Context: an optimization exercise on an open-source flow, tuned for small area, a short achievable clock period and few clock cycles. The choices shown serve that exercise and are no tape-out recipe. At most, simulation tests tie the RTL to the original design; equivalence was not proved. Not every run is shown, and edits may drop behaviour that the tests do not exercise. No functional check of the RTL was part of runs 2 to 6.

### design/flow/constraint.sdc
create_clock -name core_clock -period 16.0 [get_ports {clk}]
set_input_delay 3.2000 -clock core_clock [delete_from_list [all_inputs] [get_ports {clk}]]
set_output_delay 3.2000 -clock core_clock [all_outputs]
set_load 0.01 [all_outputs]
### design/flow/config.mk
export PLATFORM = sky130hd
export DESIGN_NAME = md5
export DESIGN_NICKNAME = md5
export VERILOG_FILES = /design/flow/design.v
export SDC_FILE = /design/flow/constraint.sdc
export NUM_CORES = 4
export LEC_CHECK = 0
export CAP_MARGIN = 40
export CORE_MARGIN = 2
export CORE_UTILIZATION = 14
export PLACE_DENSITY = 0.25
export SLEW_MARGIN = 30
### design/flow/run.sh
#!/bin/bash
# synth_recipe.tcl (not shown) runs the flow's synth.tcl, then flattens the netlist and writes it again
# the make line also repeats each setting of config.mk as NAME=value (left out here)
make -C /OpenROAD-flow-scripts/flow DESIGN_CONFIG=/design/flow/config.mk WORK_HOME=/design/flow/orfs CLKGATE_MAP_FILE= SYNTH_SCRIPT=/design/flow/synth_recipe.tcl finish
### design/flow/design.v
module md5(
    input clk,
    input reset_n,
    input done,
    input [63:0] pwd,
    output [127:0] hash_pwd,
    output en
);
reg [63:0] passwd;
integer i;
reg [31:0] f;
reg [31:0] w;
reg [31:0] a;
reg [31:0] b;
reg [31:0] c;
reg [31:0] d;
reg [31:0] tmp;
assign en = (i == 66);
assign hash_pwd = {a, b, c, d};
always@(posedge clk)begin
    if(~reset_n)begin
        i = 0;
    end
    else if(!done)
        i <= 0;
    else if(done) begin
        case(i)
             0:begin   a = 32'h67452301; b = 32'hefcdab89; c = 32'h98badcfe; d = 32'h10325476;
                      f = (b & c) | ((~b) & d);   w = a + f + 32'hd76aa478 + pwd[63:32];  tmp = d; d = c; c = b; b = b + ((w <<  7) | (w >> 25)); a = tmp; i = i + 1; end
             1:begin  f = (b & c) | ((~b) & d);   w = a + f + 32'he8c7b756 + pwd[31:0];   tmp = d; d = c; c = b; b = b + ((w << 12) | (w >> 20)); a = tmp; i = i + 1; end
             2:begin  f = (b & c) | ((~b) & d);   w = a + f + 32'h242070db + 32'h80;      tmp = d; d = c; c = b; b = b + ((w << 17) | (w >> 15)); a = tmp; i = i + 1; end
             3:begin  f = (b & c) | ((~b) & d);   w = a + f + 32'hc1bdceee;               tmp = d; d = c; c = b; b = b + ((w << 22) | (w >> 10)); a = tmp; i = i + 1; end
             4:begin  f = (b & c) | ((~b) & d);   w = a + f + 32'hf57c0faf;               tmp = d; d = c; c = b; b = b + ((w <<  7) | (w >> 25)); a = tmp; i = i + 1; end
             5:begin  f = (b & c) | ((~b) & d);   w = a + f + 32'h4787c62a;               tmp = d; d = c; c = b; b = b + ((w << 12) | (w >> 20)); a = tmp; i = i + 1; end
             6:begin  f = (b & c) | ((~b) & d);   w = a + f + 32'ha8304613;               tmp = d; d = c; c = b; b = b + ((w << 17) | (w >> 15)); a = tmp; i = i + 1; end
             7:begin  f = (b & c) | ((~b) & d);   w = a + f + 32'hfd469501;               tmp = d; d = c; c = b; b = b + ((w << 22) | (w >> 10)); a = tmp; i = i + 1; end
             8:begin  f = (b & c) | ((~b) & d);   w = a + f + 32'h698098d8;               tmp = d; d = c; c = b; b = b + ((w <<  7) | (w >> 25)); a = tmp; i = i + 1; end
             9:begin  f = (b & c) | ((~b) & d);   w = a + f + 32'h8b44f7af;               tmp = d; d = c; c = b; b = b + ((w << 12) | (w >> 20)); a = tmp; i = i + 1; end
            10:begin  f = (b & c) | ((~b) & d);   w = a + f + 32'hffff5bb1;               tmp = d; d = c; c = b; b = b + ((w << 17) | (w >> 15)); a = tmp; i = i + 1; end
            11:begin  f = (b & c) | ((~b) & d);   w = a + f + 32'h895cd7be;               tmp = d; d = c; c = b; b = b + ((w << 22) | (w >> 10)); a = tmp; i = i + 1; end
            12:begin  f = (b & c) | ((~b) & d);   w = a + f + 32'h6b901122;               tmp = d; d = c; c = b; b = b + ((w <<  7) | (w >> 25)); a = tmp; i = i + 1; end
            13:begin  f = (b & c) | ((~b) & d);   w = a + f + 32'hfd987193;               tmp = d; d = c; c = b; b = b + ((w << 12) | (w >> 20)); a = tmp; i = i + 1; end
            14:begin  f = (b & c) | ((~b) & d);   w = a + f + 32'ha679438e + 32'h40;      tmp = d; d = c; c = b; b = b + ((w << 17) | (w >> 15)); a = tmp; i = i + 1; end
            15:begin  f = (b & c) | ((~b) & d);   w = a + f + 32'h49b40821;               tmp = d; d = c; c = b; b = b + ((w << 22) | (w >> 10)); a = tmp; i = i + 1; end 
            16:begin  f = (d & b) | ((~d) & c);  w = a + f + 32'hf61e2562 + pwd[31:0];    tmp = d; d = c; c = b; b = b + ((w <<  5) | (w >> 27)); a = tmp; i = i + 1; end  
            17:begin  f = (d & b) | ((~d) & c);  w = a + f + 32'hc040b340;                tmp = d; d = c; c = b; b = b + ((w <<  9) | (w >> 23)); a = tmp; i = i + 1; end  
            18:begin  f = (d & b) | ((~d) & c);  w = a + f + 32'h265e5a51;                tmp = d; d = c; c = b; b = b + ((w << 14) | (w >> 18)); a = tmp; i = i + 1; end  
            19:begin  f = (d & b) | ((~d) & c);  w = a + f + 32'he9b6c7aa + pwd[63:32];   tmp = d; d = c; c = b; b = b + ((w << 20) | (w >> 12)); a = tmp; i = i + 1; end  
            20:begin  f = (d & b) | ((~d) & c);  w = a + f + 32'hd62f105d;                tmp = d; d = c; c = b; b = b + ((w <<  5) | (w >> 27)); a = tmp; i = i + 1; end  
            21:begin  f = (d & b) | ((~d) & c);  w = a + f + 32'h02441453;                tmp = d; d = c; c = b; b = b + ((w <<  9) | (w >> 23)); a = tmp; i = i + 1; end  
            22:begin  f = (d & b) | ((~d) & c);  w = a + f + 32'hd8a1e681;                tmp = d; d = c; c = b; b = b + ((w << 14) | (w >> 18)); a = tmp; i = i + 1; end  
            23:begin  f = (d & b) | ((~d) & c);  w = a + f + 32'he7d3fbc8;                tmp = d; d = c; c = b; b = b + ((w << 20) | (w >> 12)); a = tmp; i = i + 1; end  
            24:begin  f = (d & b) | ((~d) & c);  w = a + f + 32'h21e1cde6;                tmp = d; d = c; c = b; b = b + ((w <<  5) | (w >> 27)); a = tmp; i = i + 1; end  
            25:begin  f = (d & b) | ((~d) & c);  w = a + f + 32'hc33707d6 + 32'h40;       tmp = d; d = c; c = b; b = b + ((w <<  9) | (w >> 23)); a = tmp; i = i + 1; end  
            26:begin  f = (d & b) | ((~d) & c);  w = a + f + 32'hf4d50d87;                tmp = d; d = c; c = b; b = b + ((w << 14) | (w >> 18)); a = tmp; i = i + 1; end  
            27:begin  f = (d & b) | ((~d) & c);  w = a + f + 32'h455a14ed;                tmp = d; d = c; c = b; b = b + ((w << 20) | (w >> 12)); a = tmp; i = i + 1; end  
            28:begin  f = (d & b) | ((~d) & c);  w = a + f + 32'ha9e3e905;                tmp = d; d = c; c = b; b = b + ((w <<  5) | (w >> 27)); a = tmp; i = i + 1; end  
            29:begin  f = (d & b) | ((~d) & c);  w = a + f + 32'hfcefa3f8 + 32'h80;       tmp = d; d = c; c = b; b = b + ((w <<  9) | (w >> 23)); a = tmp; i = i + 1; end  
            30:begin  f = (d & b) | ((~d) & c);  w = a + f + 32'h676f02d9;                tmp = d; d = c; c = b; b = b + ((w << 14) | (w >> 18)); a = tmp; i = i + 1; end  
            31:begin  f = (d & b) | ((~d) & c);  w = a + f + 32'h8d2a4c8a;                tmp = d; d = c; c = b; b = b + ((w << 20) | (w >> 12)); a = tmp; i = i + 1; end  
            32:begin  f = b ^ c ^ d;             w = a + f + 32'hfffa3942;                tmp = d; d = c; c = b; b = b + ((w <<  4) | (w >> 28)); a = tmp; i = i + 1; end  
            33:begin  f = b ^ c ^ d;             w = a + f + 32'h8771f681;                tmp = d; d = c; c = b; b = b + ((w << 11) | (w >> 21)); a = tmp; i = i + 1; end  
            34:begin  f = b ^ c ^ d;             w = a + f + 32'h6d9d6122;                tmp = d; d = c; c = b; b = b + ((w << 16) | (w >> 16)); a = tmp; i = i + 1; end  
            35:begin  f = b ^ c ^ d;             w = a + f + 32'hfde5380c + 32'h40;       tmp = d; d = c; c = b; b = b + ((w << 23) | (w >>  9)); a = tmp; i = i + 1; end  
            36:begin  f = b ^ c ^ d;             w = a + f + 32'ha4beea44 + pwd[31:0];    tmp = d; d = c; c = b; b = b + ((w <<  4) | (w >> 28)); a = tmp; i = i + 1; end  
            37:begin  f = b ^ c ^ d;             w = a + f + 32'h4bdecfa9;                tmp = d; d = c; c = b; b = b + ((w << 11) | (w >> 21)); a = tmp; i = i + 1; end  
            38:begin  f = b ^ c ^ d;             w = a + f + 32'hf6bb4b60;                tmp = d; d = c; c = b; b = b + ((w << 16) | (w >> 16)); a = tmp; i = i + 1; end  
            39:begin  f = b ^ c ^ d;             w = a + f + 32'hbebfbc70;                tmp = d; d = c; c = b; b = b + ((w << 23) | (w >>  9)); a = tmp; i = i + 1; end  
            40:begin  f = b ^ c ^ d;             w = a + f + 32'h289b7ec6;                tmp = d; d = c; c = b; b = b + ((w <<  4) | (w >> 28)); a = tmp; i = i + 1; end  
            41:begin  f = b ^ c ^ d;             w = a + f + 32'heaa127fa + pwd[63:32];   tmp = d; d = c; c = b; b = b + ((w << 11) | (w >> 21)); a = tmp; i = i + 1; end  
            42:begin  f = b ^ c ^ d;             w = a + f + 32'hd4ef3085;                tmp = d; d = c; c = b; b = b + ((w << 16) | (w >> 16)); a = tmp; i = i + 1; end  
            43:begin  f = b ^ c ^ d;             w = a + f + 32'h04881d05;                tmp = d; d = c; c = b; b = b + ((w << 23) | (w >>  9)); a = tmp; i = i + 1; end  
            44:begin  f = b ^ c ^ d;             w = a + f + 32'hd9d4d039;                tmp = d; d = c; c = b; b = b + ((w <<  4) | (w >> 28)); a = tmp; i = i + 1; end  
            45:begin  f = b ^ c ^ d;             w = a + f + 32'he6db99e5;                tmp = d; d = c; c = b; b = b + ((w << 11) | (w >> 21)); a = tmp; i = i + 1; end  
            46:begin  f = b ^ c ^ d;             w = a + f + 32'h1fa27cf8;                tmp = d; d = c; c = b; b = b + ((w << 16) | (w >> 16)); a = tmp; i = i + 1; end  
            47:begin  f = b ^ c ^ d;             w = a + f + 32'hc4ac5665 + 32'h80;       tmp = d; d = c; c = b; b = b + ((w << 23) | (w >>  9)); a = tmp; i = i + 1; end  
            48:begin  f = c ^ (b | (~d));        w = a + f + 32'hf4292244 + pwd[63:32];   tmp = d; d = c; c = b; b = b + ((w <<  6) | (w >> 26)); a = tmp; i = i + 1; end  
            49:begin  f = c ^ (b | (~d));        w = a + f + 32'h432aff97;                tmp = d; d = c; c = b; b = b + ((w << 10) | (w >> 22)); a = tmp; i = i + 1; end  
            50:begin  f = c ^ (b | (~d));        w = a + f + 32'hab9423a7 + 32'h40;       tmp = d; d = c; c = b; b = b + ((w << 15) | (w >> 17)); a = tmp; i = i + 1; end  
            51:begin  f = c ^ (b | (~d));        w = a + f + 32'hfc93a039;                tmp = d; d = c; c = b; b = b + ((w << 21) | (w >> 11)); a = tmp; i = i + 1; end  
            52:begin  f = c ^ (b | (~d));        w = a + f +32'h655b59c3;                 tmp = d; d = c; c = b; b = b + ((w <<  6) | (w >> 26)); a = tmp; i = i + 1; end  
            53:begin  f = c ^ (b | (~d));        w = a + f + 32'h8f0ccc92;                tmp = d; d = c; c = b; b = b + ((w << 10) | (w >> 22)); a = tmp; i = i + 1; end  
            54:begin  f = c ^ (b | (~d));        w = a + f + 32'hffeff47d;                tmp = d; d = c; c = b; b = b + ((w << 15) | (w >> 17)); a = tmp; i = i + 1; end  
            55:begin  f = c ^ (b | (~d));        w = a + f + 32'h85845dd1 + pwd[31:0];    tmp = d; d = c; c = b; b = b + ((w << 21) | (w >> 11)); a = tmp; i = i + 1; end  
            56:begin  f = c ^ (b | (~d));        w = a + f + 32'h6fa87e4f;                tmp = d; d = c; c = b; b = b + ((w <<  6) | (w >> 26)); a = tmp; i = i + 1; end  
            57:begin  f = c ^ (b | (~d));        w = a + f + 32'hfe2ce6e0;                tmp = d; d = c; c = b; b = b + ((w << 10) | (w >> 22)); a = tmp; i = i + 1; end  
            58:begin  f = c ^ (b | (~d));        w = a + f + 32'ha3014314;                tmp = d; d = c; c = b; b = b + ((w << 15) | (w >> 17)); a = tmp; i = i + 1; end  
            59:begin  f = c ^ (b | (~d));        w = a + f + 32'h4e0811a1;                tmp = d; d = c; c = b; b = b + ((w << 21) | (w >> 11)); a = tmp; i = i + 1; end  
            60:begin  f = c ^ (b | (~d));        w = a + f + 32'hf7537e82;                tmp = d; d = c; c = b; b = b + ((w <<  6) | (w >> 26)); a = tmp; i = i + 1; end  
            61:begin  f = c ^ (b | (~d));        w = a + f + 32'hbd3af235;                tmp = d; d = c; c = b; b = b + ((w << 10) | (w >> 22)); a = tmp; i = i + 1; end  
            62:begin  f = c ^ (b | (~d));        w = a + f + 32'h2ad7d2bb + 32'h80;       tmp = d; d = c; c = b; b = b + ((w << 15) | (w >> 17)); a = tmp; i = i + 1; end  
            63:begin  f = c ^ (b | (~d));        w = a + f + 32'heb86d391;                tmp = d; d = c; c = b; b = b + ((w << 21) | (w >> 11)); a = tmp; i = i + 1; end  
            64:begin  a = a + 32'h67452301; b = b + 32'hefcdab89; c = c + 32'h98badcfe; d = d + 32'h10325476; i = i + 1; end 
            65:begin  a = {a[7:0], a[15:8], a[23:16], a[31:24]}; b = {b[7:0],b[15:8], b[23:16], b[31:24]}; c = {c[7:0], c[15:8], c[23:16], c[31:24]}; d = {d[7:0], d[15:8], d[23:16], d[31:24]};i = i + 1;end
            66:begin i = 66; end
        endcase
    end
end
endmodule
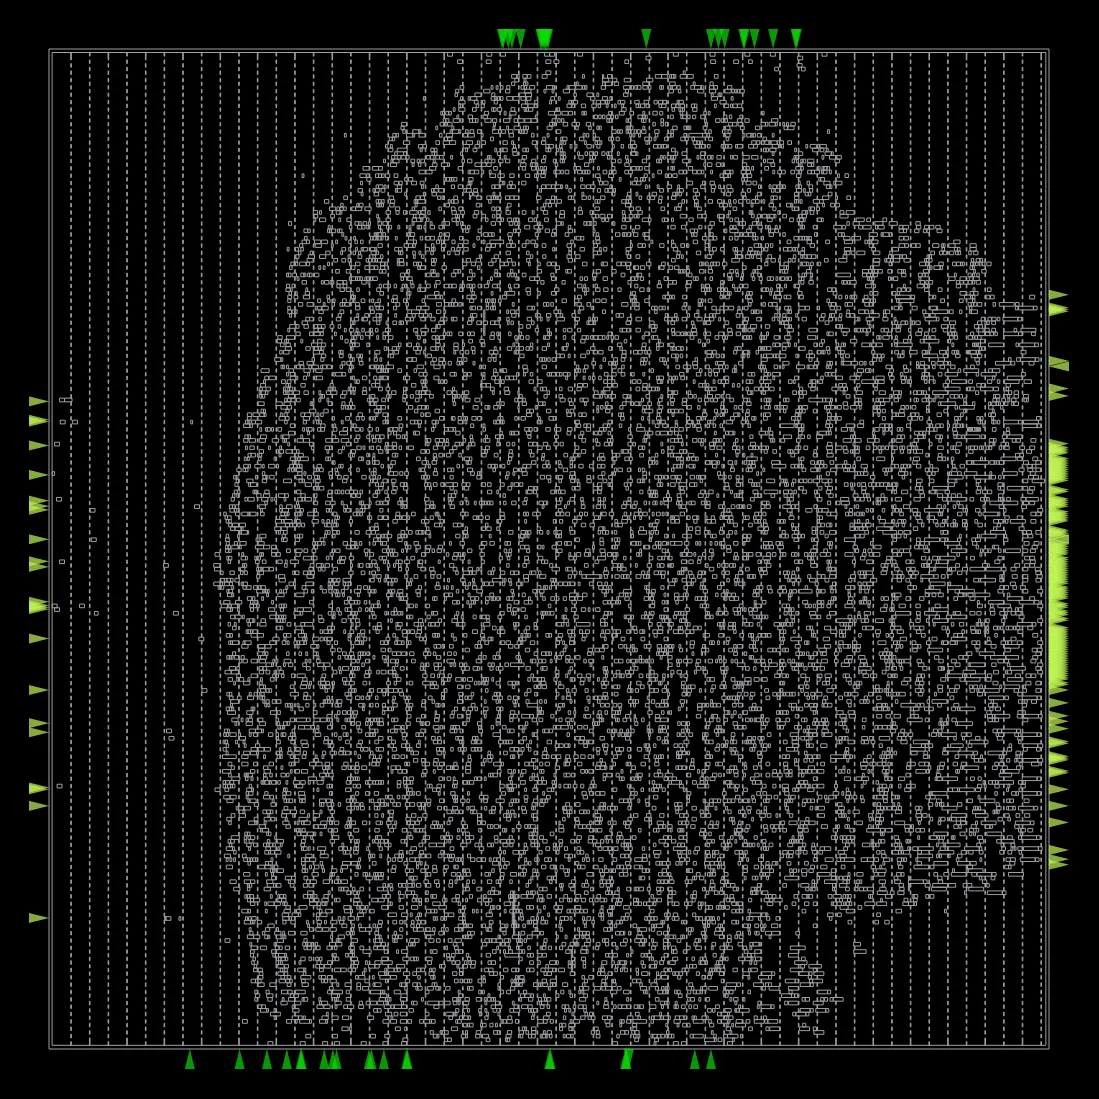
Fig. 1. Cell placement (run 1).
Tap Cells: 7,208
post-layout util: 17.6%
row count: 270
final non-filler cell total: 19,157
number of fillers in the final layout: 62,573

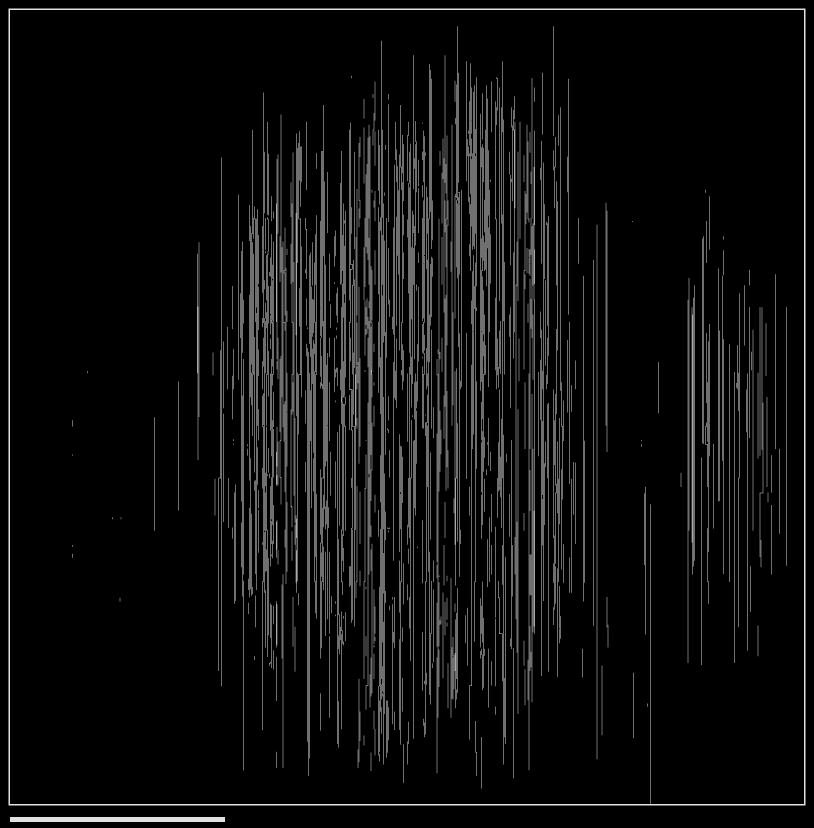
Fig. 2. M4 wires (run 1).
Bar = 200 um.
The wires run mostly vertical. 616 nets have wire on it. The longest straight run is 594 um. The layer holds 7.7% of the routed length. The layer carries 70.6 mm of wire.

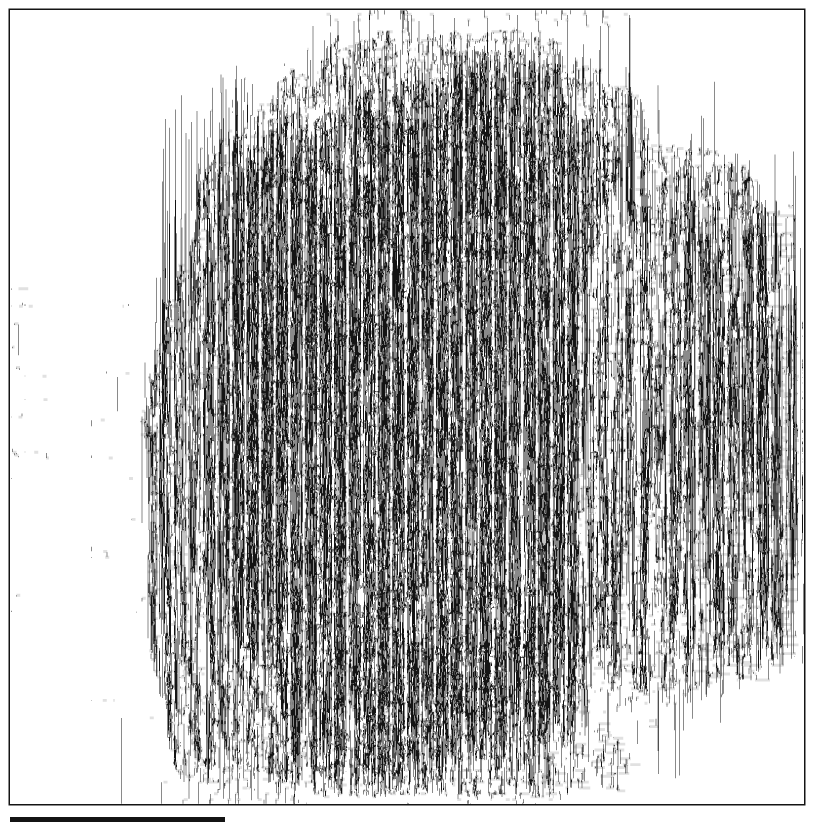
Fig. 3. M2 wires (run 1).
Bar = 200 um. Cells faint in the background.
The longest straight run is 259 um. 10,316 nets have wire on it. The layer carries 374 mm of wire. The layer holds 41% of the routed length.

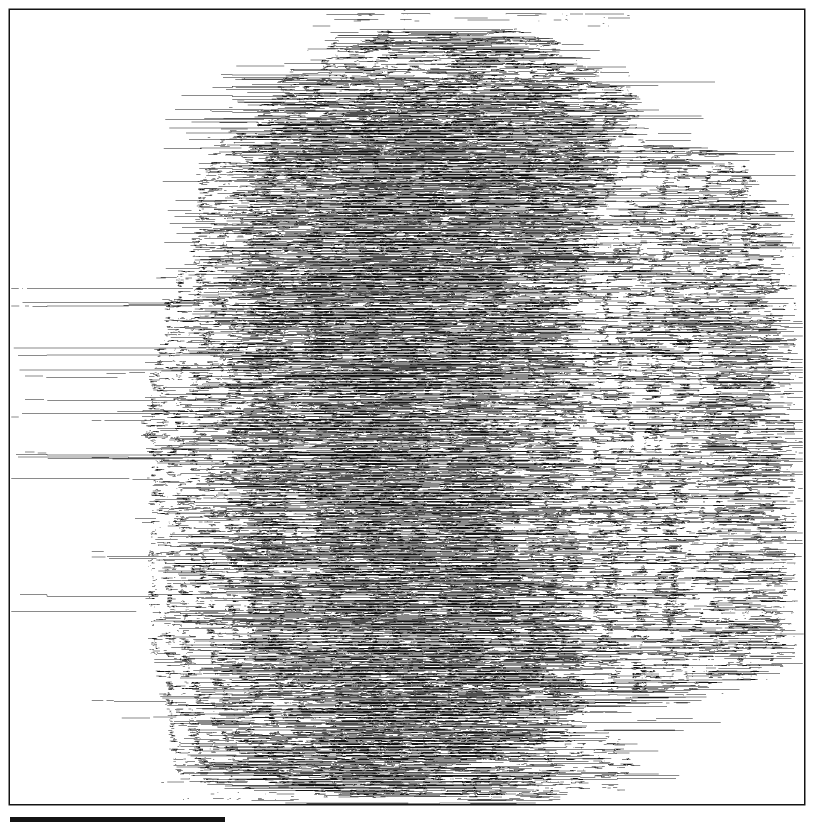
Fig. 4. M1 wires (run 1).
Bar = 200 um.
The layer holds 40% of the routed length. The longest straight run is 209 um. 11,915 nets have wire on it.

## run 1: kinds of logic after synthesis
logic type                 synth area share [%]
AOI/OAI and AO/OA                          38.4
xor gates and xnor gates                   14.9
adders and majority gates                  10.7
buffers and inverters                      6.69
DFF                                        5.92
muxes                                      1.01
and+or+nand+nor                            22.4
## run 1: state kept, by name, summed over array words and instances (netlist names)
signal / count
a: 32
b: 32
c: 32
d: 32
i: 32
## run 1: area by class of cell
class	count	area, um^2
diodes	119	298
clock buffers	27	643
clock inverters	6	108
fillers	62573	445000
inverters	458	1720
multi-input cells	9877	68000
flip-flops and latches	160	4490
well taps	7208	9020
repair buffers	1302	10500
## run 1: routing by layer
metal	track usage, %	vias up	part of all wire (%)
li1	-	43958	-
met1	38.5	56560	40
met2	46.7	8391	41
met3	13.6	2020	12
met4	19.5	88	7.7
met5	0	-	0.062
## run 1: worst max-delay path, delay by kind of cell, from the launching register on
kind,cells,cell delay (ns)
AO/OA/AOI/OAI,22,6.64
XOR/XNOR,3,1.07
adder cells (fa/ha/maj),4,1.82
buffers and inverters,4,0.68
flip-flops,1,0.86
AND/OR/NAND/NOR,13,3.93
## run 1: placed cells by master (no fill, tap or decap), types with 139 or more instances in the layout
master | netlist | routed
clkdlybuf4s50_1 | 0 | 194
nor2_1 | 968 | 887
xor2_1 | 179 | 157
o211ai_1 | 139 | 139
inv_1 | 411 | 411
nand2_1 | 1050 | 1049
buf_4 | 0 | 959
ha_1 | 627 | 627
a21oi_1 | 880 | 866
o21ai_0 | 817 | 788
nand3_1 | 322 | 321
o22ai_1 | 270 | 268
xnor2_1 | 1106 | 1053
a22oi_1 | 168 | 167
a211oi_1 | 147 | 143
a221oi_1 | 173 | 171
a21o_1 | 195 | 195
a31oi_1 | 186 | 184
nor3_1 | 357 | 345
## run 1: worst paths after layout
path,start,to,slack [ns],depth (start not counted)
setup / recovery,b[5],b[31],0.67,46
hold / removal,i[24],i[24],0.46,1
setup reg to reg,b[5],b[31],0.67,46
hold reg to reg,i[24],i[24],0.46,1
==> run notes, run 1 <==
CP endpoint kind: register
Synth Instances: 11,377
min Tclk post-route: 15.33 ns
hold_ws: 0.462 ns
count of different cell masters after synthesis: 110
Yosys top cell area share: 12.8%
Largest stage delay, worst path: 0.86 ns
clock buffer depth: 3
crit start category: register
via count of the first global-routing pass: 101,309
crit path DAT: 15.65 ns
Post-Syn Area: 75,800 um^2
status: finished clean
post-cts resize count: 0
FMAX: 65.2 MHz
CTS tree: yes
IO Port Bufs: 195
Hold WC Path Type: reg2reg
Least-Margin Pin Slew: 1.12 ns
hold_buf cts: 0
global-route usage over all layers: 31.9%
Crit path required time: 16.32 ns
initial antenna violation count: 143
CTS Sinks: 160
EDFF count, synth: 128
crit path max fanout: 13
Via density: 5.80
Rel. slew slack: 24.4%
Async S/R FF share, synth: 0%
commonest cells in the netlist: xnor2_1 (1,106), nand2_1 (1,050), nor2_1 (968), a21oi_1 (880), o21ai_0 (817)
CTS root buf: clkbuf_16
total gr overflow: 0
H-tree levels: 4
via count: 111,017
setup violators final: 0
clock-pin transition on the worst setup and hold timing paths: 0.09 ns
die height: 740 um
RSZ-0062 raised after global routing: false
# nets final: 12,530
Die ar.: 547,000 um^2
DRC Markers: 0
antenna viol nets, final: 0
final instance area: 94,800 um^2
largest net degree at the start of global routing: 72
WL/cell: 48.1 um
Initial DRC Count: 17,406
Post-Syn Nets: 12,083
synthesis-to-finish area growth: 25.1%
Seq/Total Area, Yosys: 5.92%
Synth Warn #: 1
worst setup margin: 0.668 ns
top post-synthesis cells by area: xnor2_1 (13%), ha_1 (10%), a21oi_1 (5.8%)
crit share post-route: 95.8%
Seq cells post-synth: 160
TritonRoute pass-1 iters: 7
first-pass GRT wire length: 1150 mm
Testbench counts for the RTL of run 1, summed over its fixed seeds: cycles 26,104.
Fig. 5: run 1, met3 routing
Bar = 200 um.
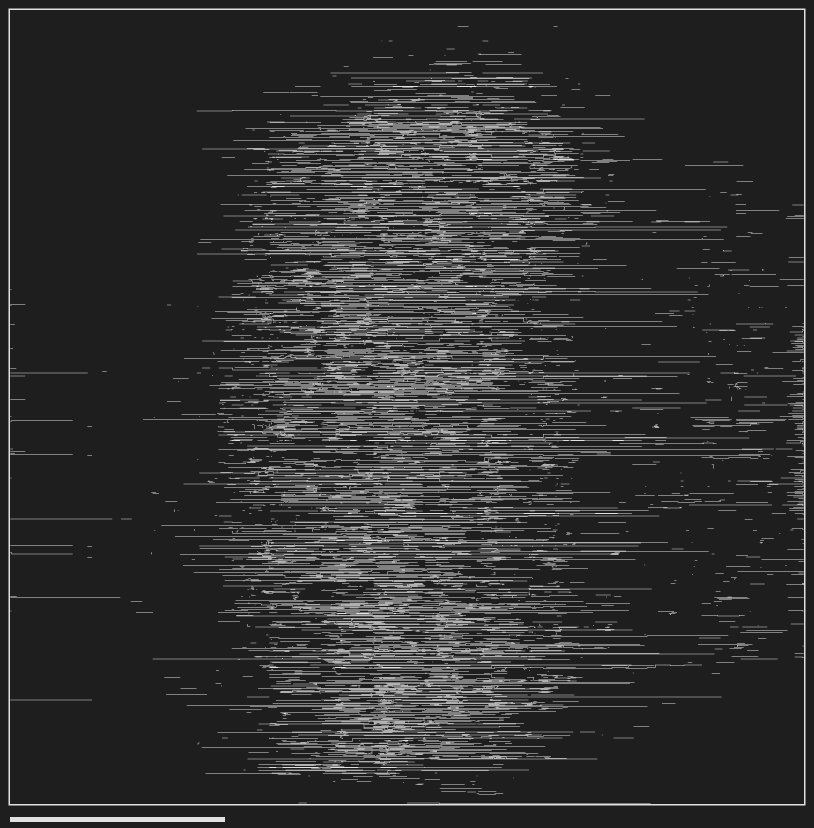

--- run 2 (changed files replaced; the others as in run 1) ---
==> design/flow/design.v <==
module md5(
    input clk,
    input reset_n,
    input done,
    input [63:0] pwd,
    output [127:0] hash_pwd,
    output en
);
reg [31:0] p, b, c, d;
reg [6:0] cnt;
reg en_r;
wire job = reset_n & done;
wire [6:0] cnt_n = !job ? 7'd0 : (cnt == 7'd68) ? cnt : cnt + 7'd1;
reg ld, hold, run, sel0, sel1;
reg [3:0] rf;      
reg [3:0] rj;      
reg [3:0] rt;      
always @(posedge clk) begin
    ld <= !job;
    hold <= (cnt_n == 7'd68);
    run <= (cnt_n >= 7'd1) && (cnt_n <= 7'd64);
    sel0 <= (cnt_n == 7'd0) | (cnt_n == 7'd19) | (cnt_n == 7'd41) | (cnt_n == 7'd48);
    sel1 <= (cnt_n == 7'd1) | (cnt_n == 7'd16) | (cnt_n == 7'd36) | (cnt_n == 7'd55);
    rf <= 4'd0; rj <= 4'd0; rt <= 4'd0;
    case (cnt_n)
        7'd1: begin rf <= 4'd1; rj <= 4'd1; rt <= 4'd8; end
        7'd2: begin rf <= 4'd1; rj <= 4'd2; rt <= 4'd8; end
        7'd3: begin rf <= 4'd1; rj <= 4'd4; rt <= 4'd8; end
        7'd4: begin rf <= 4'd1; rj <= 4'd8; rt <= 4'd4; end
        7'd5: begin rf <= 4'd1; rj <= 4'd1; rt <= 4'd8; end
        7'd6: begin rf <= 4'd1; rj <= 4'd2; rt <= 4'd8; end
        7'd7: begin rf <= 4'd1; rj <= 4'd4; rt <= 4'd8; end
        7'd8: begin rf <= 4'd1; rj <= 4'd8; rt <= 4'd4; end
        7'd9: begin rf <= 4'd1; rj <= 4'd1; rt <= 4'd8; end
        7'd10: begin rf <= 4'd1; rj <= 4'd2; rt <= 4'd8; end
        7'd11: begin rf <= 4'd1; rj <= 4'd4; rt <= 4'd8; end
        7'd12: begin rf <= 4'd1; rj <= 4'd8; rt <= 4'd4; end
        7'd13: begin rf <= 4'd1; rj <= 4'd1; rt <= 4'd8; end
        7'd14: begin rf <= 4'd1; rj <= 4'd2; rt <= 4'd8; end
        7'd15: begin rf <= 4'd1; rj <= 4'd4; rt <= 4'd8; end
        7'd16: begin rf <= 4'd1; rj <= 4'd8; rt <= 4'd4; end
        7'd17: begin rf <= 4'd2; rj <= 4'd1; rt <= 4'd2; end
        7'd18: begin rf <= 4'd2; rj <= 4'd2; rt <= 4'd1; end
        7'd19: begin rf <= 4'd2; rj <= 4'd4; rt <= 4'd1; end
        7'd20: begin rf <= 4'd2; rj <= 4'd8; rt <= 4'd1; end
        7'd21: begin rf <= 4'd2; rj <= 4'd1; rt <= 4'd2; end
        7'd22: begin rf <= 4'd2; rj <= 4'd2; rt <= 4'd1; end
        7'd23: begin rf <= 4'd2; rj <= 4'd4; rt <= 4'd1; end
        7'd24: begin rf <= 4'd2; rj <= 4'd8; rt <= 4'd1; end
        7'd25: begin rf <= 4'd2; rj <= 4'd1; rt <= 4'd2; end
        7'd26: begin rf <= 4'd2; rj <= 4'd2; rt <= 4'd1; end
        7'd27: begin rf <= 4'd2; rj <= 4'd4; rt <= 4'd1; end
        7'd28: begin rf <= 4'd2; rj <= 4'd8; rt <= 4'd1; end
        7'd29: begin rf <= 4'd2; rj <= 4'd1; rt <= 4'd2; end
        7'd30: begin rf <= 4'd2; rj <= 4'd2; rt <= 4'd1; end
        7'd31: begin rf <= 4'd2; rj <= 4'd4; rt <= 4'd1; end
        7'd32: begin rf <= 4'd2; rj <= 4'd8; rt <= 4'd1; end
        7'd33: begin rf <= 4'd4; rj <= 4'd1; rt <= 4'd1; end
        7'd34: begin rf <= 4'd4; rj <= 4'd2; rt <= 4'd4; end
        7'd35: begin rf <= 4'd4; rj <= 4'd4; rt <= 4'd4; end
        7'd36: begin rf <= 4'd4; rj <= 4'd8; rt <= 4'd8; end
        7'd37: begin rf <= 4'd4; rj <= 4'd1; rt <= 4'd1; end
        7'd38: begin rf <= 4'd4; rj <= 4'd2; rt <= 4'd4; end
        7'd39: begin rf <= 4'd4; rj <= 4'd4; rt <= 4'd4; end
        7'd40: begin rf <= 4'd4; rj <= 4'd8; rt <= 4'd8; end
        7'd41: begin rf <= 4'd4; rj <= 4'd1; rt <= 4'd1; end
        7'd42: begin rf <= 4'd4; rj <= 4'd2; rt <= 4'd4; end
        7'd43: begin rf <= 4'd4; rj <= 4'd4; rt <= 4'd4; end
        7'd44: begin rf <= 4'd4; rj <= 4'd8; rt <= 4'd8; end
        7'd45: begin rf <= 4'd4; rj <= 4'd1; rt <= 4'd1; end
        7'd46: begin rf <= 4'd4; rj <= 4'd2; rt <= 4'd4; end
        7'd47: begin rf <= 4'd4; rj <= 4'd4; rt <= 4'd4; end
        7'd48: begin rf <= 4'd4; rj <= 4'd8; rt <= 4'd8; end
        7'd49: begin rf <= 4'd8; rj <= 4'd1; rt <= 4'd4; end
        7'd50: begin rf <= 4'd8; rj <= 4'd2; rt <= 4'd2; end
        7'd51: begin rf <= 4'd8; rj <= 4'd4; rt <= 4'd2; end
        7'd52: begin rf <= 4'd8; rj <= 4'd8; rt <= 4'd2; end
        7'd53: begin rf <= 4'd8; rj <= 4'd1; rt <= 4'd4; end
        7'd54: begin rf <= 4'd8; rj <= 4'd2; rt <= 4'd2; end
        7'd55: begin rf <= 4'd8; rj <= 4'd4; rt <= 4'd2; end
        7'd56: begin rf <= 4'd8; rj <= 4'd8; rt <= 4'd2; end
        7'd57: begin rf <= 4'd8; rj <= 4'd1; rt <= 4'd4; end
        7'd58: begin rf <= 4'd8; rj <= 4'd2; rt <= 4'd2; end
        7'd59: begin rf <= 4'd8; rj <= 4'd4; rt <= 4'd2; end
        7'd60: begin rf <= 4'd8; rj <= 4'd8; rt <= 4'd2; end
        7'd61: begin rf <= 4'd8; rj <= 4'd1; rt <= 4'd4; end
        7'd62: begin rf <= 4'd8; rj <= 4'd2; rt <= 4'd2; end
        7'd63: begin rf <= 4'd8; rj <= 4'd4; rt <= 4'd2; end
        7'd64: begin rf <= 4'd8; rj <= 4'd8; rt <= 4'd2; end
        7'd65: begin rf <= 4'd0; rj <= 4'd1; rt <= 4'd8; end
        7'd66: begin rf <= 4'd0; rj <= 4'd2; rt <= 4'd8; end
        7'd67: begin rf <= 4'd0; rj <= 4'd4; rt <= 4'd8; end
        default: ;
    endcase
end
reg [31:0] kc;
always @(*) begin
    case (cnt)
        7'd0: kc = 32'h3eafc779;
        7'd1: kc = 32'he8c7b756;
        7'd2: kc = 32'h2420715b;
        7'd3: kc = 32'hc1bdceee;
        7'd4: kc = 32'hf57c0faf;
        7'd5: kc = 32'h4787c62a;
        7'd6: kc = 32'ha8304613;
        7'd7: kc = 32'hfd469501;
        7'd8: kc = 32'h698098d8;
        7'd9: kc = 32'h8b44f7af;
        7'd10: kc = 32'hffff5bb1;
        7'd11: kc = 32'h895cd7be;
        7'd12: kc = 32'h6b901122;
        7'd13: kc = 32'hfd987193;
        7'd14: kc = 32'ha67943ce;
        7'd15: kc = 32'h49b40821;
        7'd16: kc = 32'hf61e2562;
        7'd17: kc = 32'hc040b340;
        7'd18: kc = 32'h265e5a51;
        7'd19: kc = 32'he9b6c7aa;
        7'd20: kc = 32'hd62f105d;
        7'd21: kc = 32'h02441453;
        7'd22: kc = 32'hd8a1e681;
        7'd23: kc = 32'he7d3fbc8;
        7'd24: kc = 32'h21e1cde6;
        7'd25: kc = 32'hc3370816;
        7'd26: kc = 32'hf4d50d87;
        7'd27: kc = 32'h455a14ed;
        7'd28: kc = 32'ha9e3e905;
        7'd29: kc = 32'hfcefa478;
        7'd30: kc = 32'h676f02d9;
        7'd31: kc = 32'h8d2a4c8a;
        7'd32: kc = 32'hfffa3942;
        7'd33: kc = 32'h8771f681;
        7'd34: kc = 32'h6d9d6122;
        7'd35: kc = 32'hfde5384c;
        7'd36: kc = 32'ha4beea44;
        7'd37: kc = 32'h4bdecfa9;
        7'd38: kc = 32'hf6bb4b60;
        7'd39: kc = 32'hbebfbc70;
        7'd40: kc = 32'h289b7ec6;
        7'd41: kc = 32'heaa127fa;
        7'd42: kc = 32'hd4ef3085;
        7'd43: kc = 32'h04881d05;
        7'd44: kc = 32'hd9d4d039;
        7'd45: kc = 32'he6db99e5;
        7'd46: kc = 32'h1fa27cf8;
        7'd47: kc = 32'hc4ac56e5;
        7'd48: kc = 32'hf4292244;
        7'd49: kc = 32'h432aff97;
        7'd50: kc = 32'hab9423e7;
        7'd51: kc = 32'hfc93a039;
        7'd52: kc = 32'h655b59c3;
        7'd53: kc = 32'h8f0ccc92;
        7'd54: kc = 32'hffeff47d;
        7'd55: kc = 32'h85845dd1;
        7'd56: kc = 32'h6fa87e4f;
        7'd57: kc = 32'hfe2ce6e0;
        7'd58: kc = 32'ha3014314;
        7'd59: kc = 32'h4e0811a1;
        7'd60: kc = 32'hf7537e82;
        7'd61: kc = 32'hbd3af235;
        7'd62: kc = 32'h2ad7d33b;
        7'd63: kc = 32'heb86d391;
        7'd64: kc = 32'h67452301;
        7'd65: kc = 32'h10325476;
        7'd66: kc = 32'h98badcfe;
        7'd67: kc = 32'hefcdab89;
        default: kc = 32'h00000000;
    endcase
end
wire [31:0] m = ({32{sel0}} & pwd[63:32]) | ({32{sel1}} & pwd[31:0]);
wire [31:0] x = ld ? 32'd0 : d;
wire [31:0] p_next = (x + kc) + m;
wire [31:0] f = ({32{rf[0]}} & ((b & c) | (~b & d)))
              | ({32{rf[1]}} & ((d & b) | (~d & c)))
              | ({32{rf[2]}} & (b ^ c ^ d))
              | ({32{rf[3]}} & (c ^ (b | ~d)));
wire [31:0] w = p + f;
wire [31:0] wt = ({32{rt[0]}} & w)
               | ({32{rt[1]}} & {w[30:0], w[31]})
               | ({32{rt[2]}} & {w[29:0], w[31:30]})
               | ({32{rt[3]}} & {w[28:0], w[31:29]});
wire [31:0] r = ({32{rj[0]}} & {wt[27:0], wt[31:28]})
              | ({32{rj[1]}} & {wt[22:0], wt[31:23]})
              | ({32{rj[2]}} & {wt[17:0], wt[31:18]})
              | ({32{rj[3]}} & {wt[11:0], wt[31:12]});
wire [31:0] b_next = ({32{run}} & b) + r;
always @(posedge clk) begin
    cnt <= cnt_n;
    en_r <= job && (cnt == 7'd67 || cnt == 7'd68);
end
always @(posedge clk) begin
    if (ld) begin
        p <= p_next;
        b <= 32'hefcdab89;
        c <= 32'h98badcfe;
        d <= 32'h10325476;
    end else if (!hold) begin
        p <= p_next;
        b <= b_next;
        c <= b;
        d <= c;
    end
end
function [31:0] bswap(input [31:0] v);
    bswap = {v[7:0], v[15:8], v[23:16], v[31:24]};
endfunction
assign en = en_r;
assign hash_pwd = {bswap({d[6:0], d[31:7]}), bswap(p),
                   bswap({b[16:0], b[31:17]}), bswap({c[11:0], c[31:12]})};
endmodule
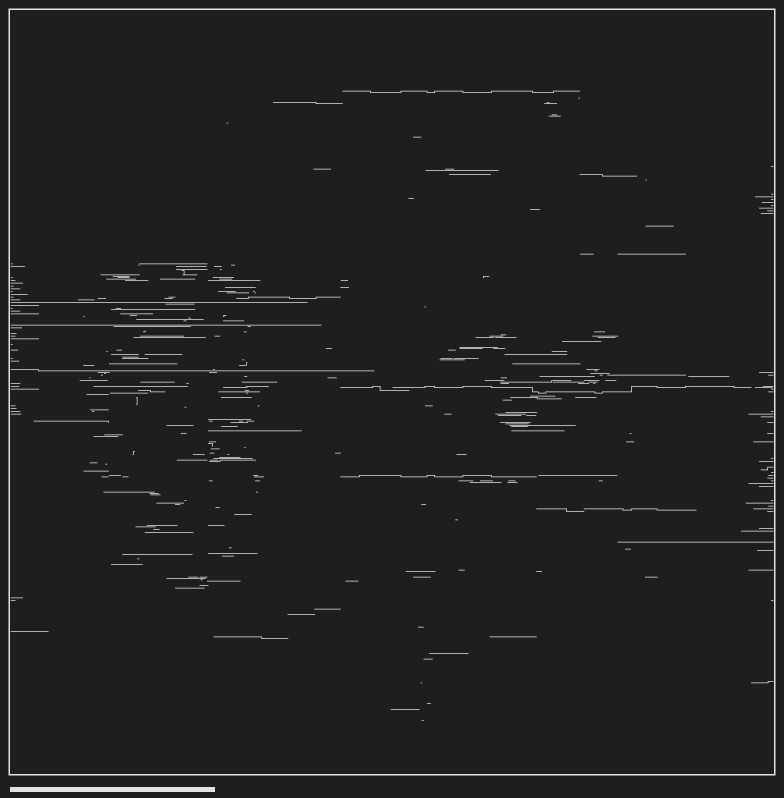
Fig. 6. Met3 routing (run 2).
Bar = 100 um.
224 nets have wire on it. The longest straight run is 164 um.

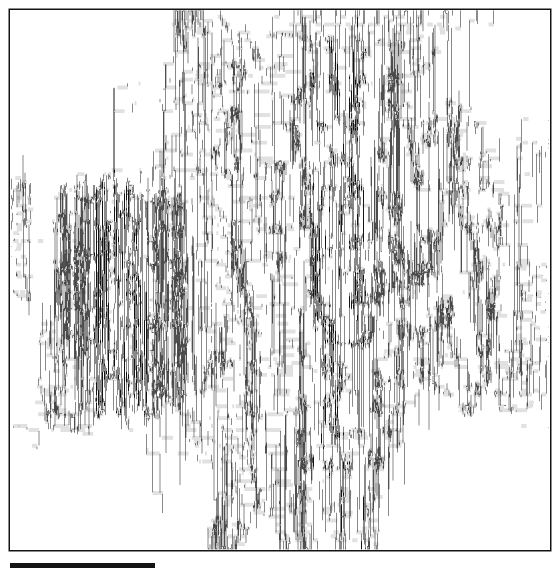
Fig. 7. M2 wires (run 2).
Bar = 100 um. Cells faint in the background.
2,310 nets have wire on it. The longest straight run is 147 um.
met2 Use GR: 25.7%
final wirelength: 107 mm
via count: 20,286

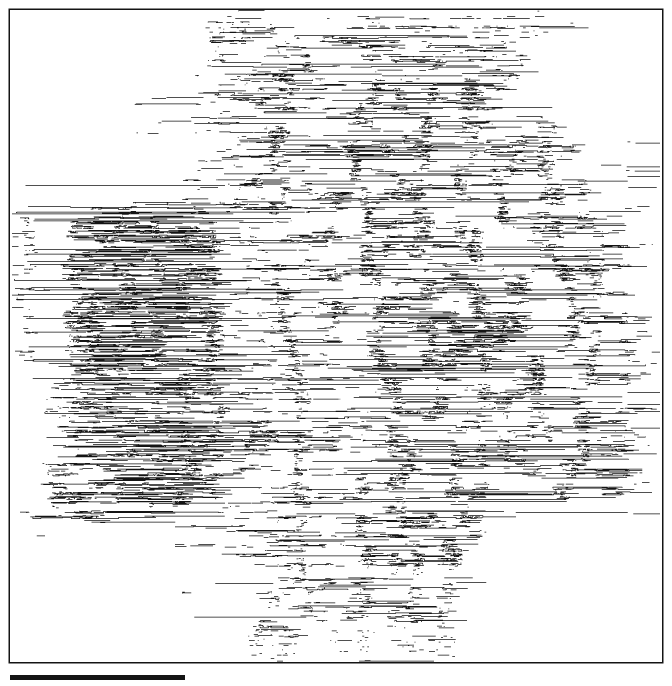
Fig. 8. M1 wires (run 2).
Bar = 100 um.
The layer holds 46% of the routed length. The wires run mostly horizontal. The longest straight run is 144 um. The layer carries 49.2 mm of wire. 2,707 nets have wire on it.

==> run notes, run 2 <==
IO Port Bufs: 195
Slew Limit Fails: 0
I/O Pins: 196
Die ar.: 139,000 um^2
Least-Margin Pin Slew: 0.845 ns
hold_ws: 0.627 ns
via count of the first global-routing pass: 20,182
Seq/Total Area, Yosys: 21.1%
largest net degree at the start of global routing: 55
worst slack, placed: 7.64 ns
Clock Latency Late Sink: 0.53 ns
first-pass GRT wire length: 153 mm
Hold WC Path Type: reg2reg
CP endpoint kind: register
RD Place Congestion: 0.872
min Tclk post-route: 8.05 ns
H-tree levels: 4
met1 global-route usage: 19.7%
Crit path required time: 16.48 ns
critical path's slowest cell: dfxtp_2
Placed Cells: 4,455
Largest stage delay, worst path: 0.86 ns
DRC Markers: 0
Rel. slew slack: 43.5%
post-layout util: 17.5%
commonest non-fill, non-tap cells in the layout: nand2_1 (372), nor2_1 (216), clkdlybuf4s50_1 (195), o21ai_0 (183), a21oi_1 (169)
WL/cell: 23.7 um
CTS root buf: clkbuf_16
top_reg_cell synth: dfxtp_1
CTS Buf Count: 17
Seq cells post-synth: 185
count of different cell masters after synthesis: 91
CP top delay family: compound AO/OA/AOI/OAI gates
antenna viol nets, final: 0
Async S/R FF share, synth: 0%
Synth Instances: 2,601
CP bufs+invs: 1
most used routing layer: met2
crit path DAT: 8.53 ns
syn avg cell area: 7.34 um^2
final non-filler cell total: 4,491
critical path type: reg2reg
post-cts resize count: 0
commonest cells in the netlist: nand2_1 (375), nor2_1 (219), o21ai_0 (185), a21oi_1 (169), dfxtp_1 (153)
TritonRoute pass-1 iters: 12
Clock Skew: 0.0134 ns
CORE AREA: 135,000 um^2
crit path max fanout: 33
Hold Violations, Final: 0
Synth Warn #: 1
RSZ-0062 raised after global routing: false
most common cell in the netlist: nand2_1
Yosys top cell by area: dfxtp_1
hold_buf cts: 0
placed inst area: 23,100 um^2
max-cap violations: 0
share of cells above drive strength 1: 5.06%
CTS tree: yes
most common cell after layout, fill and taps aside: nand2_1
Starting Density: 14.1%
Post-Syn Nets: 2,821
Die X: 373 um
row count: 135
CTS Sinks: 185
TNS Setup: 0 ns
Initial DRC Count: 1,709
clock-pin transition on the worst setup and hold timing paths: 0.08 ns
synthesis-to-finish area growth: 24.4%
setup violators final: 0
die height: 373 um
top post-synthesis cells by area: dfxtp_1 (16%), ha_1 (7.8%), nand2_1 (7.4%)
final instance area: 23,700 um^2
hpwl dp: 82.5 mm
Yosys top cell area share: 16.1%
global-route usage over all layers: 15.0%
met3 usage: 2.04%
total gr overflow: 0
# nets final: 2,915
crit share post-route: 50.3%
Post-Syn Area: 19,100 um^2
EDFF count, synth: 32
worst setup margin: 7.95 ns
Via density: 4.52
status: finished clean
post-CTS setup buffer count: 0
clock buffer depth: 2
FMAX: 124 MHz
crit start category: register
initial antenna violation count: 5
run 2: changes by cell type after synthesis, sizes merged, moves of 293 or more:
cell / change
nand2: -674
ha: -508
nor3: -298
inv: -293
xnor2: -993
clkbuf: -559
o21ai: -657
nor2: -751
a21oi: -711
run 2: routing by layer:
metal	up-vias	share of wire, %
met5	-	0
met4	0	2.0
met3	86	3.7
met2	554	48
met1	10069	46
li1	9577	-
run 2: area by class of cell:
type	instances	area, um^2
fill	15214	112000
multi-input combinational	2091	13800
sequential	185	4040
timing repair buffer	260	2510
tap	1781	2230
inverter	140	527
clock buffer	17	425
clock inverter	15	158
antenna	2	5.00
run 2: worst reg2reg max path, delay by kind of cell (launching register included):
kind / cells / cell delay [ns]
adders and majority gates: 2 / 0.69
xor gates and xnor gates: 1 / 0.22
buffers and inverters: 1 / 0.49
and+or+nand+nor: 12 / 2.08
AOI/OAI and AO/OA: 13 / 3.65
DFF: 1 / 0.86
run 2: kinds of logic after synthesis:
kind of cell	after synthesis	synth area share (%)
and+or+nand+nor	912	21.7
AOI/OAI and AO/OA	782	27.5
buffers and inverters	325	6.45
DFF	185	21.1
adders and majority gates	153	11.4
xor gates and xnor gates	148	6.79
muxes	96	5.05
run 2: path summary, 6_finish.rpt:
path	start	to	slack, ns	cells after the start
max	rf[0]	b[31]	7.95	29
min reg2reg	d[4]	d[4]	0.63	2
min	d[4]	d[4]	0.63	2
max reg2reg	rf[0]	b[31]	7.95	29
--- run 3 (changed files replaced; the others as in run 2) ---
==> design/flow/design.v <==
module md5(
    input clk,
    input reset_n,
    input done,
    input [63:0] pwd,
    output [127:0] hash_pwd,
    output en
);
reg [31:0] p, b, c, d;
reg [6:0] cnt;
reg en_r;
wire job = reset_n & done;
wire [6:0] cnt_n = !job ? 7'd0 : (cnt == 7'd68) ? cnt : cnt + 7'd1;
reg ld, hold, run, sel0, sel1;
reg [3:0] rf;      
reg [3:0] rj;      
reg [3:0] rt;      
always @(posedge clk) begin
    ld <= !job;
    hold <= (cnt_n == 7'd68);
    run <= (cnt_n >= 7'd1) && (cnt_n <= 7'd64);
    sel0 <= (cnt_n == 7'd0) | (cnt_n == 7'd19) | (cnt_n == 7'd41) | (cnt_n == 7'd48);
    sel1 <= (cnt_n == 7'd1) | (cnt_n == 7'd16) | (cnt_n == 7'd36) | (cnt_n == 7'd55);
    rf <= 4'd0; rj <= 4'd0; rt <= 4'd0;
    case (cnt_n)
        7'd1: begin rf <= 4'd1; rj <= 4'd1; rt <= 4'd8; end
        7'd2: begin rf <= 4'd1; rj <= 4'd2; rt <= 4'd8; end
        7'd3: begin rf <= 4'd1; rj <= 4'd4; rt <= 4'd8; end
        7'd4: begin rf <= 4'd1; rj <= 4'd8; rt <= 4'd4; end
        7'd5: begin rf <= 4'd1; rj <= 4'd1; rt <= 4'd8; end
        7'd6: begin rf <= 4'd1; rj <= 4'd2; rt <= 4'd8; end
        7'd7: begin rf <= 4'd1; rj <= 4'd4; rt <= 4'd8; end
        7'd8: begin rf <= 4'd1; rj <= 4'd8; rt <= 4'd4; end
        7'd9: begin rf <= 4'd1; rj <= 4'd1; rt <= 4'd8; end
        7'd10: begin rf <= 4'd1; rj <= 4'd2; rt <= 4'd8; end
        7'd11: begin rf <= 4'd1; rj <= 4'd4; rt <= 4'd8; end
        7'd12: begin rf <= 4'd1; rj <= 4'd8; rt <= 4'd4; end
        7'd13: begin rf <= 4'd1; rj <= 4'd1; rt <= 4'd8; end
        7'd14: begin rf <= 4'd1; rj <= 4'd2; rt <= 4'd8; end
        7'd15: begin rf <= 4'd1; rj <= 4'd4; rt <= 4'd8; end
        7'd16: begin rf <= 4'd1; rj <= 4'd8; rt <= 4'd4; end
        7'd17: begin rf <= 4'd2; rj <= 4'd1; rt <= 4'd2; end
        7'd18: begin rf <= 4'd2; rj <= 4'd2; rt <= 4'd1; end
        7'd19: begin rf <= 4'd2; rj <= 4'd4; rt <= 4'd1; end
        7'd20: begin rf <= 4'd2; rj <= 4'd8; rt <= 4'd1; end
        7'd21: begin rf <= 4'd2; rj <= 4'd1; rt <= 4'd2; end
        7'd22: begin rf <= 4'd2; rj <= 4'd2; rt <= 4'd1; end
        7'd23: begin rf <= 4'd2; rj <= 4'd4; rt <= 4'd1; end
        7'd24: begin rf <= 4'd2; rj <= 4'd8; rt <= 4'd1; end
        7'd25: begin rf <= 4'd2; rj <= 4'd1; rt <= 4'd2; end
        7'd26: begin rf <= 4'd2; rj <= 4'd2; rt <= 4'd1; end
        7'd27: begin rf <= 4'd2; rj <= 4'd4; rt <= 4'd1; end
        7'd28: begin rf <= 4'd2; rj <= 4'd8; rt <= 4'd1; end
        7'd29: begin rf <= 4'd2; rj <= 4'd1; rt <= 4'd2; end
        7'd30: begin rf <= 4'd2; rj <= 4'd2; rt <= 4'd1; end
        7'd31: begin rf <= 4'd2; rj <= 4'd4; rt <= 4'd1; end
        7'd32: begin rf <= 4'd2; rj <= 4'd8; rt <= 4'd1; end
        7'd33: begin rf <= 4'd4; rj <= 4'd1; rt <= 4'd1; end
        7'd34: begin rf <= 4'd4; rj <= 4'd2; rt <= 4'd4; end
        7'd35: begin rf <= 4'd4; rj <= 4'd4; rt <= 4'd4; end
        7'd36: begin rf <= 4'd4; rj <= 4'd8; rt <= 4'd8; end
        7'd37: begin rf <= 4'd4; rj <= 4'd1; rt <= 4'd1; end
        7'd38: begin rf <= 4'd4; rj <= 4'd2; rt <= 4'd4; end
        7'd39: begin rf <= 4'd4; rj <= 4'd4; rt <= 4'd4; end
        7'd40: begin rf <= 4'd4; rj <= 4'd8; rt <= 4'd8; end
        7'd41: begin rf <= 4'd4; rj <= 4'd1; rt <= 4'd1; end
        7'd42: begin rf <= 4'd4; rj <= 4'd2; rt <= 4'd4; end
        7'd43: begin rf <= 4'd4; rj <= 4'd4; rt <= 4'd4; end
        7'd44: begin rf <= 4'd4; rj <= 4'd8; rt <= 4'd8; end
        7'd45: begin rf <= 4'd4; rj <= 4'd1; rt <= 4'd1; end
        7'd46: begin rf <= 4'd4; rj <= 4'd2; rt <= 4'd4; end
        7'd47: begin rf <= 4'd4; rj <= 4'd4; rt <= 4'd4; end
        7'd48: begin rf <= 4'd4; rj <= 4'd8; rt <= 4'd8; end
        7'd49: begin rf <= 4'd8; rj <= 4'd1; rt <= 4'd4; end
        7'd50: begin rf <= 4'd8; rj <= 4'd2; rt <= 4'd2; end
        7'd51: begin rf <= 4'd8; rj <= 4'd4; rt <= 4'd2; end
        7'd52: begin rf <= 4'd8; rj <= 4'd8; rt <= 4'd2; end
        7'd53: begin rf <= 4'd8; rj <= 4'd1; rt <= 4'd4; end
        7'd54: begin rf <= 4'd8; rj <= 4'd2; rt <= 4'd2; end
        7'd55: begin rf <= 4'd8; rj <= 4'd4; rt <= 4'd2; end
        7'd56: begin rf <= 4'd8; rj <= 4'd8; rt <= 4'd2; end
        7'd57: begin rf <= 4'd8; rj <= 4'd1; rt <= 4'd4; end
        7'd58: begin rf <= 4'd8; rj <= 4'd2; rt <= 4'd2; end
        7'd59: begin rf <= 4'd8; rj <= 4'd4; rt <= 4'd2; end
        7'd60: begin rf <= 4'd8; rj <= 4'd8; rt <= 4'd2; end
        7'd61: begin rf <= 4'd8; rj <= 4'd1; rt <= 4'd4; end
        7'd62: begin rf <= 4'd8; rj <= 4'd2; rt <= 4'd2; end
        7'd63: begin rf <= 4'd8; rj <= 4'd4; rt <= 4'd2; end
        7'd64: begin rf <= 4'd8; rj <= 4'd8; rt <= 4'd2; end
        7'd65: begin rf <= 4'd0; rj <= 4'd1; rt <= 4'd8; end
        7'd66: begin rf <= 4'd0; rj <= 4'd2; rt <= 4'd8; end
        7'd67: begin rf <= 4'd0; rj <= 4'd4; rt <= 4'd8; end
        default: ;
    endcase
end
wire [16:0] hi = 17'd1 << cnt[6:2];
wire [3:0] lo = 4'd1 << cnt[1:0];
wire [31:0] kc;
assign kc[0] = (hi[0] & (lo[0] | lo[2])) | (hi[1] & (lo[0] | lo[2] | lo[3])) | (hi[2] & (lo[1] | lo[2])) | (hi[3] & (lo[1] | lo[3])) | (hi[4] & (lo[2])) | (hi[5] & (lo[0] | lo[1] | lo[2])) | (hi[6] & (lo[2] | lo[3])) | (hi[7] & (lo[0] | lo[2])) | (hi[8] & (lo[1])) | (hi[9] & (lo[1])) | (hi[10] & (lo[2] | lo[3])) | (hi[11] & (lo[0] | lo[1] | lo[3])) | (hi[12] & (lo[1] | lo[2] | lo[3])) | (hi[13] & (lo[0] | lo[2] | lo[3])) | (hi[14] & (lo[0] | lo[3])) | (hi[15] & (lo[1] | lo[2] | lo[3])) | (hi[16] & (lo[0] | lo[3]));
assign kc[1] = (hi[0] & (lo[1] | lo[2] | lo[3])) | (hi[1] & (lo[0] | lo[1] | lo[2])) | (hi[2] & (lo[1] | lo[3])) | (hi[3] & (lo[0] | lo[1] | lo[2])) | (hi[4] & (lo[0] | lo[3])) | (hi[5] & (lo[1])) | (hi[6] & (lo[0] | lo[1] | lo[2])) | (hi[7] & (lo[3])) | (hi[8] & (lo[0] | lo[2])) | (hi[10] & (lo[0] | lo[1])) | (hi[12] & (lo[1] | lo[2])) | (hi[13] & (lo[0] | lo[1])) | (hi[14] & (lo[0])) | (hi[15] & (lo[0] | lo[2])) | (hi[16] & (lo[1] | lo[2]));
assign kc[2] = (hi[0] & (lo[1] | lo[3])) | (hi[1] & (lo[0])) | (hi[2] & (lo[1] | lo[3])) | (hi[3] & (lo[2])) | (hi[5] & (lo[0])) | hi[6] | (hi[7] & (lo[0])) | (hi[8] & (lo[3])) | (hi[9] & (lo[0])) | (hi[10] & (lo[0] | lo[2] | lo[3])) | (hi[11] & (lo[1] | lo[3])) | (hi[12] & (lo[0] | lo[1] | lo[2])) | (hi[13] & (lo[2])) | (hi[14] & (lo[0] | lo[2])) | (hi[15] & (lo[1])) | (hi[16] & (lo[1] | lo[2]));
assign kc[3] = (hi[0] & (lo[0] | lo[2] | lo[3])) | (hi[1] & (lo[0] | lo[1])) | (hi[2] & (lo[0] | lo[1] | lo[3])) | (hi[3] & (lo[2])) | (hi[4] & (lo[3])) | (hi[5] & (lo[0] | lo[3])) | (hi[6] & (lo[3])) | (hi[7] & (lo[1] | lo[2] | lo[3])) | (hi[8] & (lo[3])) | (hi[9] & (lo[1])) | (hi[10] & (lo[1])) | (hi[11] & (lo[0] | lo[2])) | (hi[12] & (lo[3])) | (hi[13] & (lo[2])) | (hi[14] & (lo[0])) | (hi[15] & (lo[2])) | (hi[16] & (lo[2] | lo[3]));
assign kc[4] = (hi[0] & (lo[0] | lo[1] | lo[2])) | (hi[1] & (lo[2])) | (hi[2] & (lo[0] | lo[2] | lo[3])) | (hi[3] & (lo[1])) | (hi[4] & (lo[2])) | (hi[5] & (lo[0] | lo[1])) | (hi[6] & (lo[1])) | (hi[7] & (lo[1] | lo[2])) | (hi[9] & (lo[3])) | (hi[10] & (lo[1])) | (hi[11] & (lo[0] | lo[2])) | (hi[12] & (lo[1] | lo[3])) | (hi[13] & (lo[1] | lo[2] | lo[3])) | (hi[14] & (lo[2])) | (hi[15] & (lo[1] | lo[2] | lo[3])) | (hi[16] & (lo[1] | lo[2]));
assign kc[5] = (hi[0] & (lo[0] | lo[3])) | (hi[1] & (lo[0] | lo[1])) | (hi[2] & (lo[1] | lo[2] | lo[3])) | (hi[3] & (lo[0] | lo[3])) | (hi[4] & (lo[0] | lo[3])) | (hi[6] & (lo[0] | lo[3])) | (hi[7] & (lo[1])) | (hi[8] & (lo[2])) | (hi[9] & (lo[1] | lo[2] | lo[3])) | (hi[10] & (lo[1])) | hi[11] | (hi[12] & (lo[2] | lo[3])) | (hi[13] & (lo[2])) | (hi[14] & (lo[1] | lo[3])) | (hi[15] & (lo[1] | lo[2])) | (hi[16] & (lo[1] | lo[2]));
assign kc[6] = hi[0] | (hi[2] & (lo[0])) | (hi[3] & (lo[2])) | (hi[4] & (lo[0] | lo[1] | lo[2])) | (hi[5] & (lo[0] | lo[1] | lo[3])) | (hi[6] & (lo[0] | lo[3])) | (hi[7] & (lo[1] | lo[2])) | (hi[8] & (lo[0] | lo[3])) | (hi[9] & (lo[0] | lo[2] | lo[3])) | (hi[10] & (lo[0] | lo[1])) | (hi[11] & (lo[1] | lo[2] | lo[3])) | (hi[12] & (lo[0] | lo[2])) | (hi[13] & (lo[0] | lo[2] | lo[3])) | (hi[14] & (lo[0] | lo[1])) | (hi[16] & (lo[1] | lo[2]));
assign kc[7] = (hi[0] & (lo[3])) | (hi[1] & (lo[0])) | hi[2] | (hi[3] & (lo[1] | lo[2])) | (hi[4] & (lo[3])) | (hi[5] & (lo[2] | lo[3])) | (hi[6] & (lo[0] | lo[2] | lo[3])) | (hi[7] & (lo[2] | lo[3])) | (hi[8] & (lo[1])) | (hi[9] & (lo[1])) | (hi[10] & (lo[0] | lo[1] | lo[2])) | (hi[11] & (lo[1] | lo[2] | lo[3])) | (hi[12] & (lo[1] | lo[2])) | (hi[13] & (lo[0] | lo[1] | lo[3])) | (hi[14] & (lo[1] | lo[3])) | (hi[15] & (lo[0] | lo[3])) | (hi[16] & (lo[2] | lo[3]));
assign kc[8] = (hi[0] & (lo[0] | lo[1] | lo[2])) | (hi[1] & (lo[0] | lo[3])) | (hi[2] & (lo[1] | lo[2] | lo[3])) | (hi[3] & (lo[0] | lo[1] | lo[2])) | (hi[4] & (lo[0] | lo[1] | lo[3])) | (hi[5] & (lo[3])) | (hi[6] & (lo[0] | lo[2])) | (hi[7] & (lo[0])) | (hi[8] & (lo[0] | lo[2])) | (hi[9] & (lo[1] | lo[2])) | (hi[10] & (lo[1] | lo[3])) | (hi[11] & (lo[1])) | (hi[12] & (lo[1] | lo[2])) | (hi[13] & (lo[0] | lo[3])) | (hi[14] & (lo[2] | lo[3])) | (hi[15] & (lo[2] | lo[3])) | (hi[16] & (lo[0] | lo[3]));
assign kc[9] = (hi[0] & (lo[0] | lo[1] | lo[3])) | (hi[1] & (lo[0] | lo[1] | lo[2])) | (hi[2] & (lo[1] | lo[2] | lo[3])) | (hi[3] & (lo[2])) | (hi[4] & (lo[1] | lo[2] | lo[3])) | (hi[5] & (lo[2] | lo[3])) | (hi[7] & (lo[2])) | (hi[8] & (lo[1])) | (hi[9] & (lo[0] | lo[1] | lo[2])) | (hi[10] & (lo[0] | lo[1])) | (hi[11] & (lo[3])) | (hi[12] & (lo[0] | lo[1] | lo[2])) | (hi[14] & (lo[0] | lo[1] | lo[2])) | hi[15] | (hi[16] & (lo[0] | lo[3]));
assign kc[10] = (hi[0] & (lo[0] | lo[1] | lo[3])) | hi[1] | (hi[2] & (lo[1] | lo[3])) | (hi[4] & (lo[0] | lo[3])) | (hi[5] & (lo[1] | lo[2])) | (hi[6] & (lo[0] | lo[2] | lo[3])) | (hi[7] & (lo[1] | lo[3])) | (hi[8] & (lo[1])) | (hi[9] & (lo[1] | lo[3])) | (hi[10] & (lo[0] | lo[1] | lo[3])) | (hi[11] & (lo[2] | lo[3])) | (hi[12] & (lo[1])) | (hi[13] & (lo[1] | lo[2] | lo[3])) | (hi[14] & (lo[0] | lo[1])) | (hi[15] & (lo[0])) | (hi[16] & (lo[1] | lo[2]));
assign kc[11] = (hi[0] & (lo[3])) | (hi[1] & (lo[0])) | (hi[2] & (lo[0] | lo[2])) | (hi[3] & (lo[3])) | (hi[4] & (lo[2])) | (hi[5] & (lo[3])) | (hi[6] & (lo[0] | lo[1] | lo[2])) | (hi[7] & (lo[0] | lo[3])) | (hi[8] & (lo[0] | lo[3])) | hi[9] | (hi[10] & (lo[0] | lo[3])) | (hi[11] & (lo[1] | lo[2])) | (hi[12] & (lo[1])) | (hi[13] & (lo[0] | lo[1] | lo[3])) | (hi[14] & (lo[0])) | (hi[15] & (lo[0])) | (hi[16] & (lo[2] | lo[3]));
assign kc[12] = (hi[0] & (lo[1] | lo[2])) | (hi[1] & (lo[3])) | hi[2] | (hi[3] & (lo[0] | lo[1])) | (hi[4] & (lo[1] | lo[2])) | (hi[5] & (lo[0] | lo[1] | lo[3])) | (hi[6] & (lo[3])) | (hi[8] & (lo[0] | lo[1] | lo[3])) | (hi[9] & (lo[3])) | (hi[10] & (lo[0] | lo[2] | lo[3])) | hi[11] | (hi[12] & (lo[1])) | (hi[13] & (lo[0] | lo[2] | lo[3])) | (hi[14] & (lo[0] | lo[3])) | hi[15] | (hi[16] & (lo[1] | lo[2]));
assign kc[13] = (hi[0] & (lo[1] | lo[2])) | (hi[2] & (lo[1])) | (hi[3] & (lo[1])) | (hi[4] & (lo[0] | lo[1])) | (hi[5] & (lo[2] | lo[3])) | (hi[7] & (lo[0] | lo[1])) | hi[8] | (hi[9] & (lo[0] | lo[3])) | (hi[10] & (lo[0] | lo[1] | lo[2])) | (hi[11] & (lo[2])) | hi[12] | (hi[13] & (lo[2])) | (hi[14] & (lo[0] | lo[1])) | (hi[15] & (lo[0] | lo[1])) | (hi[16] & (lo[0] | lo[3]));
assign kc[14] = (hi[0] & (lo[0] | lo[2] | lo[3])) | (hi[1] & (lo[1] | lo[2])) | (hi[2] & (lo[1] | lo[2] | lo[3])) | (hi[3] & (lo[1] | lo[2])) | (hi[4] & (lo[2] | lo[3])) | (hi[5] & (lo[2] | lo[3])) | (hi[6] & (lo[0])) | (hi[7] & (lo[0] | lo[3])) | (hi[8] & (lo[1] | lo[2])) | (hi[9] & (lo[0] | lo[1] | lo[2])) | (hi[10] & (lo[0])) | (hi[11] & (lo[0] | lo[2] | lo[3])) | (hi[12] & (lo[1])) | hi[13] | (hi[14] & (lo[0] | lo[1] | lo[2])) | hi[15] | (hi[16] & (lo[1] | lo[2]));
assign kc[15] = (hi[0] & (lo[0] | lo[1] | lo[3])) | (hi[1] & (lo[1] | lo[3])) | (hi[2] & (lo[0] | lo[1] | lo[3])) | (hi[4] & (lo[1] | lo[3])) | (hi[5] & (lo[2] | lo[3])) | (hi[6] & (lo[0])) | (hi[7] & (lo[0] | lo[1])) | (hi[8] & (lo[1])) | (hi[9] & (lo[0] | lo[1] | lo[3])) | (hi[11] & (lo[0] | lo[1])) | (hi[12] & (lo[1] | lo[3])) | (hi[13] & (lo[1] | lo[2])) | (hi[14] & (lo[1])) | (hi[15] & (lo[1] | lo[2] | lo[3])) | (hi[16] & (lo[2] | lo[3]));
assign kc[16] = (hi[0] & (lo[0] | lo[1] | lo[3])) | (hi[1] & (lo[1])) | (hi[2] & (lo[2])) | (hi[3] & (lo[2])) | (hi[5] & (lo[0] | lo[2] | lo[3])) | (hi[6] & (lo[0] | lo[1] | lo[2])) | (hi[7] & (lo[0] | lo[1] | lo[2])) | (hi[8] & (lo[1] | lo[2] | lo[3])) | (hi[9] & (lo[2] | lo[3])) | (hi[10] & (lo[0] | lo[1] | lo[2])) | (hi[11] & (lo[1])) | (hi[12] & (lo[0] | lo[3])) | (hi[13] & (lo[0] | lo[2])) | (hi[14] & (lo[2])) | (hi[15] & (lo[0] | lo[2])) | (hi[16] & (lo[0] | lo[3]));
assign kc[17] = (hi[0] & (lo[0] | lo[1])) | (hi[1] & (lo[1] | lo[3])) | (hi[2] & (lo[2])) | (hi[4] & (lo[0] | lo[2] | lo[3])) | (hi[5] & (lo[0] | lo[3])) | (hi[6] & (lo[1] | lo[3])) | hi[7] | (hi[8] & (lo[0])) | hi[9] | (hi[10] & (lo[0] | lo[2])) | (hi[11] & (lo[1] | lo[2])) | (hi[12] & (lo[1] | lo[3])) | (hi[13] & (lo[0] | lo[2])) | hi[15] | (hi[16] & (lo[1] | lo[2]));
assign kc[18] = (hi[0] & (lo[0] | lo[1] | lo[3])) | (hi[1] & (lo[0] | lo[1] | lo[3])) | (hi[2] & (lo[1] | lo[2] | lo[3])) | (hi[3] & (lo[3])) | (hi[4] & (lo[0] | lo[2] | lo[3])) | (hi[5] & (lo[0] | lo[1])) | (hi[6] & (lo[1] | lo[2])) | (hi[7] & (lo[1] | lo[2])) | (hi[8] & (lo[2] | lo[3])) | (hi[9] & (lo[0] | lo[1] | lo[3])) | (hi[10] & (lo[2])) | (hi[11] & (lo[0] | lo[3])) | (hi[12] & (lo[2])) | (hi[13] & (lo[1] | lo[2] | lo[3])) | (hi[14] & (lo[1])) | (hi[15] & (lo[2] | lo[3])) | (hi[16] & (lo[0] | lo[3]));
assign kc[19] = (hi[0] & (lo[0] | lo[3])) | (hi[1] & (lo[0])) | (hi[2] & (lo[2] | lo[3])) | (hi[3] & (lo[1] | lo[2])) | (hi[4] & (lo[0] | lo[2])) | (hi[5] & (lo[0])) | (hi[6] & (lo[3])) | (hi[7] & (lo[1] | lo[2] | lo[3])) | (hi[8] & (lo[0] | lo[2])) | hi[9] | (hi[10] & (lo[0] | lo[2] | lo[3])) | (hi[11] & (lo[1] | lo[3])) | (hi[12] & (lo[0] | lo[1])) | (hi[13] & (lo[0] | lo[1] | lo[2])) | (hi[14] & (lo[0] | lo[1] | lo[3])) | (hi[15] & (lo[1])) | (hi[16] & (lo[2] | lo[3]));
assign kc[20] = (hi[0] & (lo[3])) | (hi[1] & (lo[0] | lo[2])) | (hi[2] & (lo[2] | lo[3])) | hi[3] | (hi[4] & (lo[0] | lo[2] | lo[3])) | (hi[5] & (lo[3])) | (hi[6] & (lo[1] | lo[2] | lo[3])) | (hi[8] & (lo[0] | lo[1] | lo[2])) | hi[9] | (hi[10] & (lo[0])) | (hi[11] & (lo[0] | lo[1])) | (hi[12] & (lo[2] | lo[3])) | (hi[13] & (lo[0])) | (hi[15] & (lo[0] | lo[1] | lo[2])) | (hi[16] & (lo[1] | lo[2]));
assign kc[21] = (hi[0] & (lo[0] | lo[2] | lo[3])) | (hi[1] & (lo[0] | lo[2])) | (hi[2] & (lo[2])) | (hi[3] & (lo[2] | lo[3])) | (hi[4] & (lo[3])) | (hi[5] & (lo[0] | lo[2])) | (hi[6] & (lo[0] | lo[1])) | hi[7] | (hi[8] & (lo[0] | lo[1] | lo[3])) | (hi[9] & (lo[0] | lo[2] | lo[3])) | (hi[10] & (lo[1] | lo[2])) | (hi[11] & (lo[2] | lo[3])) | (hi[12] & (lo[0] | lo[1])) | (hi[13] & (lo[2])) | (hi[14] & (lo[0] | lo[1])) | (hi[15] & (lo[1])) | (hi[16] & (lo[1] | lo[2]));
assign kc[22] = (hi[0] & (lo[1])) | (hi[1] & (lo[0] | lo[3])) | (hi[2] & (lo[1] | lo[2] | lo[3])) | (hi[3] & (lo[2])) | (hi[4] & (lo[1] | lo[2])) | (hi[5] & (lo[1] | lo[3])) | (hi[6] & (lo[0] | lo[2] | lo[3])) | (hi[7] & (lo[0] | lo[1] | lo[2])) | (hi[8] & (lo[0] | lo[1] | lo[3])) | (hi[9] & (lo[1])) | (hi[10] & (lo[2])) | (hi[11] & (lo[0] | lo[1])) | (hi[13] & (lo[0] | lo[2])) | (hi[15] & (lo[0] | lo[2])) | (hi[16] & (lo[0] | lo[3]));
assign kc[23] = (hi[0] & (lo[0] | lo[1] | lo[3])) | (hi[1] & (lo[1])) | (hi[2] & (lo[0] | lo[2])) | (hi[3] & (lo[0] | lo[1] | lo[3])) | (hi[4] & (lo[3])) | (hi[5] & (lo[2] | lo[3])) | (hi[6] & (lo[0] | lo[2])) | (hi[7] & (lo[0] | lo[1])) | (hi[8] & (lo[0] | lo[2] | lo[3])) | hi[9] | hi[10] | hi[11] | (hi[12] & (lo[2] | lo[3])) | (hi[13] & (lo[2] | lo[3])) | (hi[14] & (lo[0])) | (hi[15] & (lo[2] | lo[3])) | (hi[16] & (lo[2] | lo[3]));
assign kc[24] = (hi[0] & (lo[3])) | (hi[1] & (lo[0] | lo[1] | lo[3])) | hi[2] | (hi[3] & (lo[0] | lo[1] | lo[3])) | (hi[4] & (lo[3])) | (hi[5] & (lo[3])) | (hi[6] & (lo[0] | lo[1] | lo[3])) | (hi[7] & (lo[0] | lo[2] | lo[3])) | hi[8] | (hi[9] & (lo[1])) | (hi[11] & (lo[0] | lo[2])) | (hi[12] & (lo[1] | lo[2])) | hi[13] | (hi[14] & (lo[0] | lo[2])) | (hi[15] & (lo[0] | lo[1] | lo[3])) | (hi[16] & (lo[0] | lo[3]));
assign kc[25] = (hi[0] & (lo[0])) | (hi[1] & (lo[1])) | (hi[2] & (lo[1] | lo[2])) | (hi[3] & (lo[0] | lo[2])) | (hi[4] & (lo[0] | lo[2])) | (hi[5] & (lo[0] | lo[1] | lo[3])) | (hi[6] & (lo[1])) | (hi[7] & (lo[2])) | (hi[8] & (lo[0] | lo[1])) | (hi[9] & (lo[1] | lo[2] | lo[3])) | (hi[10] & (lo[1])) | (hi[11] & (lo[1] | lo[2])) | (hi[12] & (lo[1] | lo[2])) | (hi[13] & (lo[1] | lo[2])) | hi[14] | (hi[15] & (lo[0] | lo[2] | lo[3])) | (hi[16] & (lo[0] | lo[3]));
assign kc[26] = (hi[0] & (lo[0] | lo[2])) | (hi[1] & (lo[0] | lo[1] | lo[3])) | (hi[2] & (lo[2])) | (hi[3] & (lo[1] | lo[2])) | (hi[4] & (lo[0] | lo[2])) | (hi[5] & (lo[0] | lo[3])) | (hi[6] & (lo[2] | lo[3])) | (hi[7] & (lo[1] | lo[2] | lo[3])) | hi[8] | (hi[9] & (lo[0] | lo[2] | lo[3])) | (hi[10] & (lo[2] | lo[3])) | (hi[11] & (lo[1] | lo[2] | lo[3])) | (hi[12] & (lo[0] | lo[3])) | hi[13] | (hi[14] & (lo[0] | lo[1] | lo[3])) | (hi[15] & (lo[0] | lo[1])) | (hi[16] & (lo[0] | lo[3]));
assign kc[27] = (hi[0] & (lo[0] | lo[1])) | (hi[1] & (lo[2] | lo[3])) | hi[2] | (hi[3] & (lo[0] | lo[1] | lo[3])) | (hi[4] & (lo[3])) | (hi[5] & (lo[2])) | (hi[7] & (lo[0] | lo[1] | lo[3])) | (hi[8] & (lo[0] | lo[2] | lo[3])) | (hi[9] & (lo[1] | lo[3])) | (hi[10] & (lo[0] | lo[1])) | (hi[11] & (lo[0] | lo[2])) | (hi[12] & (lo[2] | lo[3])) | (hi[13] & (lo[1] | lo[2])) | (hi[14] & (lo[0] | lo[1] | lo[3])) | (hi[15] & (lo[1] | lo[2] | lo[3])) | (hi[16] & (lo[2] | lo[3]));
assign kc[28] = (hi[0] & (lo[0])) | (hi[1] & (lo[0] | lo[3])) | (hi[2] & (lo[2])) | (hi[3] & (lo[1])) | (hi[4] & (lo[0])) | (hi[5] & (lo[0] | lo[2])) | (hi[6] & (lo[2])) | (hi[7] & (lo[1])) | (hi[8] & (lo[0] | lo[3])) | (hi[9] & (lo[2] | lo[3])) | (hi[10] & (lo[2])) | (hi[11] & (lo[0] | lo[2])) | (hi[12] & (lo[0] | lo[3])) | (hi[13] & (lo[2])) | (hi[14] & (lo[1])) | (hi[15] & (lo[0] | lo[1])) | (hi[16] & (lo[1] | lo[2]));
assign kc[29] = (hi[0] & (lo[0] | lo[1] | lo[2])) | (hi[1] & (lo[0] | lo[2] | lo[3])) | (hi[2] & (lo[0] | lo[2])) | (hi[3] & (lo[0] | lo[1] | lo[2])) | (hi[4] & (lo[0] | lo[2] | lo[3])) | (hi[5] & (lo[3])) | (hi[6] & (lo[0] | lo[2])) | (hi[7] & (lo[0] | lo[1] | lo[2])) | (hi[8] & (lo[0] | lo[2] | lo[3])) | (hi[9] & (lo[0] | lo[2] | lo[3])) | (hi[10] & (lo[0] | lo[1])) | (hi[11] & (lo[1])) | (hi[12] & (lo[0] | lo[2] | lo[3])) | (hi[13] & (lo[0] | lo[2])) | (hi[14] & (lo[0] | lo[1] | lo[2])) | hi[15] | (hi[16] & (lo[0] | lo[3]));
assign kc[30] = (hi[0] & (lo[1] | lo[3])) | (hi[1] & (lo[0] | lo[1] | lo[3])) | (hi[2] & (lo[0] | lo[2])) | (hi[3] & (lo[0] | lo[1] | lo[3])) | (hi[4] & (lo[0] | lo[1] | lo[3])) | (hi[5] & (lo[0] | lo[2] | lo[3])) | (hi[6] & (lo[1] | lo[2] | lo[3])) | (hi[7] & (lo[1] | lo[2])) | (hi[8] & (lo[0] | lo[2] | lo[3])) | (hi[9] & (lo[1] | lo[2])) | (hi[10] & (lo[1] | lo[2])) | (hi[11] & (lo[0] | lo[1] | lo[3])) | (hi[12] & (lo[0] | lo[1] | lo[3])) | (hi[13] & (lo[0] | lo[2])) | (hi[14] & (lo[0] | lo[1] | lo[3])) | (hi[15] & (lo[0] | lo[3])) | (hi[16] & (lo[0] | lo[3]));
assign kc[31] = (hi[0] & (lo[1] | lo[3])) | (hi[1] & (lo[0] | lo[2] | lo[3])) | (hi[2] & (lo[1] | lo[2] | lo[3])) | (hi[3] & (lo[1] | lo[2])) | (hi[4] & (lo[0] | lo[1] | lo[3])) | (hi[5] & (lo[0] | lo[2] | lo[3])) | (hi[6] & (lo[1] | lo[2])) | (hi[7] & (lo[0] | lo[1] | lo[3])) | (hi[8] & (lo[0] | lo[1] | lo[3])) | (hi[9] & (lo[0] | lo[2] | lo[3])) | (hi[10] & (lo[1] | lo[2])) | (hi[11] & (lo[0] | lo[1] | lo[3])) | (hi[12] & (lo[0] | lo[2] | lo[3])) | (hi[13] & (lo[1] | lo[2] | lo[3])) | (hi[14] & (lo[1] | lo[2])) | (hi[15] & (lo[0] | lo[1] | lo[3])) | (hi[16] & (lo[2] | lo[3]));
wire [31:0] m = ({32{sel0}} & pwd[63:32]) | ({32{sel1}} & pwd[31:0]);
wire [31:0] x = ld ? 32'd0 : d;
wire [31:0] p_next = (x + kc) + m;
wire [31:0] f = ({32{rf[0]}} & ((b & c) | (~b & d)))
              | ({32{rf[1]}} & ((d & b) | (~d & c)))
              | ({32{rf[2]}} & (b ^ c ^ d))
              | ({32{rf[3]}} & (c ^ (b | ~d)));
wire [31:0] w = p + f;
wire [31:0] wt = ({32{rt[0]}} & w)
               | ({32{rt[1]}} & {w[30:0], w[31]})
               | ({32{rt[2]}} & {w[29:0], w[31:30]})
               | ({32{rt[3]}} & {w[28:0], w[31:29]});
wire [31:0] r = ({32{rj[0]}} & {wt[27:0], wt[31:28]})
              | ({32{rj[1]}} & {wt[22:0], wt[31:23]})
              | ({32{rj[2]}} & {wt[17:0], wt[31:18]})
              | ({32{rj[3]}} & {wt[11:0], wt[31:12]});
wire [31:0] b_next = ({32{run}} & b) + r;
always @(posedge clk) begin
    cnt <= cnt_n;
    en_r <= job && (cnt == 7'd67 || cnt == 7'd68);
end
always @(posedge clk) begin
    if (ld) begin
        p <= p_next;
        b <= 32'hefcdab89;
        c <= 32'h98badcfe;
        d <= 32'h10325476;
    end else if (!hold) begin
        p <= p_next;
        b <= b_next;
        c <= b;
        d <= c;
    end
end
function [31:0] bswap(input [31:0] v);
    bswap = {v[7:0], v[15:8], v[23:16], v[31:24]};
endfunction
assign en = en_r;
assign hash_pwd = {bswap({d[6:0], d[31:7]}), bswap(p),
                   bswap({b[16:0], b[31:17]}), bswap({c[11:0], c[31:12]})};
endmodule
==> design/flow/config.mk <==
export PLATFORM = sky130hd
export DESIGN_NAME = md5
export DESIGN_NICKNAME = md5
export VERILOG_FILES = /design/flow/design.v
export SDC_FILE = /design/flow/constraint.sdc
export NUM_CORES = 4
export LEC_CHECK = 0
export CAP_MARGIN = 40
export CORE_MARGIN = 2
export CORE_UTILIZATION = 45
export PLACE_DENSITY = 0.6
export SLEW_MARGIN = 30
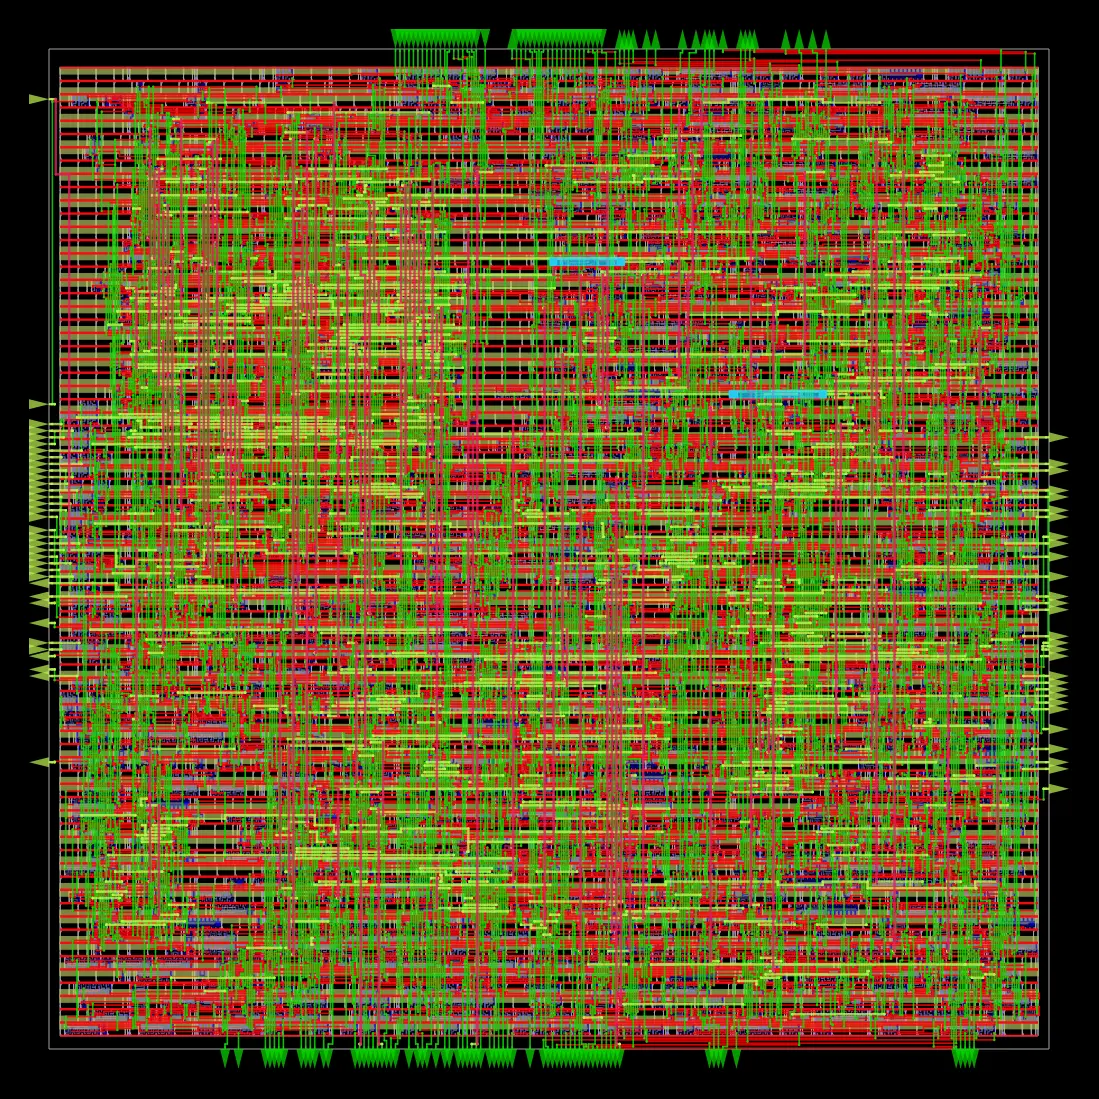
Fig. 9. The routed nets (run 3).
final wirelength: 80.3 mm
WL/cell: 25.8 um
Top Layer Used: met5

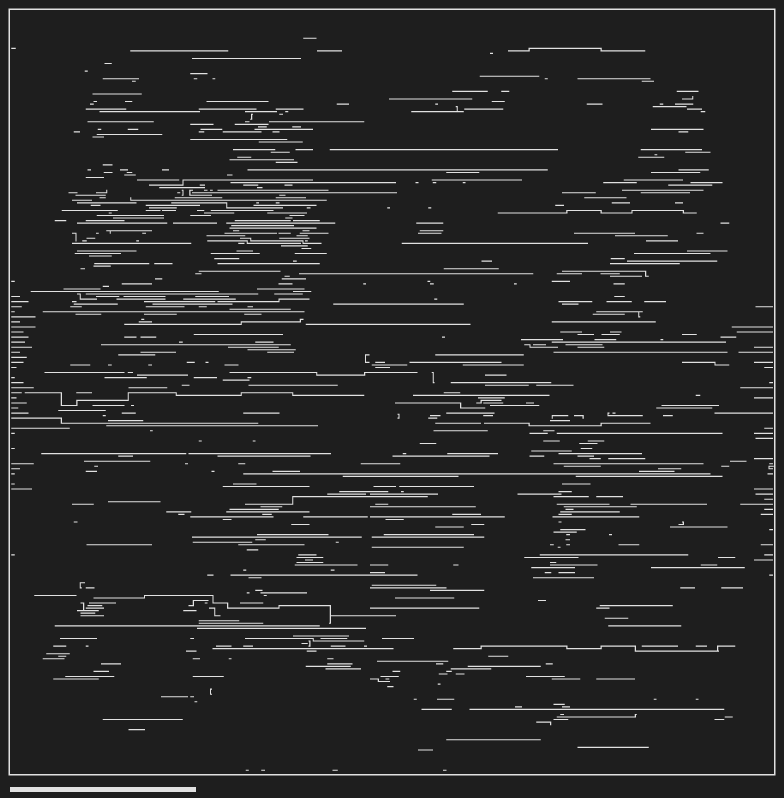
Fig. 10. Met3 routing (run 3).
Bar = 50 um.
413 nets have wire on it. The longest straight run is 125 um.
via count: 20,233
met3 usage: 7.72%

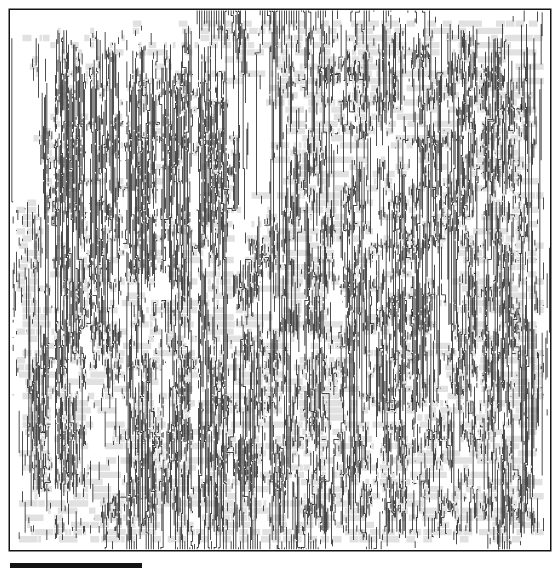
Fig. 11. M2 wires (run 3).
Bar = 50 um. Cells faint in the background.
2,267 nets have wire on it. The layer holds 44% of the routed length. The layer carries 35.6 mm of wire. The longest straight run is 135 um.
met2 Use GR: 58.7%

==> run notes, run 3 <==
largest net degree at the start of global routing: 97
placed inst area: 20,400 um^2
min Tclk post-route: 8.08 ns
critical path type: reg2reg
max-cap violations: 0
CTS Buf Count: 17
Post-Syn Area: 18,200 um^2
antenna viol nets, final: 0
crit path max fanout: 64
global-route usage over all layers: 37.7%
Crit path required time: 16.43 ns
synthesis-to-finish area growth: 15.3%
first-pass GRT wire length: 118 mm
FMAX: 124 MHz
status: finished clean
DRC Markers: 0
most common cell in the netlist: nand2_1
RD Place Congestion: 1.02
final instance area: 21,000 um^2
post-layout util: 52.7%
most common cell after layout, fill and taps aside: nand2_1
# nets final: 2,782
number of fillers in the final layout: 3,936
syn avg cell area: 7.27 um^2
Yosys top cell area share: 13.3%
Placed Cells: 3,083
hold_ws: 0.625 ns
CTS root buf: clkbuf_16
H-tree levels: 4
Die ar.: 42,100 um^2
IO Port Bufs: 195
row count: 73
Worst R2R Path Depth: 33
CORE AREA: 39,800 um^2
Seq cells post-synth: 153
share of cells above drive strength 1: 4.98%
die height: 205 um
TNS Setup: 0 ns
top post-synthesis cells by area: dfxtp_1 (13%), nand2_1 (7.9%), ha_1 (7.1%)
R2R Setup Slk: 7.92 ns
Hold Violations, Final: 0
critical path's slowest cell: buf_4
RSZ-0062 raised after global routing: false
I/O Pins: 196
Clock Skew: 0.0145 ns
post-cts resize count: 0
final non-filler cell total: 3,117
Starting Density: 45.7%
hold-critical path depth: 2
CTS Sinks: 153
total gr overflow: 0
Slew Limit Fails: 0
Rel. slew slack: 37.8%
hpwl dp: 61.8 mm
count of different cell masters after synthesis: 90
Hold WC Path Type: reg2reg
TritonRoute pass-1 iters: 9
hold_buf cts: 0
commonest cells in the netlist: nand2_1 (381), nor2_1 (216), a21oi_1 (185), clkbuf_1 (153), o21ai_0 (152)
clock buffer depth: 2
CP endpoint kind: register
Via density: 6.49
EDFF count, synth: 32
crit path DAT: 8.50 ns
commonest non-fill, non-tap cells in the layout: nand2_1 (381), nor2_1 (214), clkdlybuf4s50_1 (195), a21oi_1 (185), o21ai_0 (152)
Yosys top cell by area: dfxtp_1
worst setup margin: 7.92 ns
==> run 3: metal layers <==
metal	GRT usage (%)	up-vias	wire length, um
li1	-	9225	-
met1	47.4	9643	32400
met2	58.7	1127	35600
met3	7.72	234	6870
met4	24.2	4	5480
met5	0	-	32
==> run 3: area by class of cell <==
class	count	area [um^2]	share of cell area [%]
Sequential cell	153	3390	16.2
Inverter	97	364	1.74
Clock inverter	14	161	0.769
Tap cell	525	657	3.13
Timing Repair Buffer	245	2340	11.2
Multi-Input combinational cell	2064	13600	64.9
Antenna cell	1	2.50	0.0119
Clock buffer	18	450	2.15
==> run 3: cell families after synthesis <==
group | count (synthesis) | synth area share (%)
mux | 109 | 6.01
fa+ha+maj | 137 | 10.8
buf+inv | 288 | 6.70
xor+xnor | 152 | 7.31
simple gates | 949 | 24.1
flops | 153 | 18.6
compound gates | 717 | 26.5
==> run 3: worst max-delay path: cells and delay by family, from the launching register on <==
family                   cells  cell delay (ns)
AO/OA/AOI/OAI               14             3.50
AND/OR/NAND/NOR             10             1.78
adder cells (fa/ha/maj)      4             1.21
buffers and inverters        3             0.71
flip-flops                   1             0.32
XOR/XNOR                     1             0.28
multiplexers                 1             0.16
==> run 3: path summary, 6_finish.rpt <==
check	from	end
max	rf[0]	b[30]
min	d[13]	d[13]
max reg2reg	rf[0]	b[30]
min reg2reg	d[13]	d[13]
--- run 4 (diff from run 3) ---
--- a/design/flow/config.mk
+++ b/design/flow/config.mk
@@ -9,4 +9,4 @@
 export CORE_MARGIN = 2
-export CORE_UTILIZATION = 45
-export PLACE_DENSITY = 0.6
+export CORE_UTILIZATION = 14
+export PLACE_DENSITY = 0.25
 export SLEW_MARGIN = 30
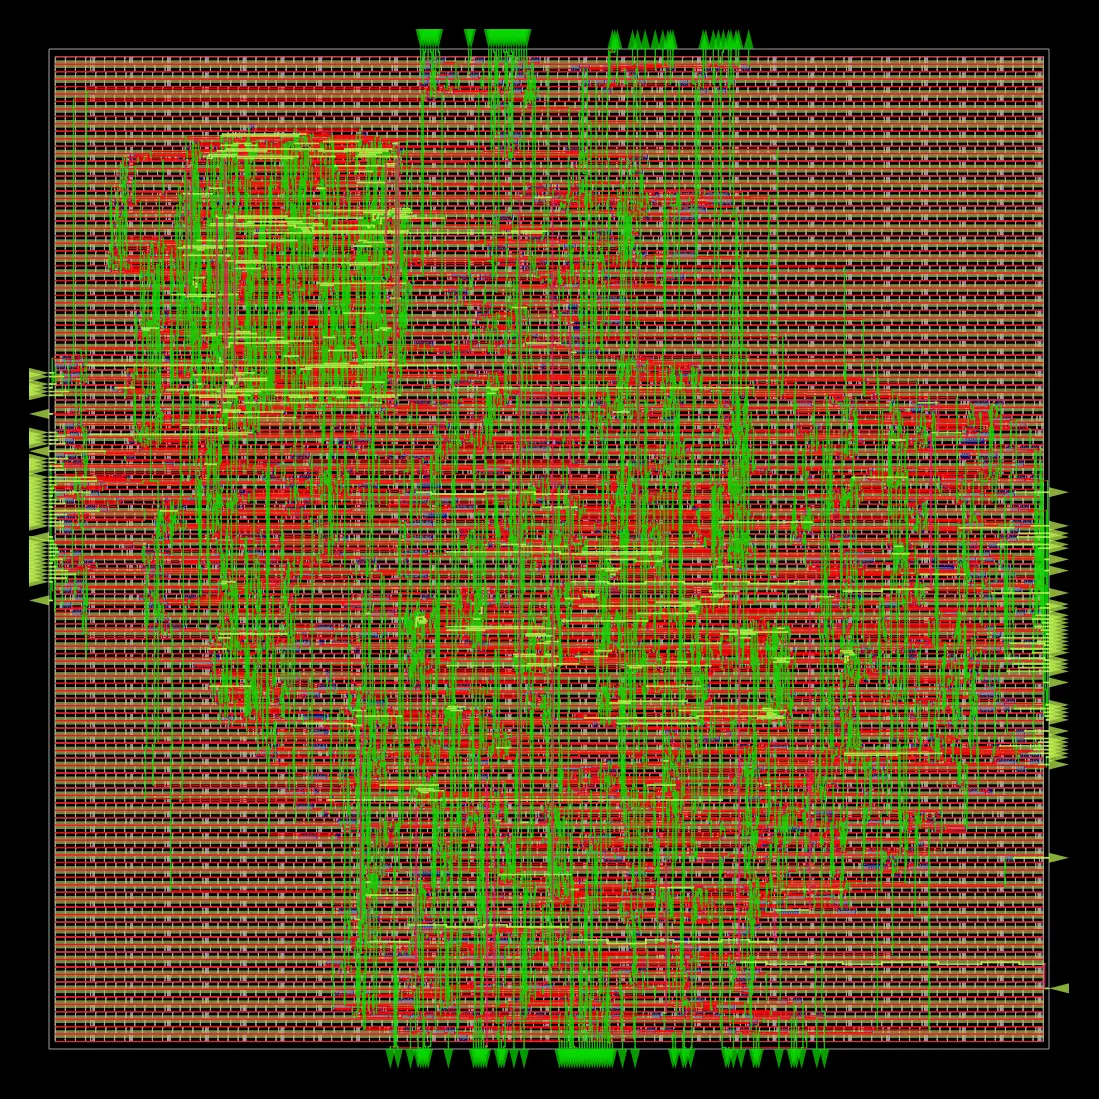
Fig. 12. The routed nets (run 4).
global-route usage over all layers: 15.5%
met2 WL: 50.2 mm
via count: 19,689

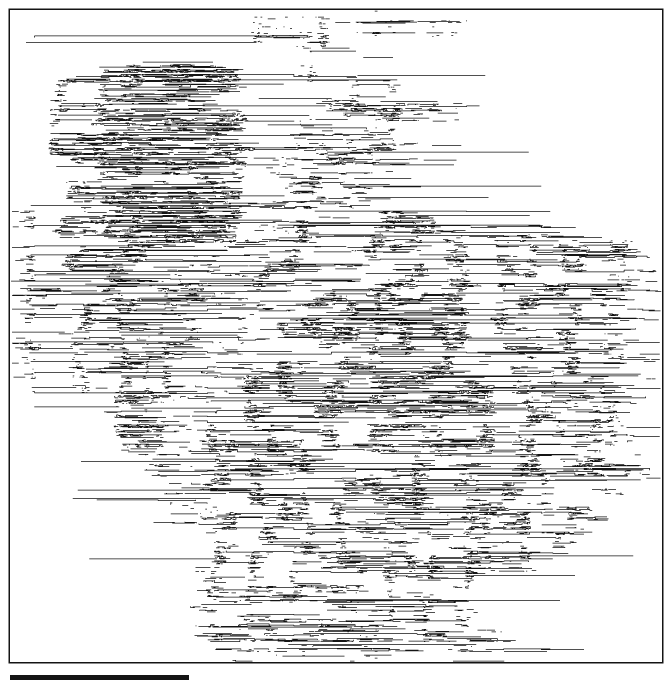
Fig. 13. M1 wires (run 4).
Bar = 100 um.
The layer holds 46% of the routed length. The layer carries 48.9 mm of wire. The wires run mostly horizontal.

==> run notes, run 4 <==
Hold Violations, Final: 0
CTS root buf: clkbuf_16
Seq/Total Area, Yosys: 18.6%
commonest cells in the netlist: nand2_1 (381), nor2_1 (216), a21oi_1 (185), clkbuf_1 (153), o21ai_0 (152)
Synth Warn #: 1
number of fillers in the final layout: 14,646
Initial DRC Count: 1,782
clock-pin transition on the worst setup and hold timing paths: 0.09 ns
EDFF count, synth: 32
DRC Markers: 0
Synth Instances: 2,505
top post-synthesis cells by area: dfxtp_1 (13%), nand2_1 (7.9%), ha_1 (7.1%)
initial antenna violation count: 5
R2R Setup Slk: 7.93 ns
I/O Pins: 196
Async S/R FF share, synth: 0%
critical path type: reg2reg
Seq cells post-synth: 153
Post-Syn Nets: 2,709
# nets final: 2,793
Rel. slew slack: 36.0%
Yosys top cell area share: 13.3%
total gr overflow: 0
CTS Sinks: 153
Die ar.: 133,000 um^2
clock buffer depth: 2
Yosys top cell by area: dfxtp_1
most common cell in the netlist: nand2_1
count of different cell masters after synthesis: 90
first-pass GRT wire length: 147 mm
crit path DAT: 8.49 ns
syn avg cell area: 7.27 um^2
Least-Margin Pin Slew: 0.952 ns
WL/cell: 24.3 um
Clock Latency Late Sink: 0.51 ns
post-CTS setup buffer count: 0
CTS Buf Count: 17
IO Port Bufs: 195
Clock Skew: 0.0257 ns
hpwl dp: 83.6 mm
crit share post-route: 50.4%
largest net degree at the start of global routing: 65
Post-Synth Adder-Cell Area: 10.8%
max-cap violations: 0
share of cells above drive strength 1: 5.42%
TNS Setup: 0 ns
CP endpoint kind: register
Hold WC Path Type: reg2reg
crit path max fanout: 51
Crit path required time: 16.42 ns
area share of xor/xnor cells in the synthesized design: 7.31%
die height: 365 um
synthesis-to-finish area growth: 24.0%
setup violators final: 0
post-cts resize count: 0
Die X: 365 um
Largest stage delay, worst path: 0.48 ns
worst slack, placed: 7.43 ns
status: finished clean
H-tree levels: 4
Slew Limit Fails: 0
Starting Density: 14.1%
area of the multi-input gates: 13,600 um^2
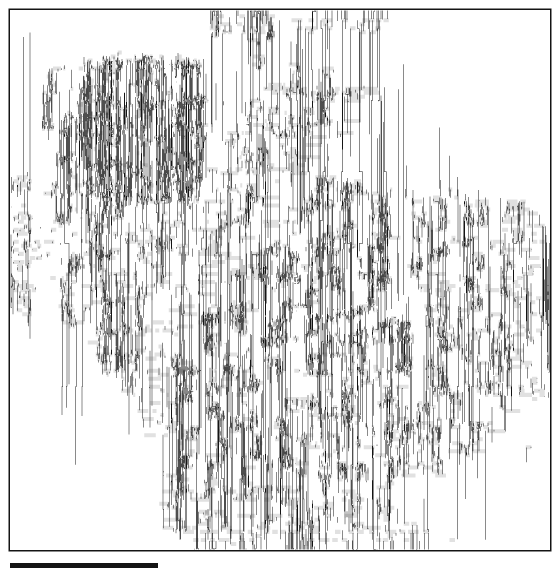
Fig. 14. M2 wires (run 4).
Bar = 100 um. Cells faint in the background.
2,230 nets have wire on it. The layer holds 48% of the routed length. The layer carries 50.2 mm of wire.
final wirelength: 106 mm
met2 Use GR: 26.1%

-- run 4: kinds of logic (layout without fill, tap and decap cells) --
kind of cell,after synthesis,count (layout)
xor+xnor,152,152
buf+inv,288,385
fa+ha+maj,137,137
compound gates,717,717
other cells,0,2
flops,153,153
simple gates,949,949
mux,109,109
-- run 4: critical path: cells and delay by family, from the launching register on --
kind	cells	cell delay (ns)
buffers and inverters	2	0.76
flip-flops	1	0.39
XOR/XNOR	2	0.45
AND/OR/NAND/NOR	6	1.40
multiplexers	2	0.24
AO/OA/AOI/OAI	16	3.95
adder cells (fa/ha/maj)	2	0.73
-- run 4: final cells by class --
| cell class | count | share of cell area (%) |
|---|---|---|
| Clock inverter | 15 | 0.704 |
| Tap cell | 1742 | 9.65 |
| Antenna cell | 2 | 0.0222 |
| Multi-Input combinational cell | 2064 | 60.3 |
| Sequential cell | 153 | 15.0 |
| Inverter | 97 | 1.62 |
| Timing Repair Buffer | 256 | 10.8 |
| Clock buffer | 17 | 1.88 |
-- run 4: through the flow --
step / cell area (um^2) / hold WS [ns] / std cells / util (%)
5_1_grt: 22600 / 0.676 / 4344 / 17.5
2_1_floorplan: 18200 / 0.557 / 2505 / -
3_5_place_dp: 22000 / 0.624 / 4311 / 17.0
3_3_place_gp: 21900 / 0.615 / 4304 / 16.9
4_1_cts: 22600 / 0.639 / 4343 / 17.4
6_report: 22600 / 0.635 / 4346 / 17.5
-- run 4: layer usage --
metal	GRT usage [%]	wire, um	vias up
met2	26.1	50200	630
met5	0	0	-
met4	3.44	1870	0
li1	-	-	9243
met1	21.1	48900	9751
met3	1.88	4570	65
-- run 4: path summary, 6_finish.rpt --
path         startpoint    end  cells past startpoint
min               c[31]  d[31]                      2
min reg2reg       c[31]  d[31]                      2
max reg2reg       rf[3]  b[31]                     30
max               rf[3]  b[31]                     30
Fig. 15: run 4, M4 wires
Bar = 100 um.
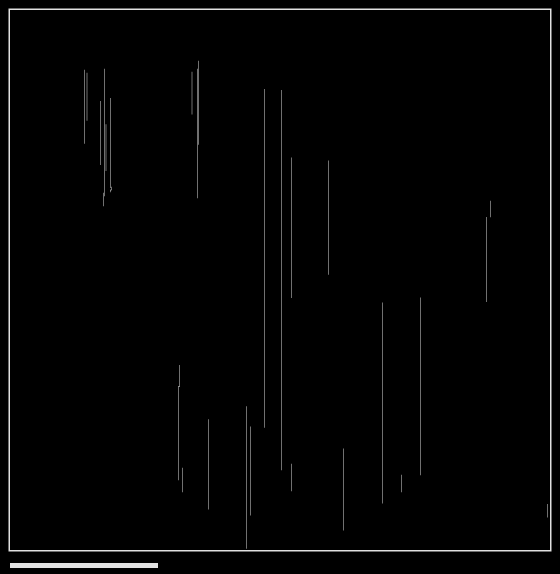

--- run 5 (diff from run 4) ---
--- a/design/flow/design.v
+++ b/design/flow/design.v
@@ -132,8 +132,15 @@
 wire [31:0] x = ld ? 32'd0 : d;
-wire [31:0] p_next = (x + kc) + m;
-wire [31:0] f = ({32{rf[0]}} & ((b & c) | (~b & d)))
-              | ({32{rf[1]}} & ((d & b) | (~d & c)))
-              | ({32{rf[2]}} & (b ^ c ^ d))
-              | ({32{rf[3]}} & (c ^ (b | ~d)));
-wire [31:0] w = p + f;
+wire [31:0] p_next;
+md5_addp u_addp (.x(x), .y(kc), .z(m), .s(p_next));
+wire [31:0] u = ({32{rf[0]}} & c)
+              | ({32{rf[1]}} & (c | d))
+              | ({32{rf[2]}} & ~(c ^ d))
+              | ({32{rf[3]}} & ~c);
+wire [31:0] v = ({32{rf[0]}} & d)
+              | ({32{rf[1]}} & (c & ~d))
+              | ({32{rf[2]}} & (c ^ d))
+              | ({32{rf[3]}} & ~(c ^ d));
+wire [31:0] f = (b & u) | (~b & v);
+wire [31:0] w;
+md5_addw u_addw (.x(p), .y(f), .s(w));
 wire [31:0] wt = ({32{rt[0]}} & w)
@@ -146,3 +153,4 @@
               | ({32{rj[3]}} & {wt[11:0], wt[31:12]});
-wire [31:0] b_next = ({32{run}} & b) + r;
+wire [31:0] b_next;
+md5_addb u_addb (.x({32{run}} & b), .y(r), .s(b_next));
 always @(posedge clk) begin
@@ -171 +179,10 @@
 endmodule
+module md5_addp(input [31:0] x, input [31:0] y, input [31:0] z, output [31:0] s);
+assign s = x + y + z;
+endmodule
+module md5_addw(input [31:0] x, input [31:0] y, output [31:0] s);
+assign s = x + y;
+endmodule
+module md5_addb(input [31:0] x, input [31:0] y, output [31:0] s);
+assign s = x + y;
+endmodule
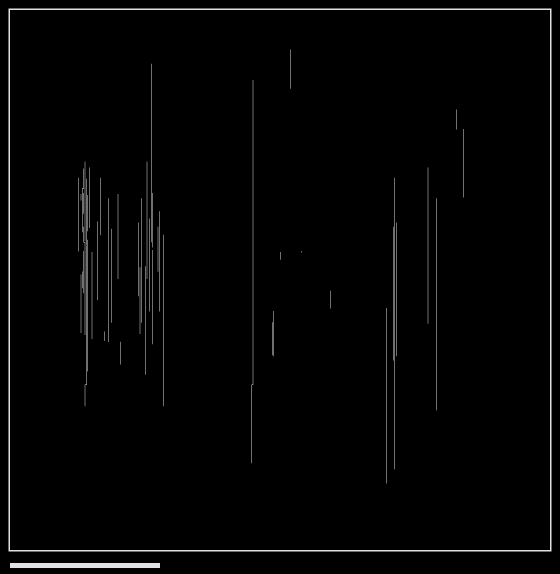
Fig. 16. M4 wires (run 5).
Bar = 100 um.
The layer holds 2.8% of the routed length. 38 nets have wire on it. The wires run mostly vertical. The longest straight run is 203 um.
via count: 19,031
final wirelength: 105 mm

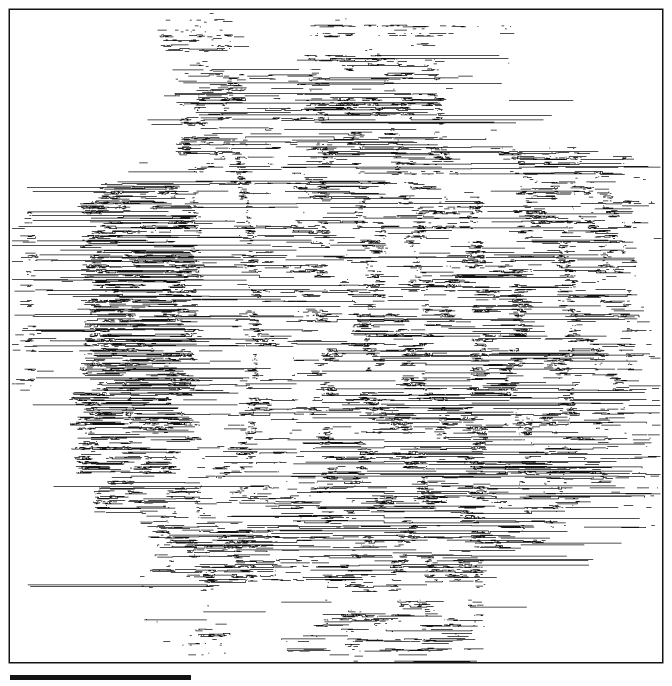
Fig. 17. M1 wires (run 5).
Bar = 100 um.
2,514 nets have wire on it. The layer holds 46% of the routed length. The layer carries 48.0 mm of wire.

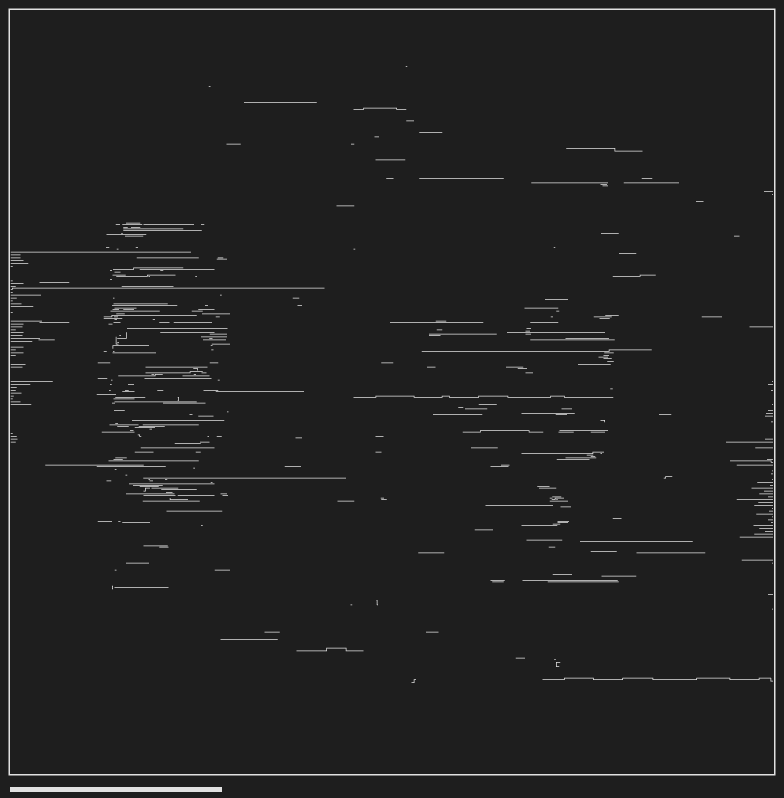
Fig. 18. Met3 routing (run 5).
Bar = 100 um.
The longest straight run is 147 um. 265 nets have wire on it. The layer carries 4,150 um of wire.

==> run notes, run 5 <==
TNS Setup: 0 ns
total gr overflow: 0
I/O Pins: 196
crit path DAT: 9.21 ns
Async S/R FF share, synth: 0%
crit share post-route: 54.9%
TritonRoute pass-1 iters: 7
Least-Margin Pin Slew: 0.905 ns
die height: 361 um
EDFF count, synth: 32
IO Port Bufs: 195
post-cts resize count: 0
crit start category: register
Die ar.: 130,000 um^2
worst setup margin: 7.21 ns
commonest non-fill, non-tap cells in the layout: nand2_1 (216), nor2_1 (207), clkdlybuf4s50_1 (195), ha_1 (166), inv_1 (141)
critical path's slowest cell: a211oi_1
critical path type: reg2reg
Post-Syn Nets: 2,587
synthesis-to-finish area growth: 25.7%
Synth Warn #: 1
Yosys top cell by area: dfxtp_1
final instance area: 22,400 um^2
hpwl dp: 84.2 mm
Seq/Total Area, Yosys: 19.0%
crit path max fanout: 30
top post-synthesis cells by area: dfxtp_1 (14%), ha_1 (12%), edfxtp_1 (5.4%)
Synth Instances: 2,319
setup violators final: 0
global-route usage over all layers: 15.9%
row count: 130
most common cell in the netlist: nand2_1
Hold Violations, Final: 0
first-pass GRT wire length: 149 mm
Crit path required time: 16.42 ns
Via density: 4.63
CTS tree: yes
H-tree levels: 4
Clock Skew: 0.0175 ns
CTS root buf: clkbuf_16
Hold WC Path Type: reg2reg
Post-Syn Area: 17,800 um^2
Slew Limit Fails: 0
share of cells above drive strength 1: 5.17%
largest net degree at the start of global routing: 65
WL/cell: 25.6 um
antenna viol nets, final: 0
RSZ-0062 raised after global routing: false
clock buffer depth: 2
placed inst area: 21,700 um^2
worst slack, placed: 7.18 ns
hold_buf cts: 0
CTS Buf Count: 17
Starting Density: 14.2%
RD Place Congestion: 0.896
most common cell after layout, fill and taps aside: nand2_1
# nets final: 2,710
FMAX: 114 MHz
Initial DRC Count: 1,638
min Tclk post-route: 8.79 ns
clock-pin transition on the worst setup and hold timing paths: 0.08 ns
initial antenna violation count: 7
status: finished clean
Die X: 361 um
DRC Markers: 0
number of fillers in the final layout: 14,236
via count of the first global-routing pass: 19,136
post-CTS setup buffer count: 0
Clock Latency Late Sink: 0.51 ns
CP endpoint kind: register
max-cap violations: 0
CORE AREA: 126,000 um^2
commonest cells in the netlist: nand2_1 (217), nor2_1 (208), ha_1 (167), inv_1 (141), a21oi_1 (130)
Seq cells post-synth: 153
Yosys top cell area share: 13.6%
Rel. slew slack: 39.4%
top_reg_cell synth: dfxtp_1
CTS Sinks: 153
count of different cell masters after synthesis: 83
Largest stage delay, worst path: 0.69 ns
syn avg cell area: 7.69 um^2
run 5: cell count changes after synthesis, moves of 29 or more:
cell	before	now
a2111oi_0	5	40
inv_1	96	141
ha_1	103	167
o21ai_0	152	115
a21oi_1	185	130
and2_1	41	70
nand2_1	381	217
a22o_1	24	60
nor3b_1	36	3
xnor2_1	121	54
run 5: cells by family after synthesis:
| logic type | synth area share, % |
|---|---|
| mux | 5.22 |
| simple gates | 18.9 |
| buf+inv | 6.27 |
| fa+ha+maj | 15.5 |
| flops | 19.0 |
| compound gates | 30.8 |
| xor+xnor | 4.27 |
run 5: routing by layer:
layer	GRT usage (%)	routed length (um)	up-vias
met5	0	13	-
met4	5.18	2960	2
li1	-	-	8890
met3	1.72	4150	111
met2	26.9	50000	616
met1	20.9	48000	9412
run 5: final timing paths:
kind / slack (ns) / endpoint / start / cells past startpoint
hold / removal: 0.56 / d[20] / d[20] / 2
hold reg to reg: 0.56 / d[20] / d[20] / 2
setup reg to reg: 7.21 / b[31] / rf[1] / 29
setup / recovery: 7.21 / b[31] / rf[1] / 29
run 5: layout make-up:
cell class | instances | area, um^2 | share of cell area (%)
clock buffers | 20 | 478 | 2.13
flip-flops and latches | 153 | 3400 | 15.2
clock inverters | 12 | 144 | 0.642
repair buffers | 256 | 2420 | 10.8
diodes | 5 | 12.5 | 0.0558
well taps | 1650 | 2060 | 9.21
multi-input cells | 1870 | 13300 | 59.6
inverters | 144 | 541 | 2.41
run 5: worst max-delay path, delay by kind of cell, from the launching register on:
kind                     cells  cell delay, ns
AO/OA/AOI/OAI               18            5.18
AND/OR/NAND/NOR              5            0.96
XOR/XNOR                     1            0.20
adder cells (fa/ha/maj)      2            0.86
flip-flops                   1            0.65
buffers and inverters        3            0.78
run 5: metrics by stage:
| stage | utilization [%] | std cells | hold slack [ns] |
|---|---|---|---|
| after floorplan | - | 2319 | 0.526 |
| after global placement | 17.2 | 4067 | 0.536 |
| after CTS | 17.8 | 4102 | 0.567 |
| after global routing | 17.8 | 4105 | 0.600 |
| final | 17.8 | 4110 | 0.560 |
| after detailed placement | 17.3 | 4070 | 0.540 |
--- run 6 (diff from run 5) ---
--- a/design/flow/config.mk
+++ b/design/flow/config.mk
@@ -7,2 +7,3 @@
 export LEC_CHECK = 0
+export ABC_AREA = 1
 export CAP_MARGIN = 40
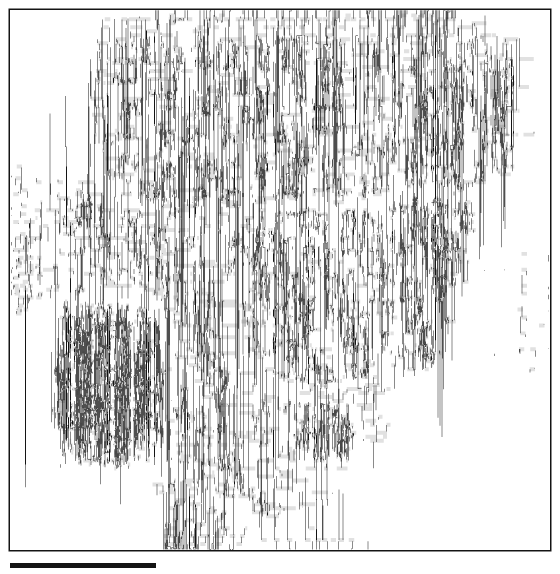
Fig. 19. M2 wires (run 6).
Bar = 100 um. Cells faint in the background.
The longest straight run is 241 um. The layer carries 57.8 mm of wire.
via count: 21,781
met2 Use GR: 29.5%
final wirelength: 124 mm

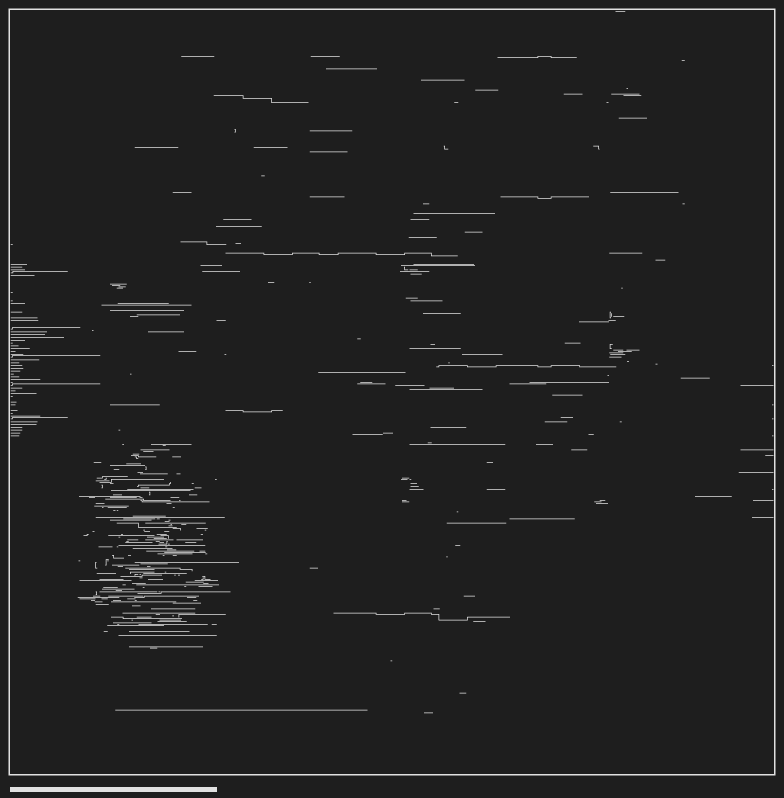
Fig. 20. Met3 routing (run 6).
Bar = 100 um.
The layer holds 3.5% of the routed length. The layer carries 4,310 um of wire.
met3 usage: 1.79%

==> run notes, run 6 <==
Diodes inserted: 3
synthesis-to-finish area growth: 26.0%
hold_buf cts: 0
setup violators final: 0
Clock Latency Late Sink: 0.53 ns
worst flop-to-flop path endpoint: b[18]
Yosys top cell by area: dfxtp_1
R2R Setup Slk: 8.66 ns
min Tclk post-route: 7.34 ns
clock-pin transition on the worst setup and hold timing paths: 0.09 ns
Crit path depth: 37
complex-gate fraction of the synthesized area: 22.6%
Synth Instances: 2,958
Non-clock buffers: 251
Via density: 4.44
Clock Skew: 0.0279 ns
Seq cells: 153
multi-input gates: 2,261
max-cap violations: 0
row count: 134
CTS Buf Count: 17
Least-Margin Pin Slew: 0.978 ns
Post-Syn Area: 18,700 um^2
Slew Limit Fails: 0
die height: 370 um
initial antenna violation count: 10
TNS Setup: 0 ns
Crit path required time: 16.43 ns
Seq cells post-synth: 153
crit start category: register
Rel. slew slack: 33.1%
clock buffer depth: 2
critical path type: reg2reg
Hold Crit Start: d[2]
CTS Sinks: 153
commonest cells in the netlist: nand2_1 (642), inv_1 (409), nor2_1 (313), a21oi_1 (256), nand3_1 (170)
top post-synthesis cells by area: dfxtp_1 (13%), nand2_1 (13%), ha_1 (11%)
Post-Syn Nets: 3,226
Tap Cells: 1,768
TritonRoute pass-1 iters: 8
post-cts resize count: 0
Die ar.: 137,000 um^2
Starting Density: 14.1%
commonest non-fill, non-tap cells in the layout: nand2_1 (642), inv_1 (408), nor2_1 (310), a21oi_1 (256), clkdlybuf4s50_1 (195)
Hold Violations, Final: 0
H-tree levels: 4
largest net degree at the start of global routing: 52
r2r startpoint: rf[2]
status: finished clean
RD Place Congestion: 0.904
CP bufs+invs: 7
hpwl dp: 102 mm
syn avg cell area: 6.32 um^2
worst setup margin: 8.66 ns
DRC Markers: 0
Die X: 370 um
top_reg_cell synth: dfxtp_1
antenna viol nets, final: 0
crit path DAT: 7.77 ns
most common cell after layout, fill and taps aside: nand2_1
crit share post-route: 45.9%
first-pass GRT wire length: 173 mm
Hold WC Path Type: reg2reg
Yosys top cell area share: 13.0%
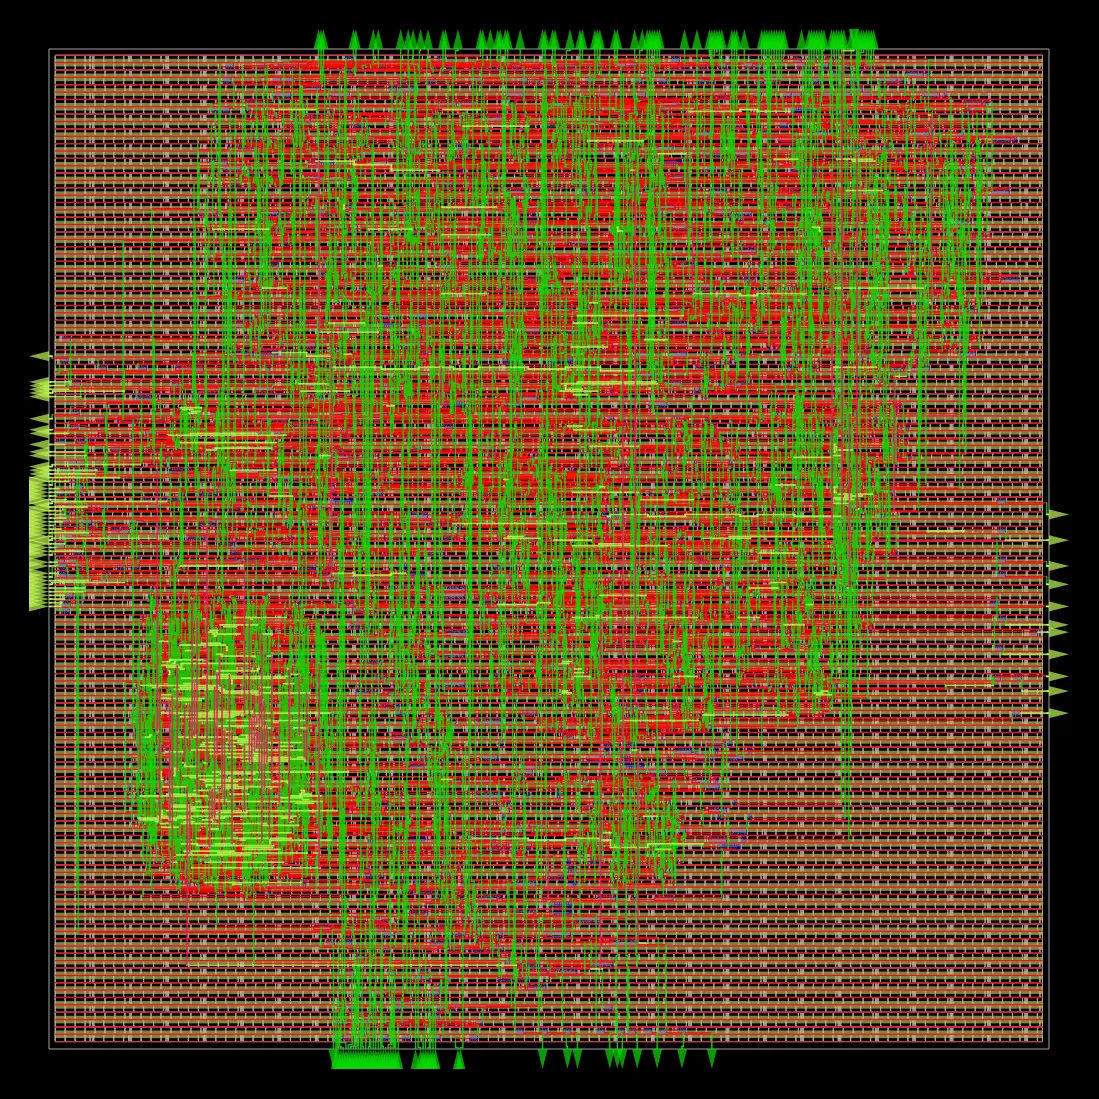
Fig. 21. The routed nets (run 6).
met3 WL: 4.31 mm
WL/cell: 25.3 um
global-route usage over all layers: 17.9%

-- run 6: changes by cell type after synthesis, sizes merged, moves of 43 or more --
cell,delta
a21oi,+123
nand3,+126
a222oi,-43
inv,+290
nand2,+433
and2,-64
mux2i,-93
nor2,+127
-- run 6: worst max-delay path by stage --
stage / from / endpoint / slack, ns
global placement: rf[2] / b[30] / 8.51
CTS: rf[2] / b[18] / 8.66
global route: rf[2] / b[18] / 8.16
finish: rf[2] / b[18] / 8.66
detailed placement: rf[2] / b[18] / 8.65
floorplan: pwd[33] / p[27] / 9.94
-- run 6: per-stage QoR --
step                cell area (um^2)  utilization (%)  std cells
detailed placement             23000             17.3       4873
global placement               22800             17.2       4863
global route                   23600             17.7       4907
finish                         23600             17.7       4910
CTS                            23500             17.7       4905
floorplan                      18700                -       2958
-- run 6: per-layer routing --
| layer | track usage (%) | up-vias | routed length, um |
|---|---|---|---|
| li1 | - | 10437 | - |
| met1 | 24.7 | 10581 | 59000 |
| met2 | 29.5 | 630 | 57800 |
| met3 | 1.79 | 133 | 4310 |
| met4 | 4.87 | 0 | 3030 |
| met5 | 0 | - | 0 |
-- run 6: logic make-up (layout without fill, tap and decap cells) --
kind of cell | count (synthesis) | after routing
buffers and inverters | 544 | 725
AOI/OAI and AO/OA | 668 | 668
DFF | 153 | 153
xor gates and xnor gates | 51 | 51
adders and majority gates | 201 | 201
and+or+nand+nor | 1341 | 1341
other | 0 | 3

==> screenshots <==
Cell placement.
(a)
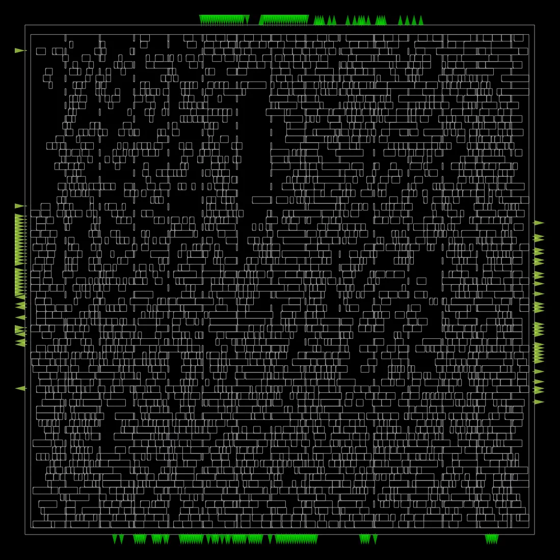
(b)
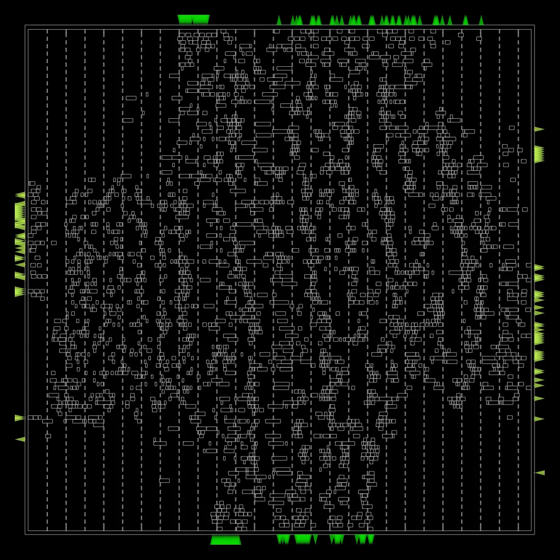
(c)
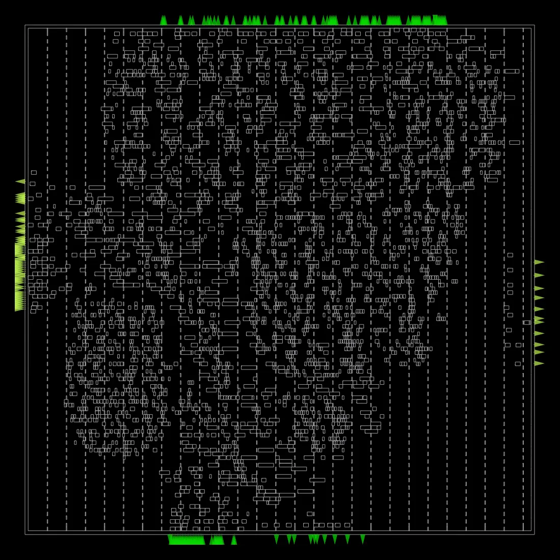
(d)
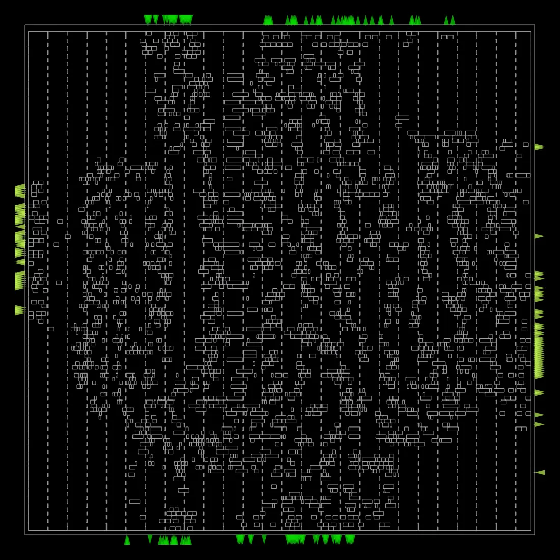
(e)
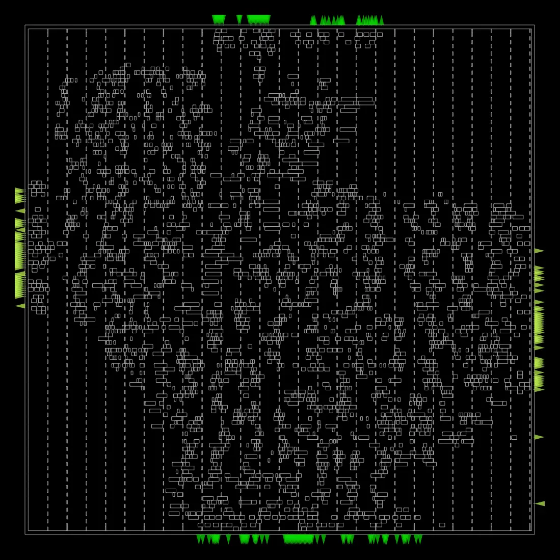
| picture | from |
|---|---|
| (b) | run 2 |
| (c) | run 6 |
| (a) | run 3 |
| (d) | run 5 |
| (e) | run 4 |
The one with the most sequential cells is (b).
The one with the fewest cells is (a).


## Gallery

The routed nets.
Plate I
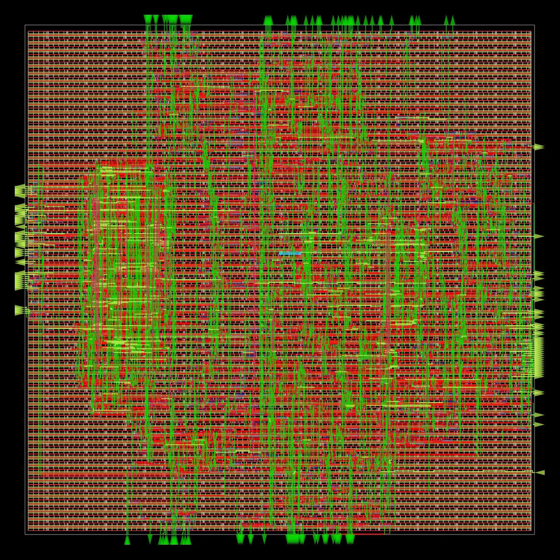
Plate II
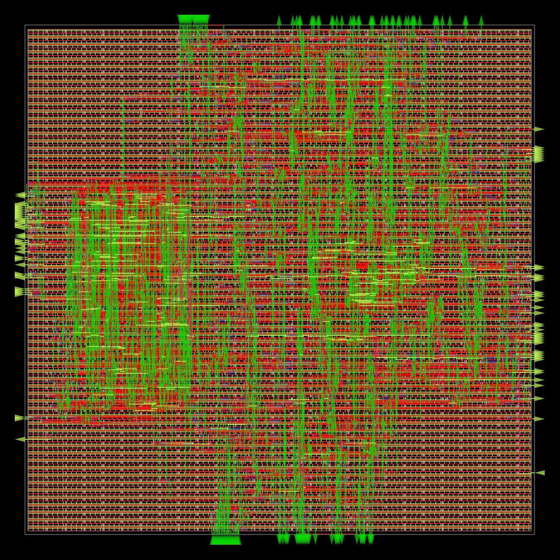
Plate III
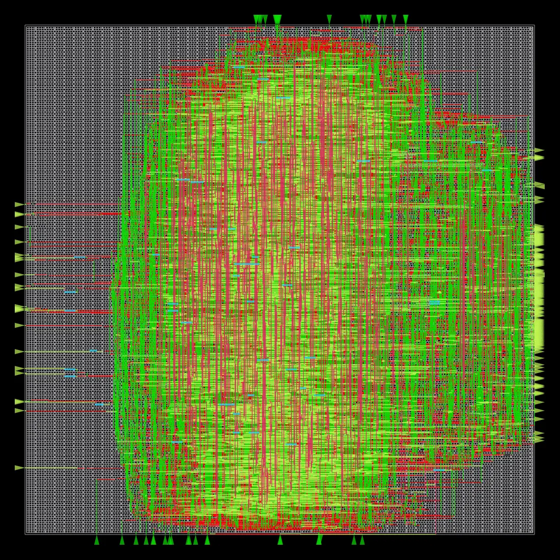
Plate I comes from run 5.
Plate III comes from run 1.
Plate II comes from run 2.
The one with the highest track usage is Plate III.
The one with the most wire per cell is Plate III.

==> what the ideal ports hide <==
Ports are ideal in the flow. The routed layouts listed here were re-timed in OpenROAD. Step 1 assumes that a clkbuf_16 drives the clock port and a buf_2 every other input. Step 2 adds t to the input delays and takes it off the output delays; t is the mean of the earliest and latest rising clock arrival at the registers after step 1. Input paths then give back, and output paths get back, about the clock's delay inside the block. Three values: ideal ports, drivers, drivers and shift; two values: the first two.
run | shift t [ns] | slack for setup (ns) | worst hold slack (ns) | clock arrival spread, ns | pins driven straight from the clock port
run 1 | 0.628 | 0.668 / 0.668 / 0.668 | 0.462 / 0.462 / 0.462 | 0.043 / 0.044 | 1
run 2 | 0.597 | 7.950 / 7.950 / 7.640 | 0.627 / 0.627 / 0.627 | 0.016 / 0.015 | 1
run 3 | 0.550 | 7.925 / 7.925 / 7.925 | 0.625 / 0.625 / 0.625 | 0.014 / 0.014 | 1
run 4 | 0.571 | 7.931 / 7.931 / 7.439 | 0.635 / 0.635 / 0.635 | 0.026 / 0.026 | 1
run 5 | 0.562 | 7.209 / 7.209 / 7.209 | 0.560 / 0.560 / 0.560 | 0.020 / 0.019 | 1
run 6 | 0.585 | 8.661 / 8.661 / 8.661 | 0.577 / 0.577 / 0.577 | 0.028 / 0.028 | 1
After both steps setup and hold are still met in every run listed. For run 4, which loses most, drivers alone change the setup slack by 0.000 ns; drivers and shift together by -0.492 ns.
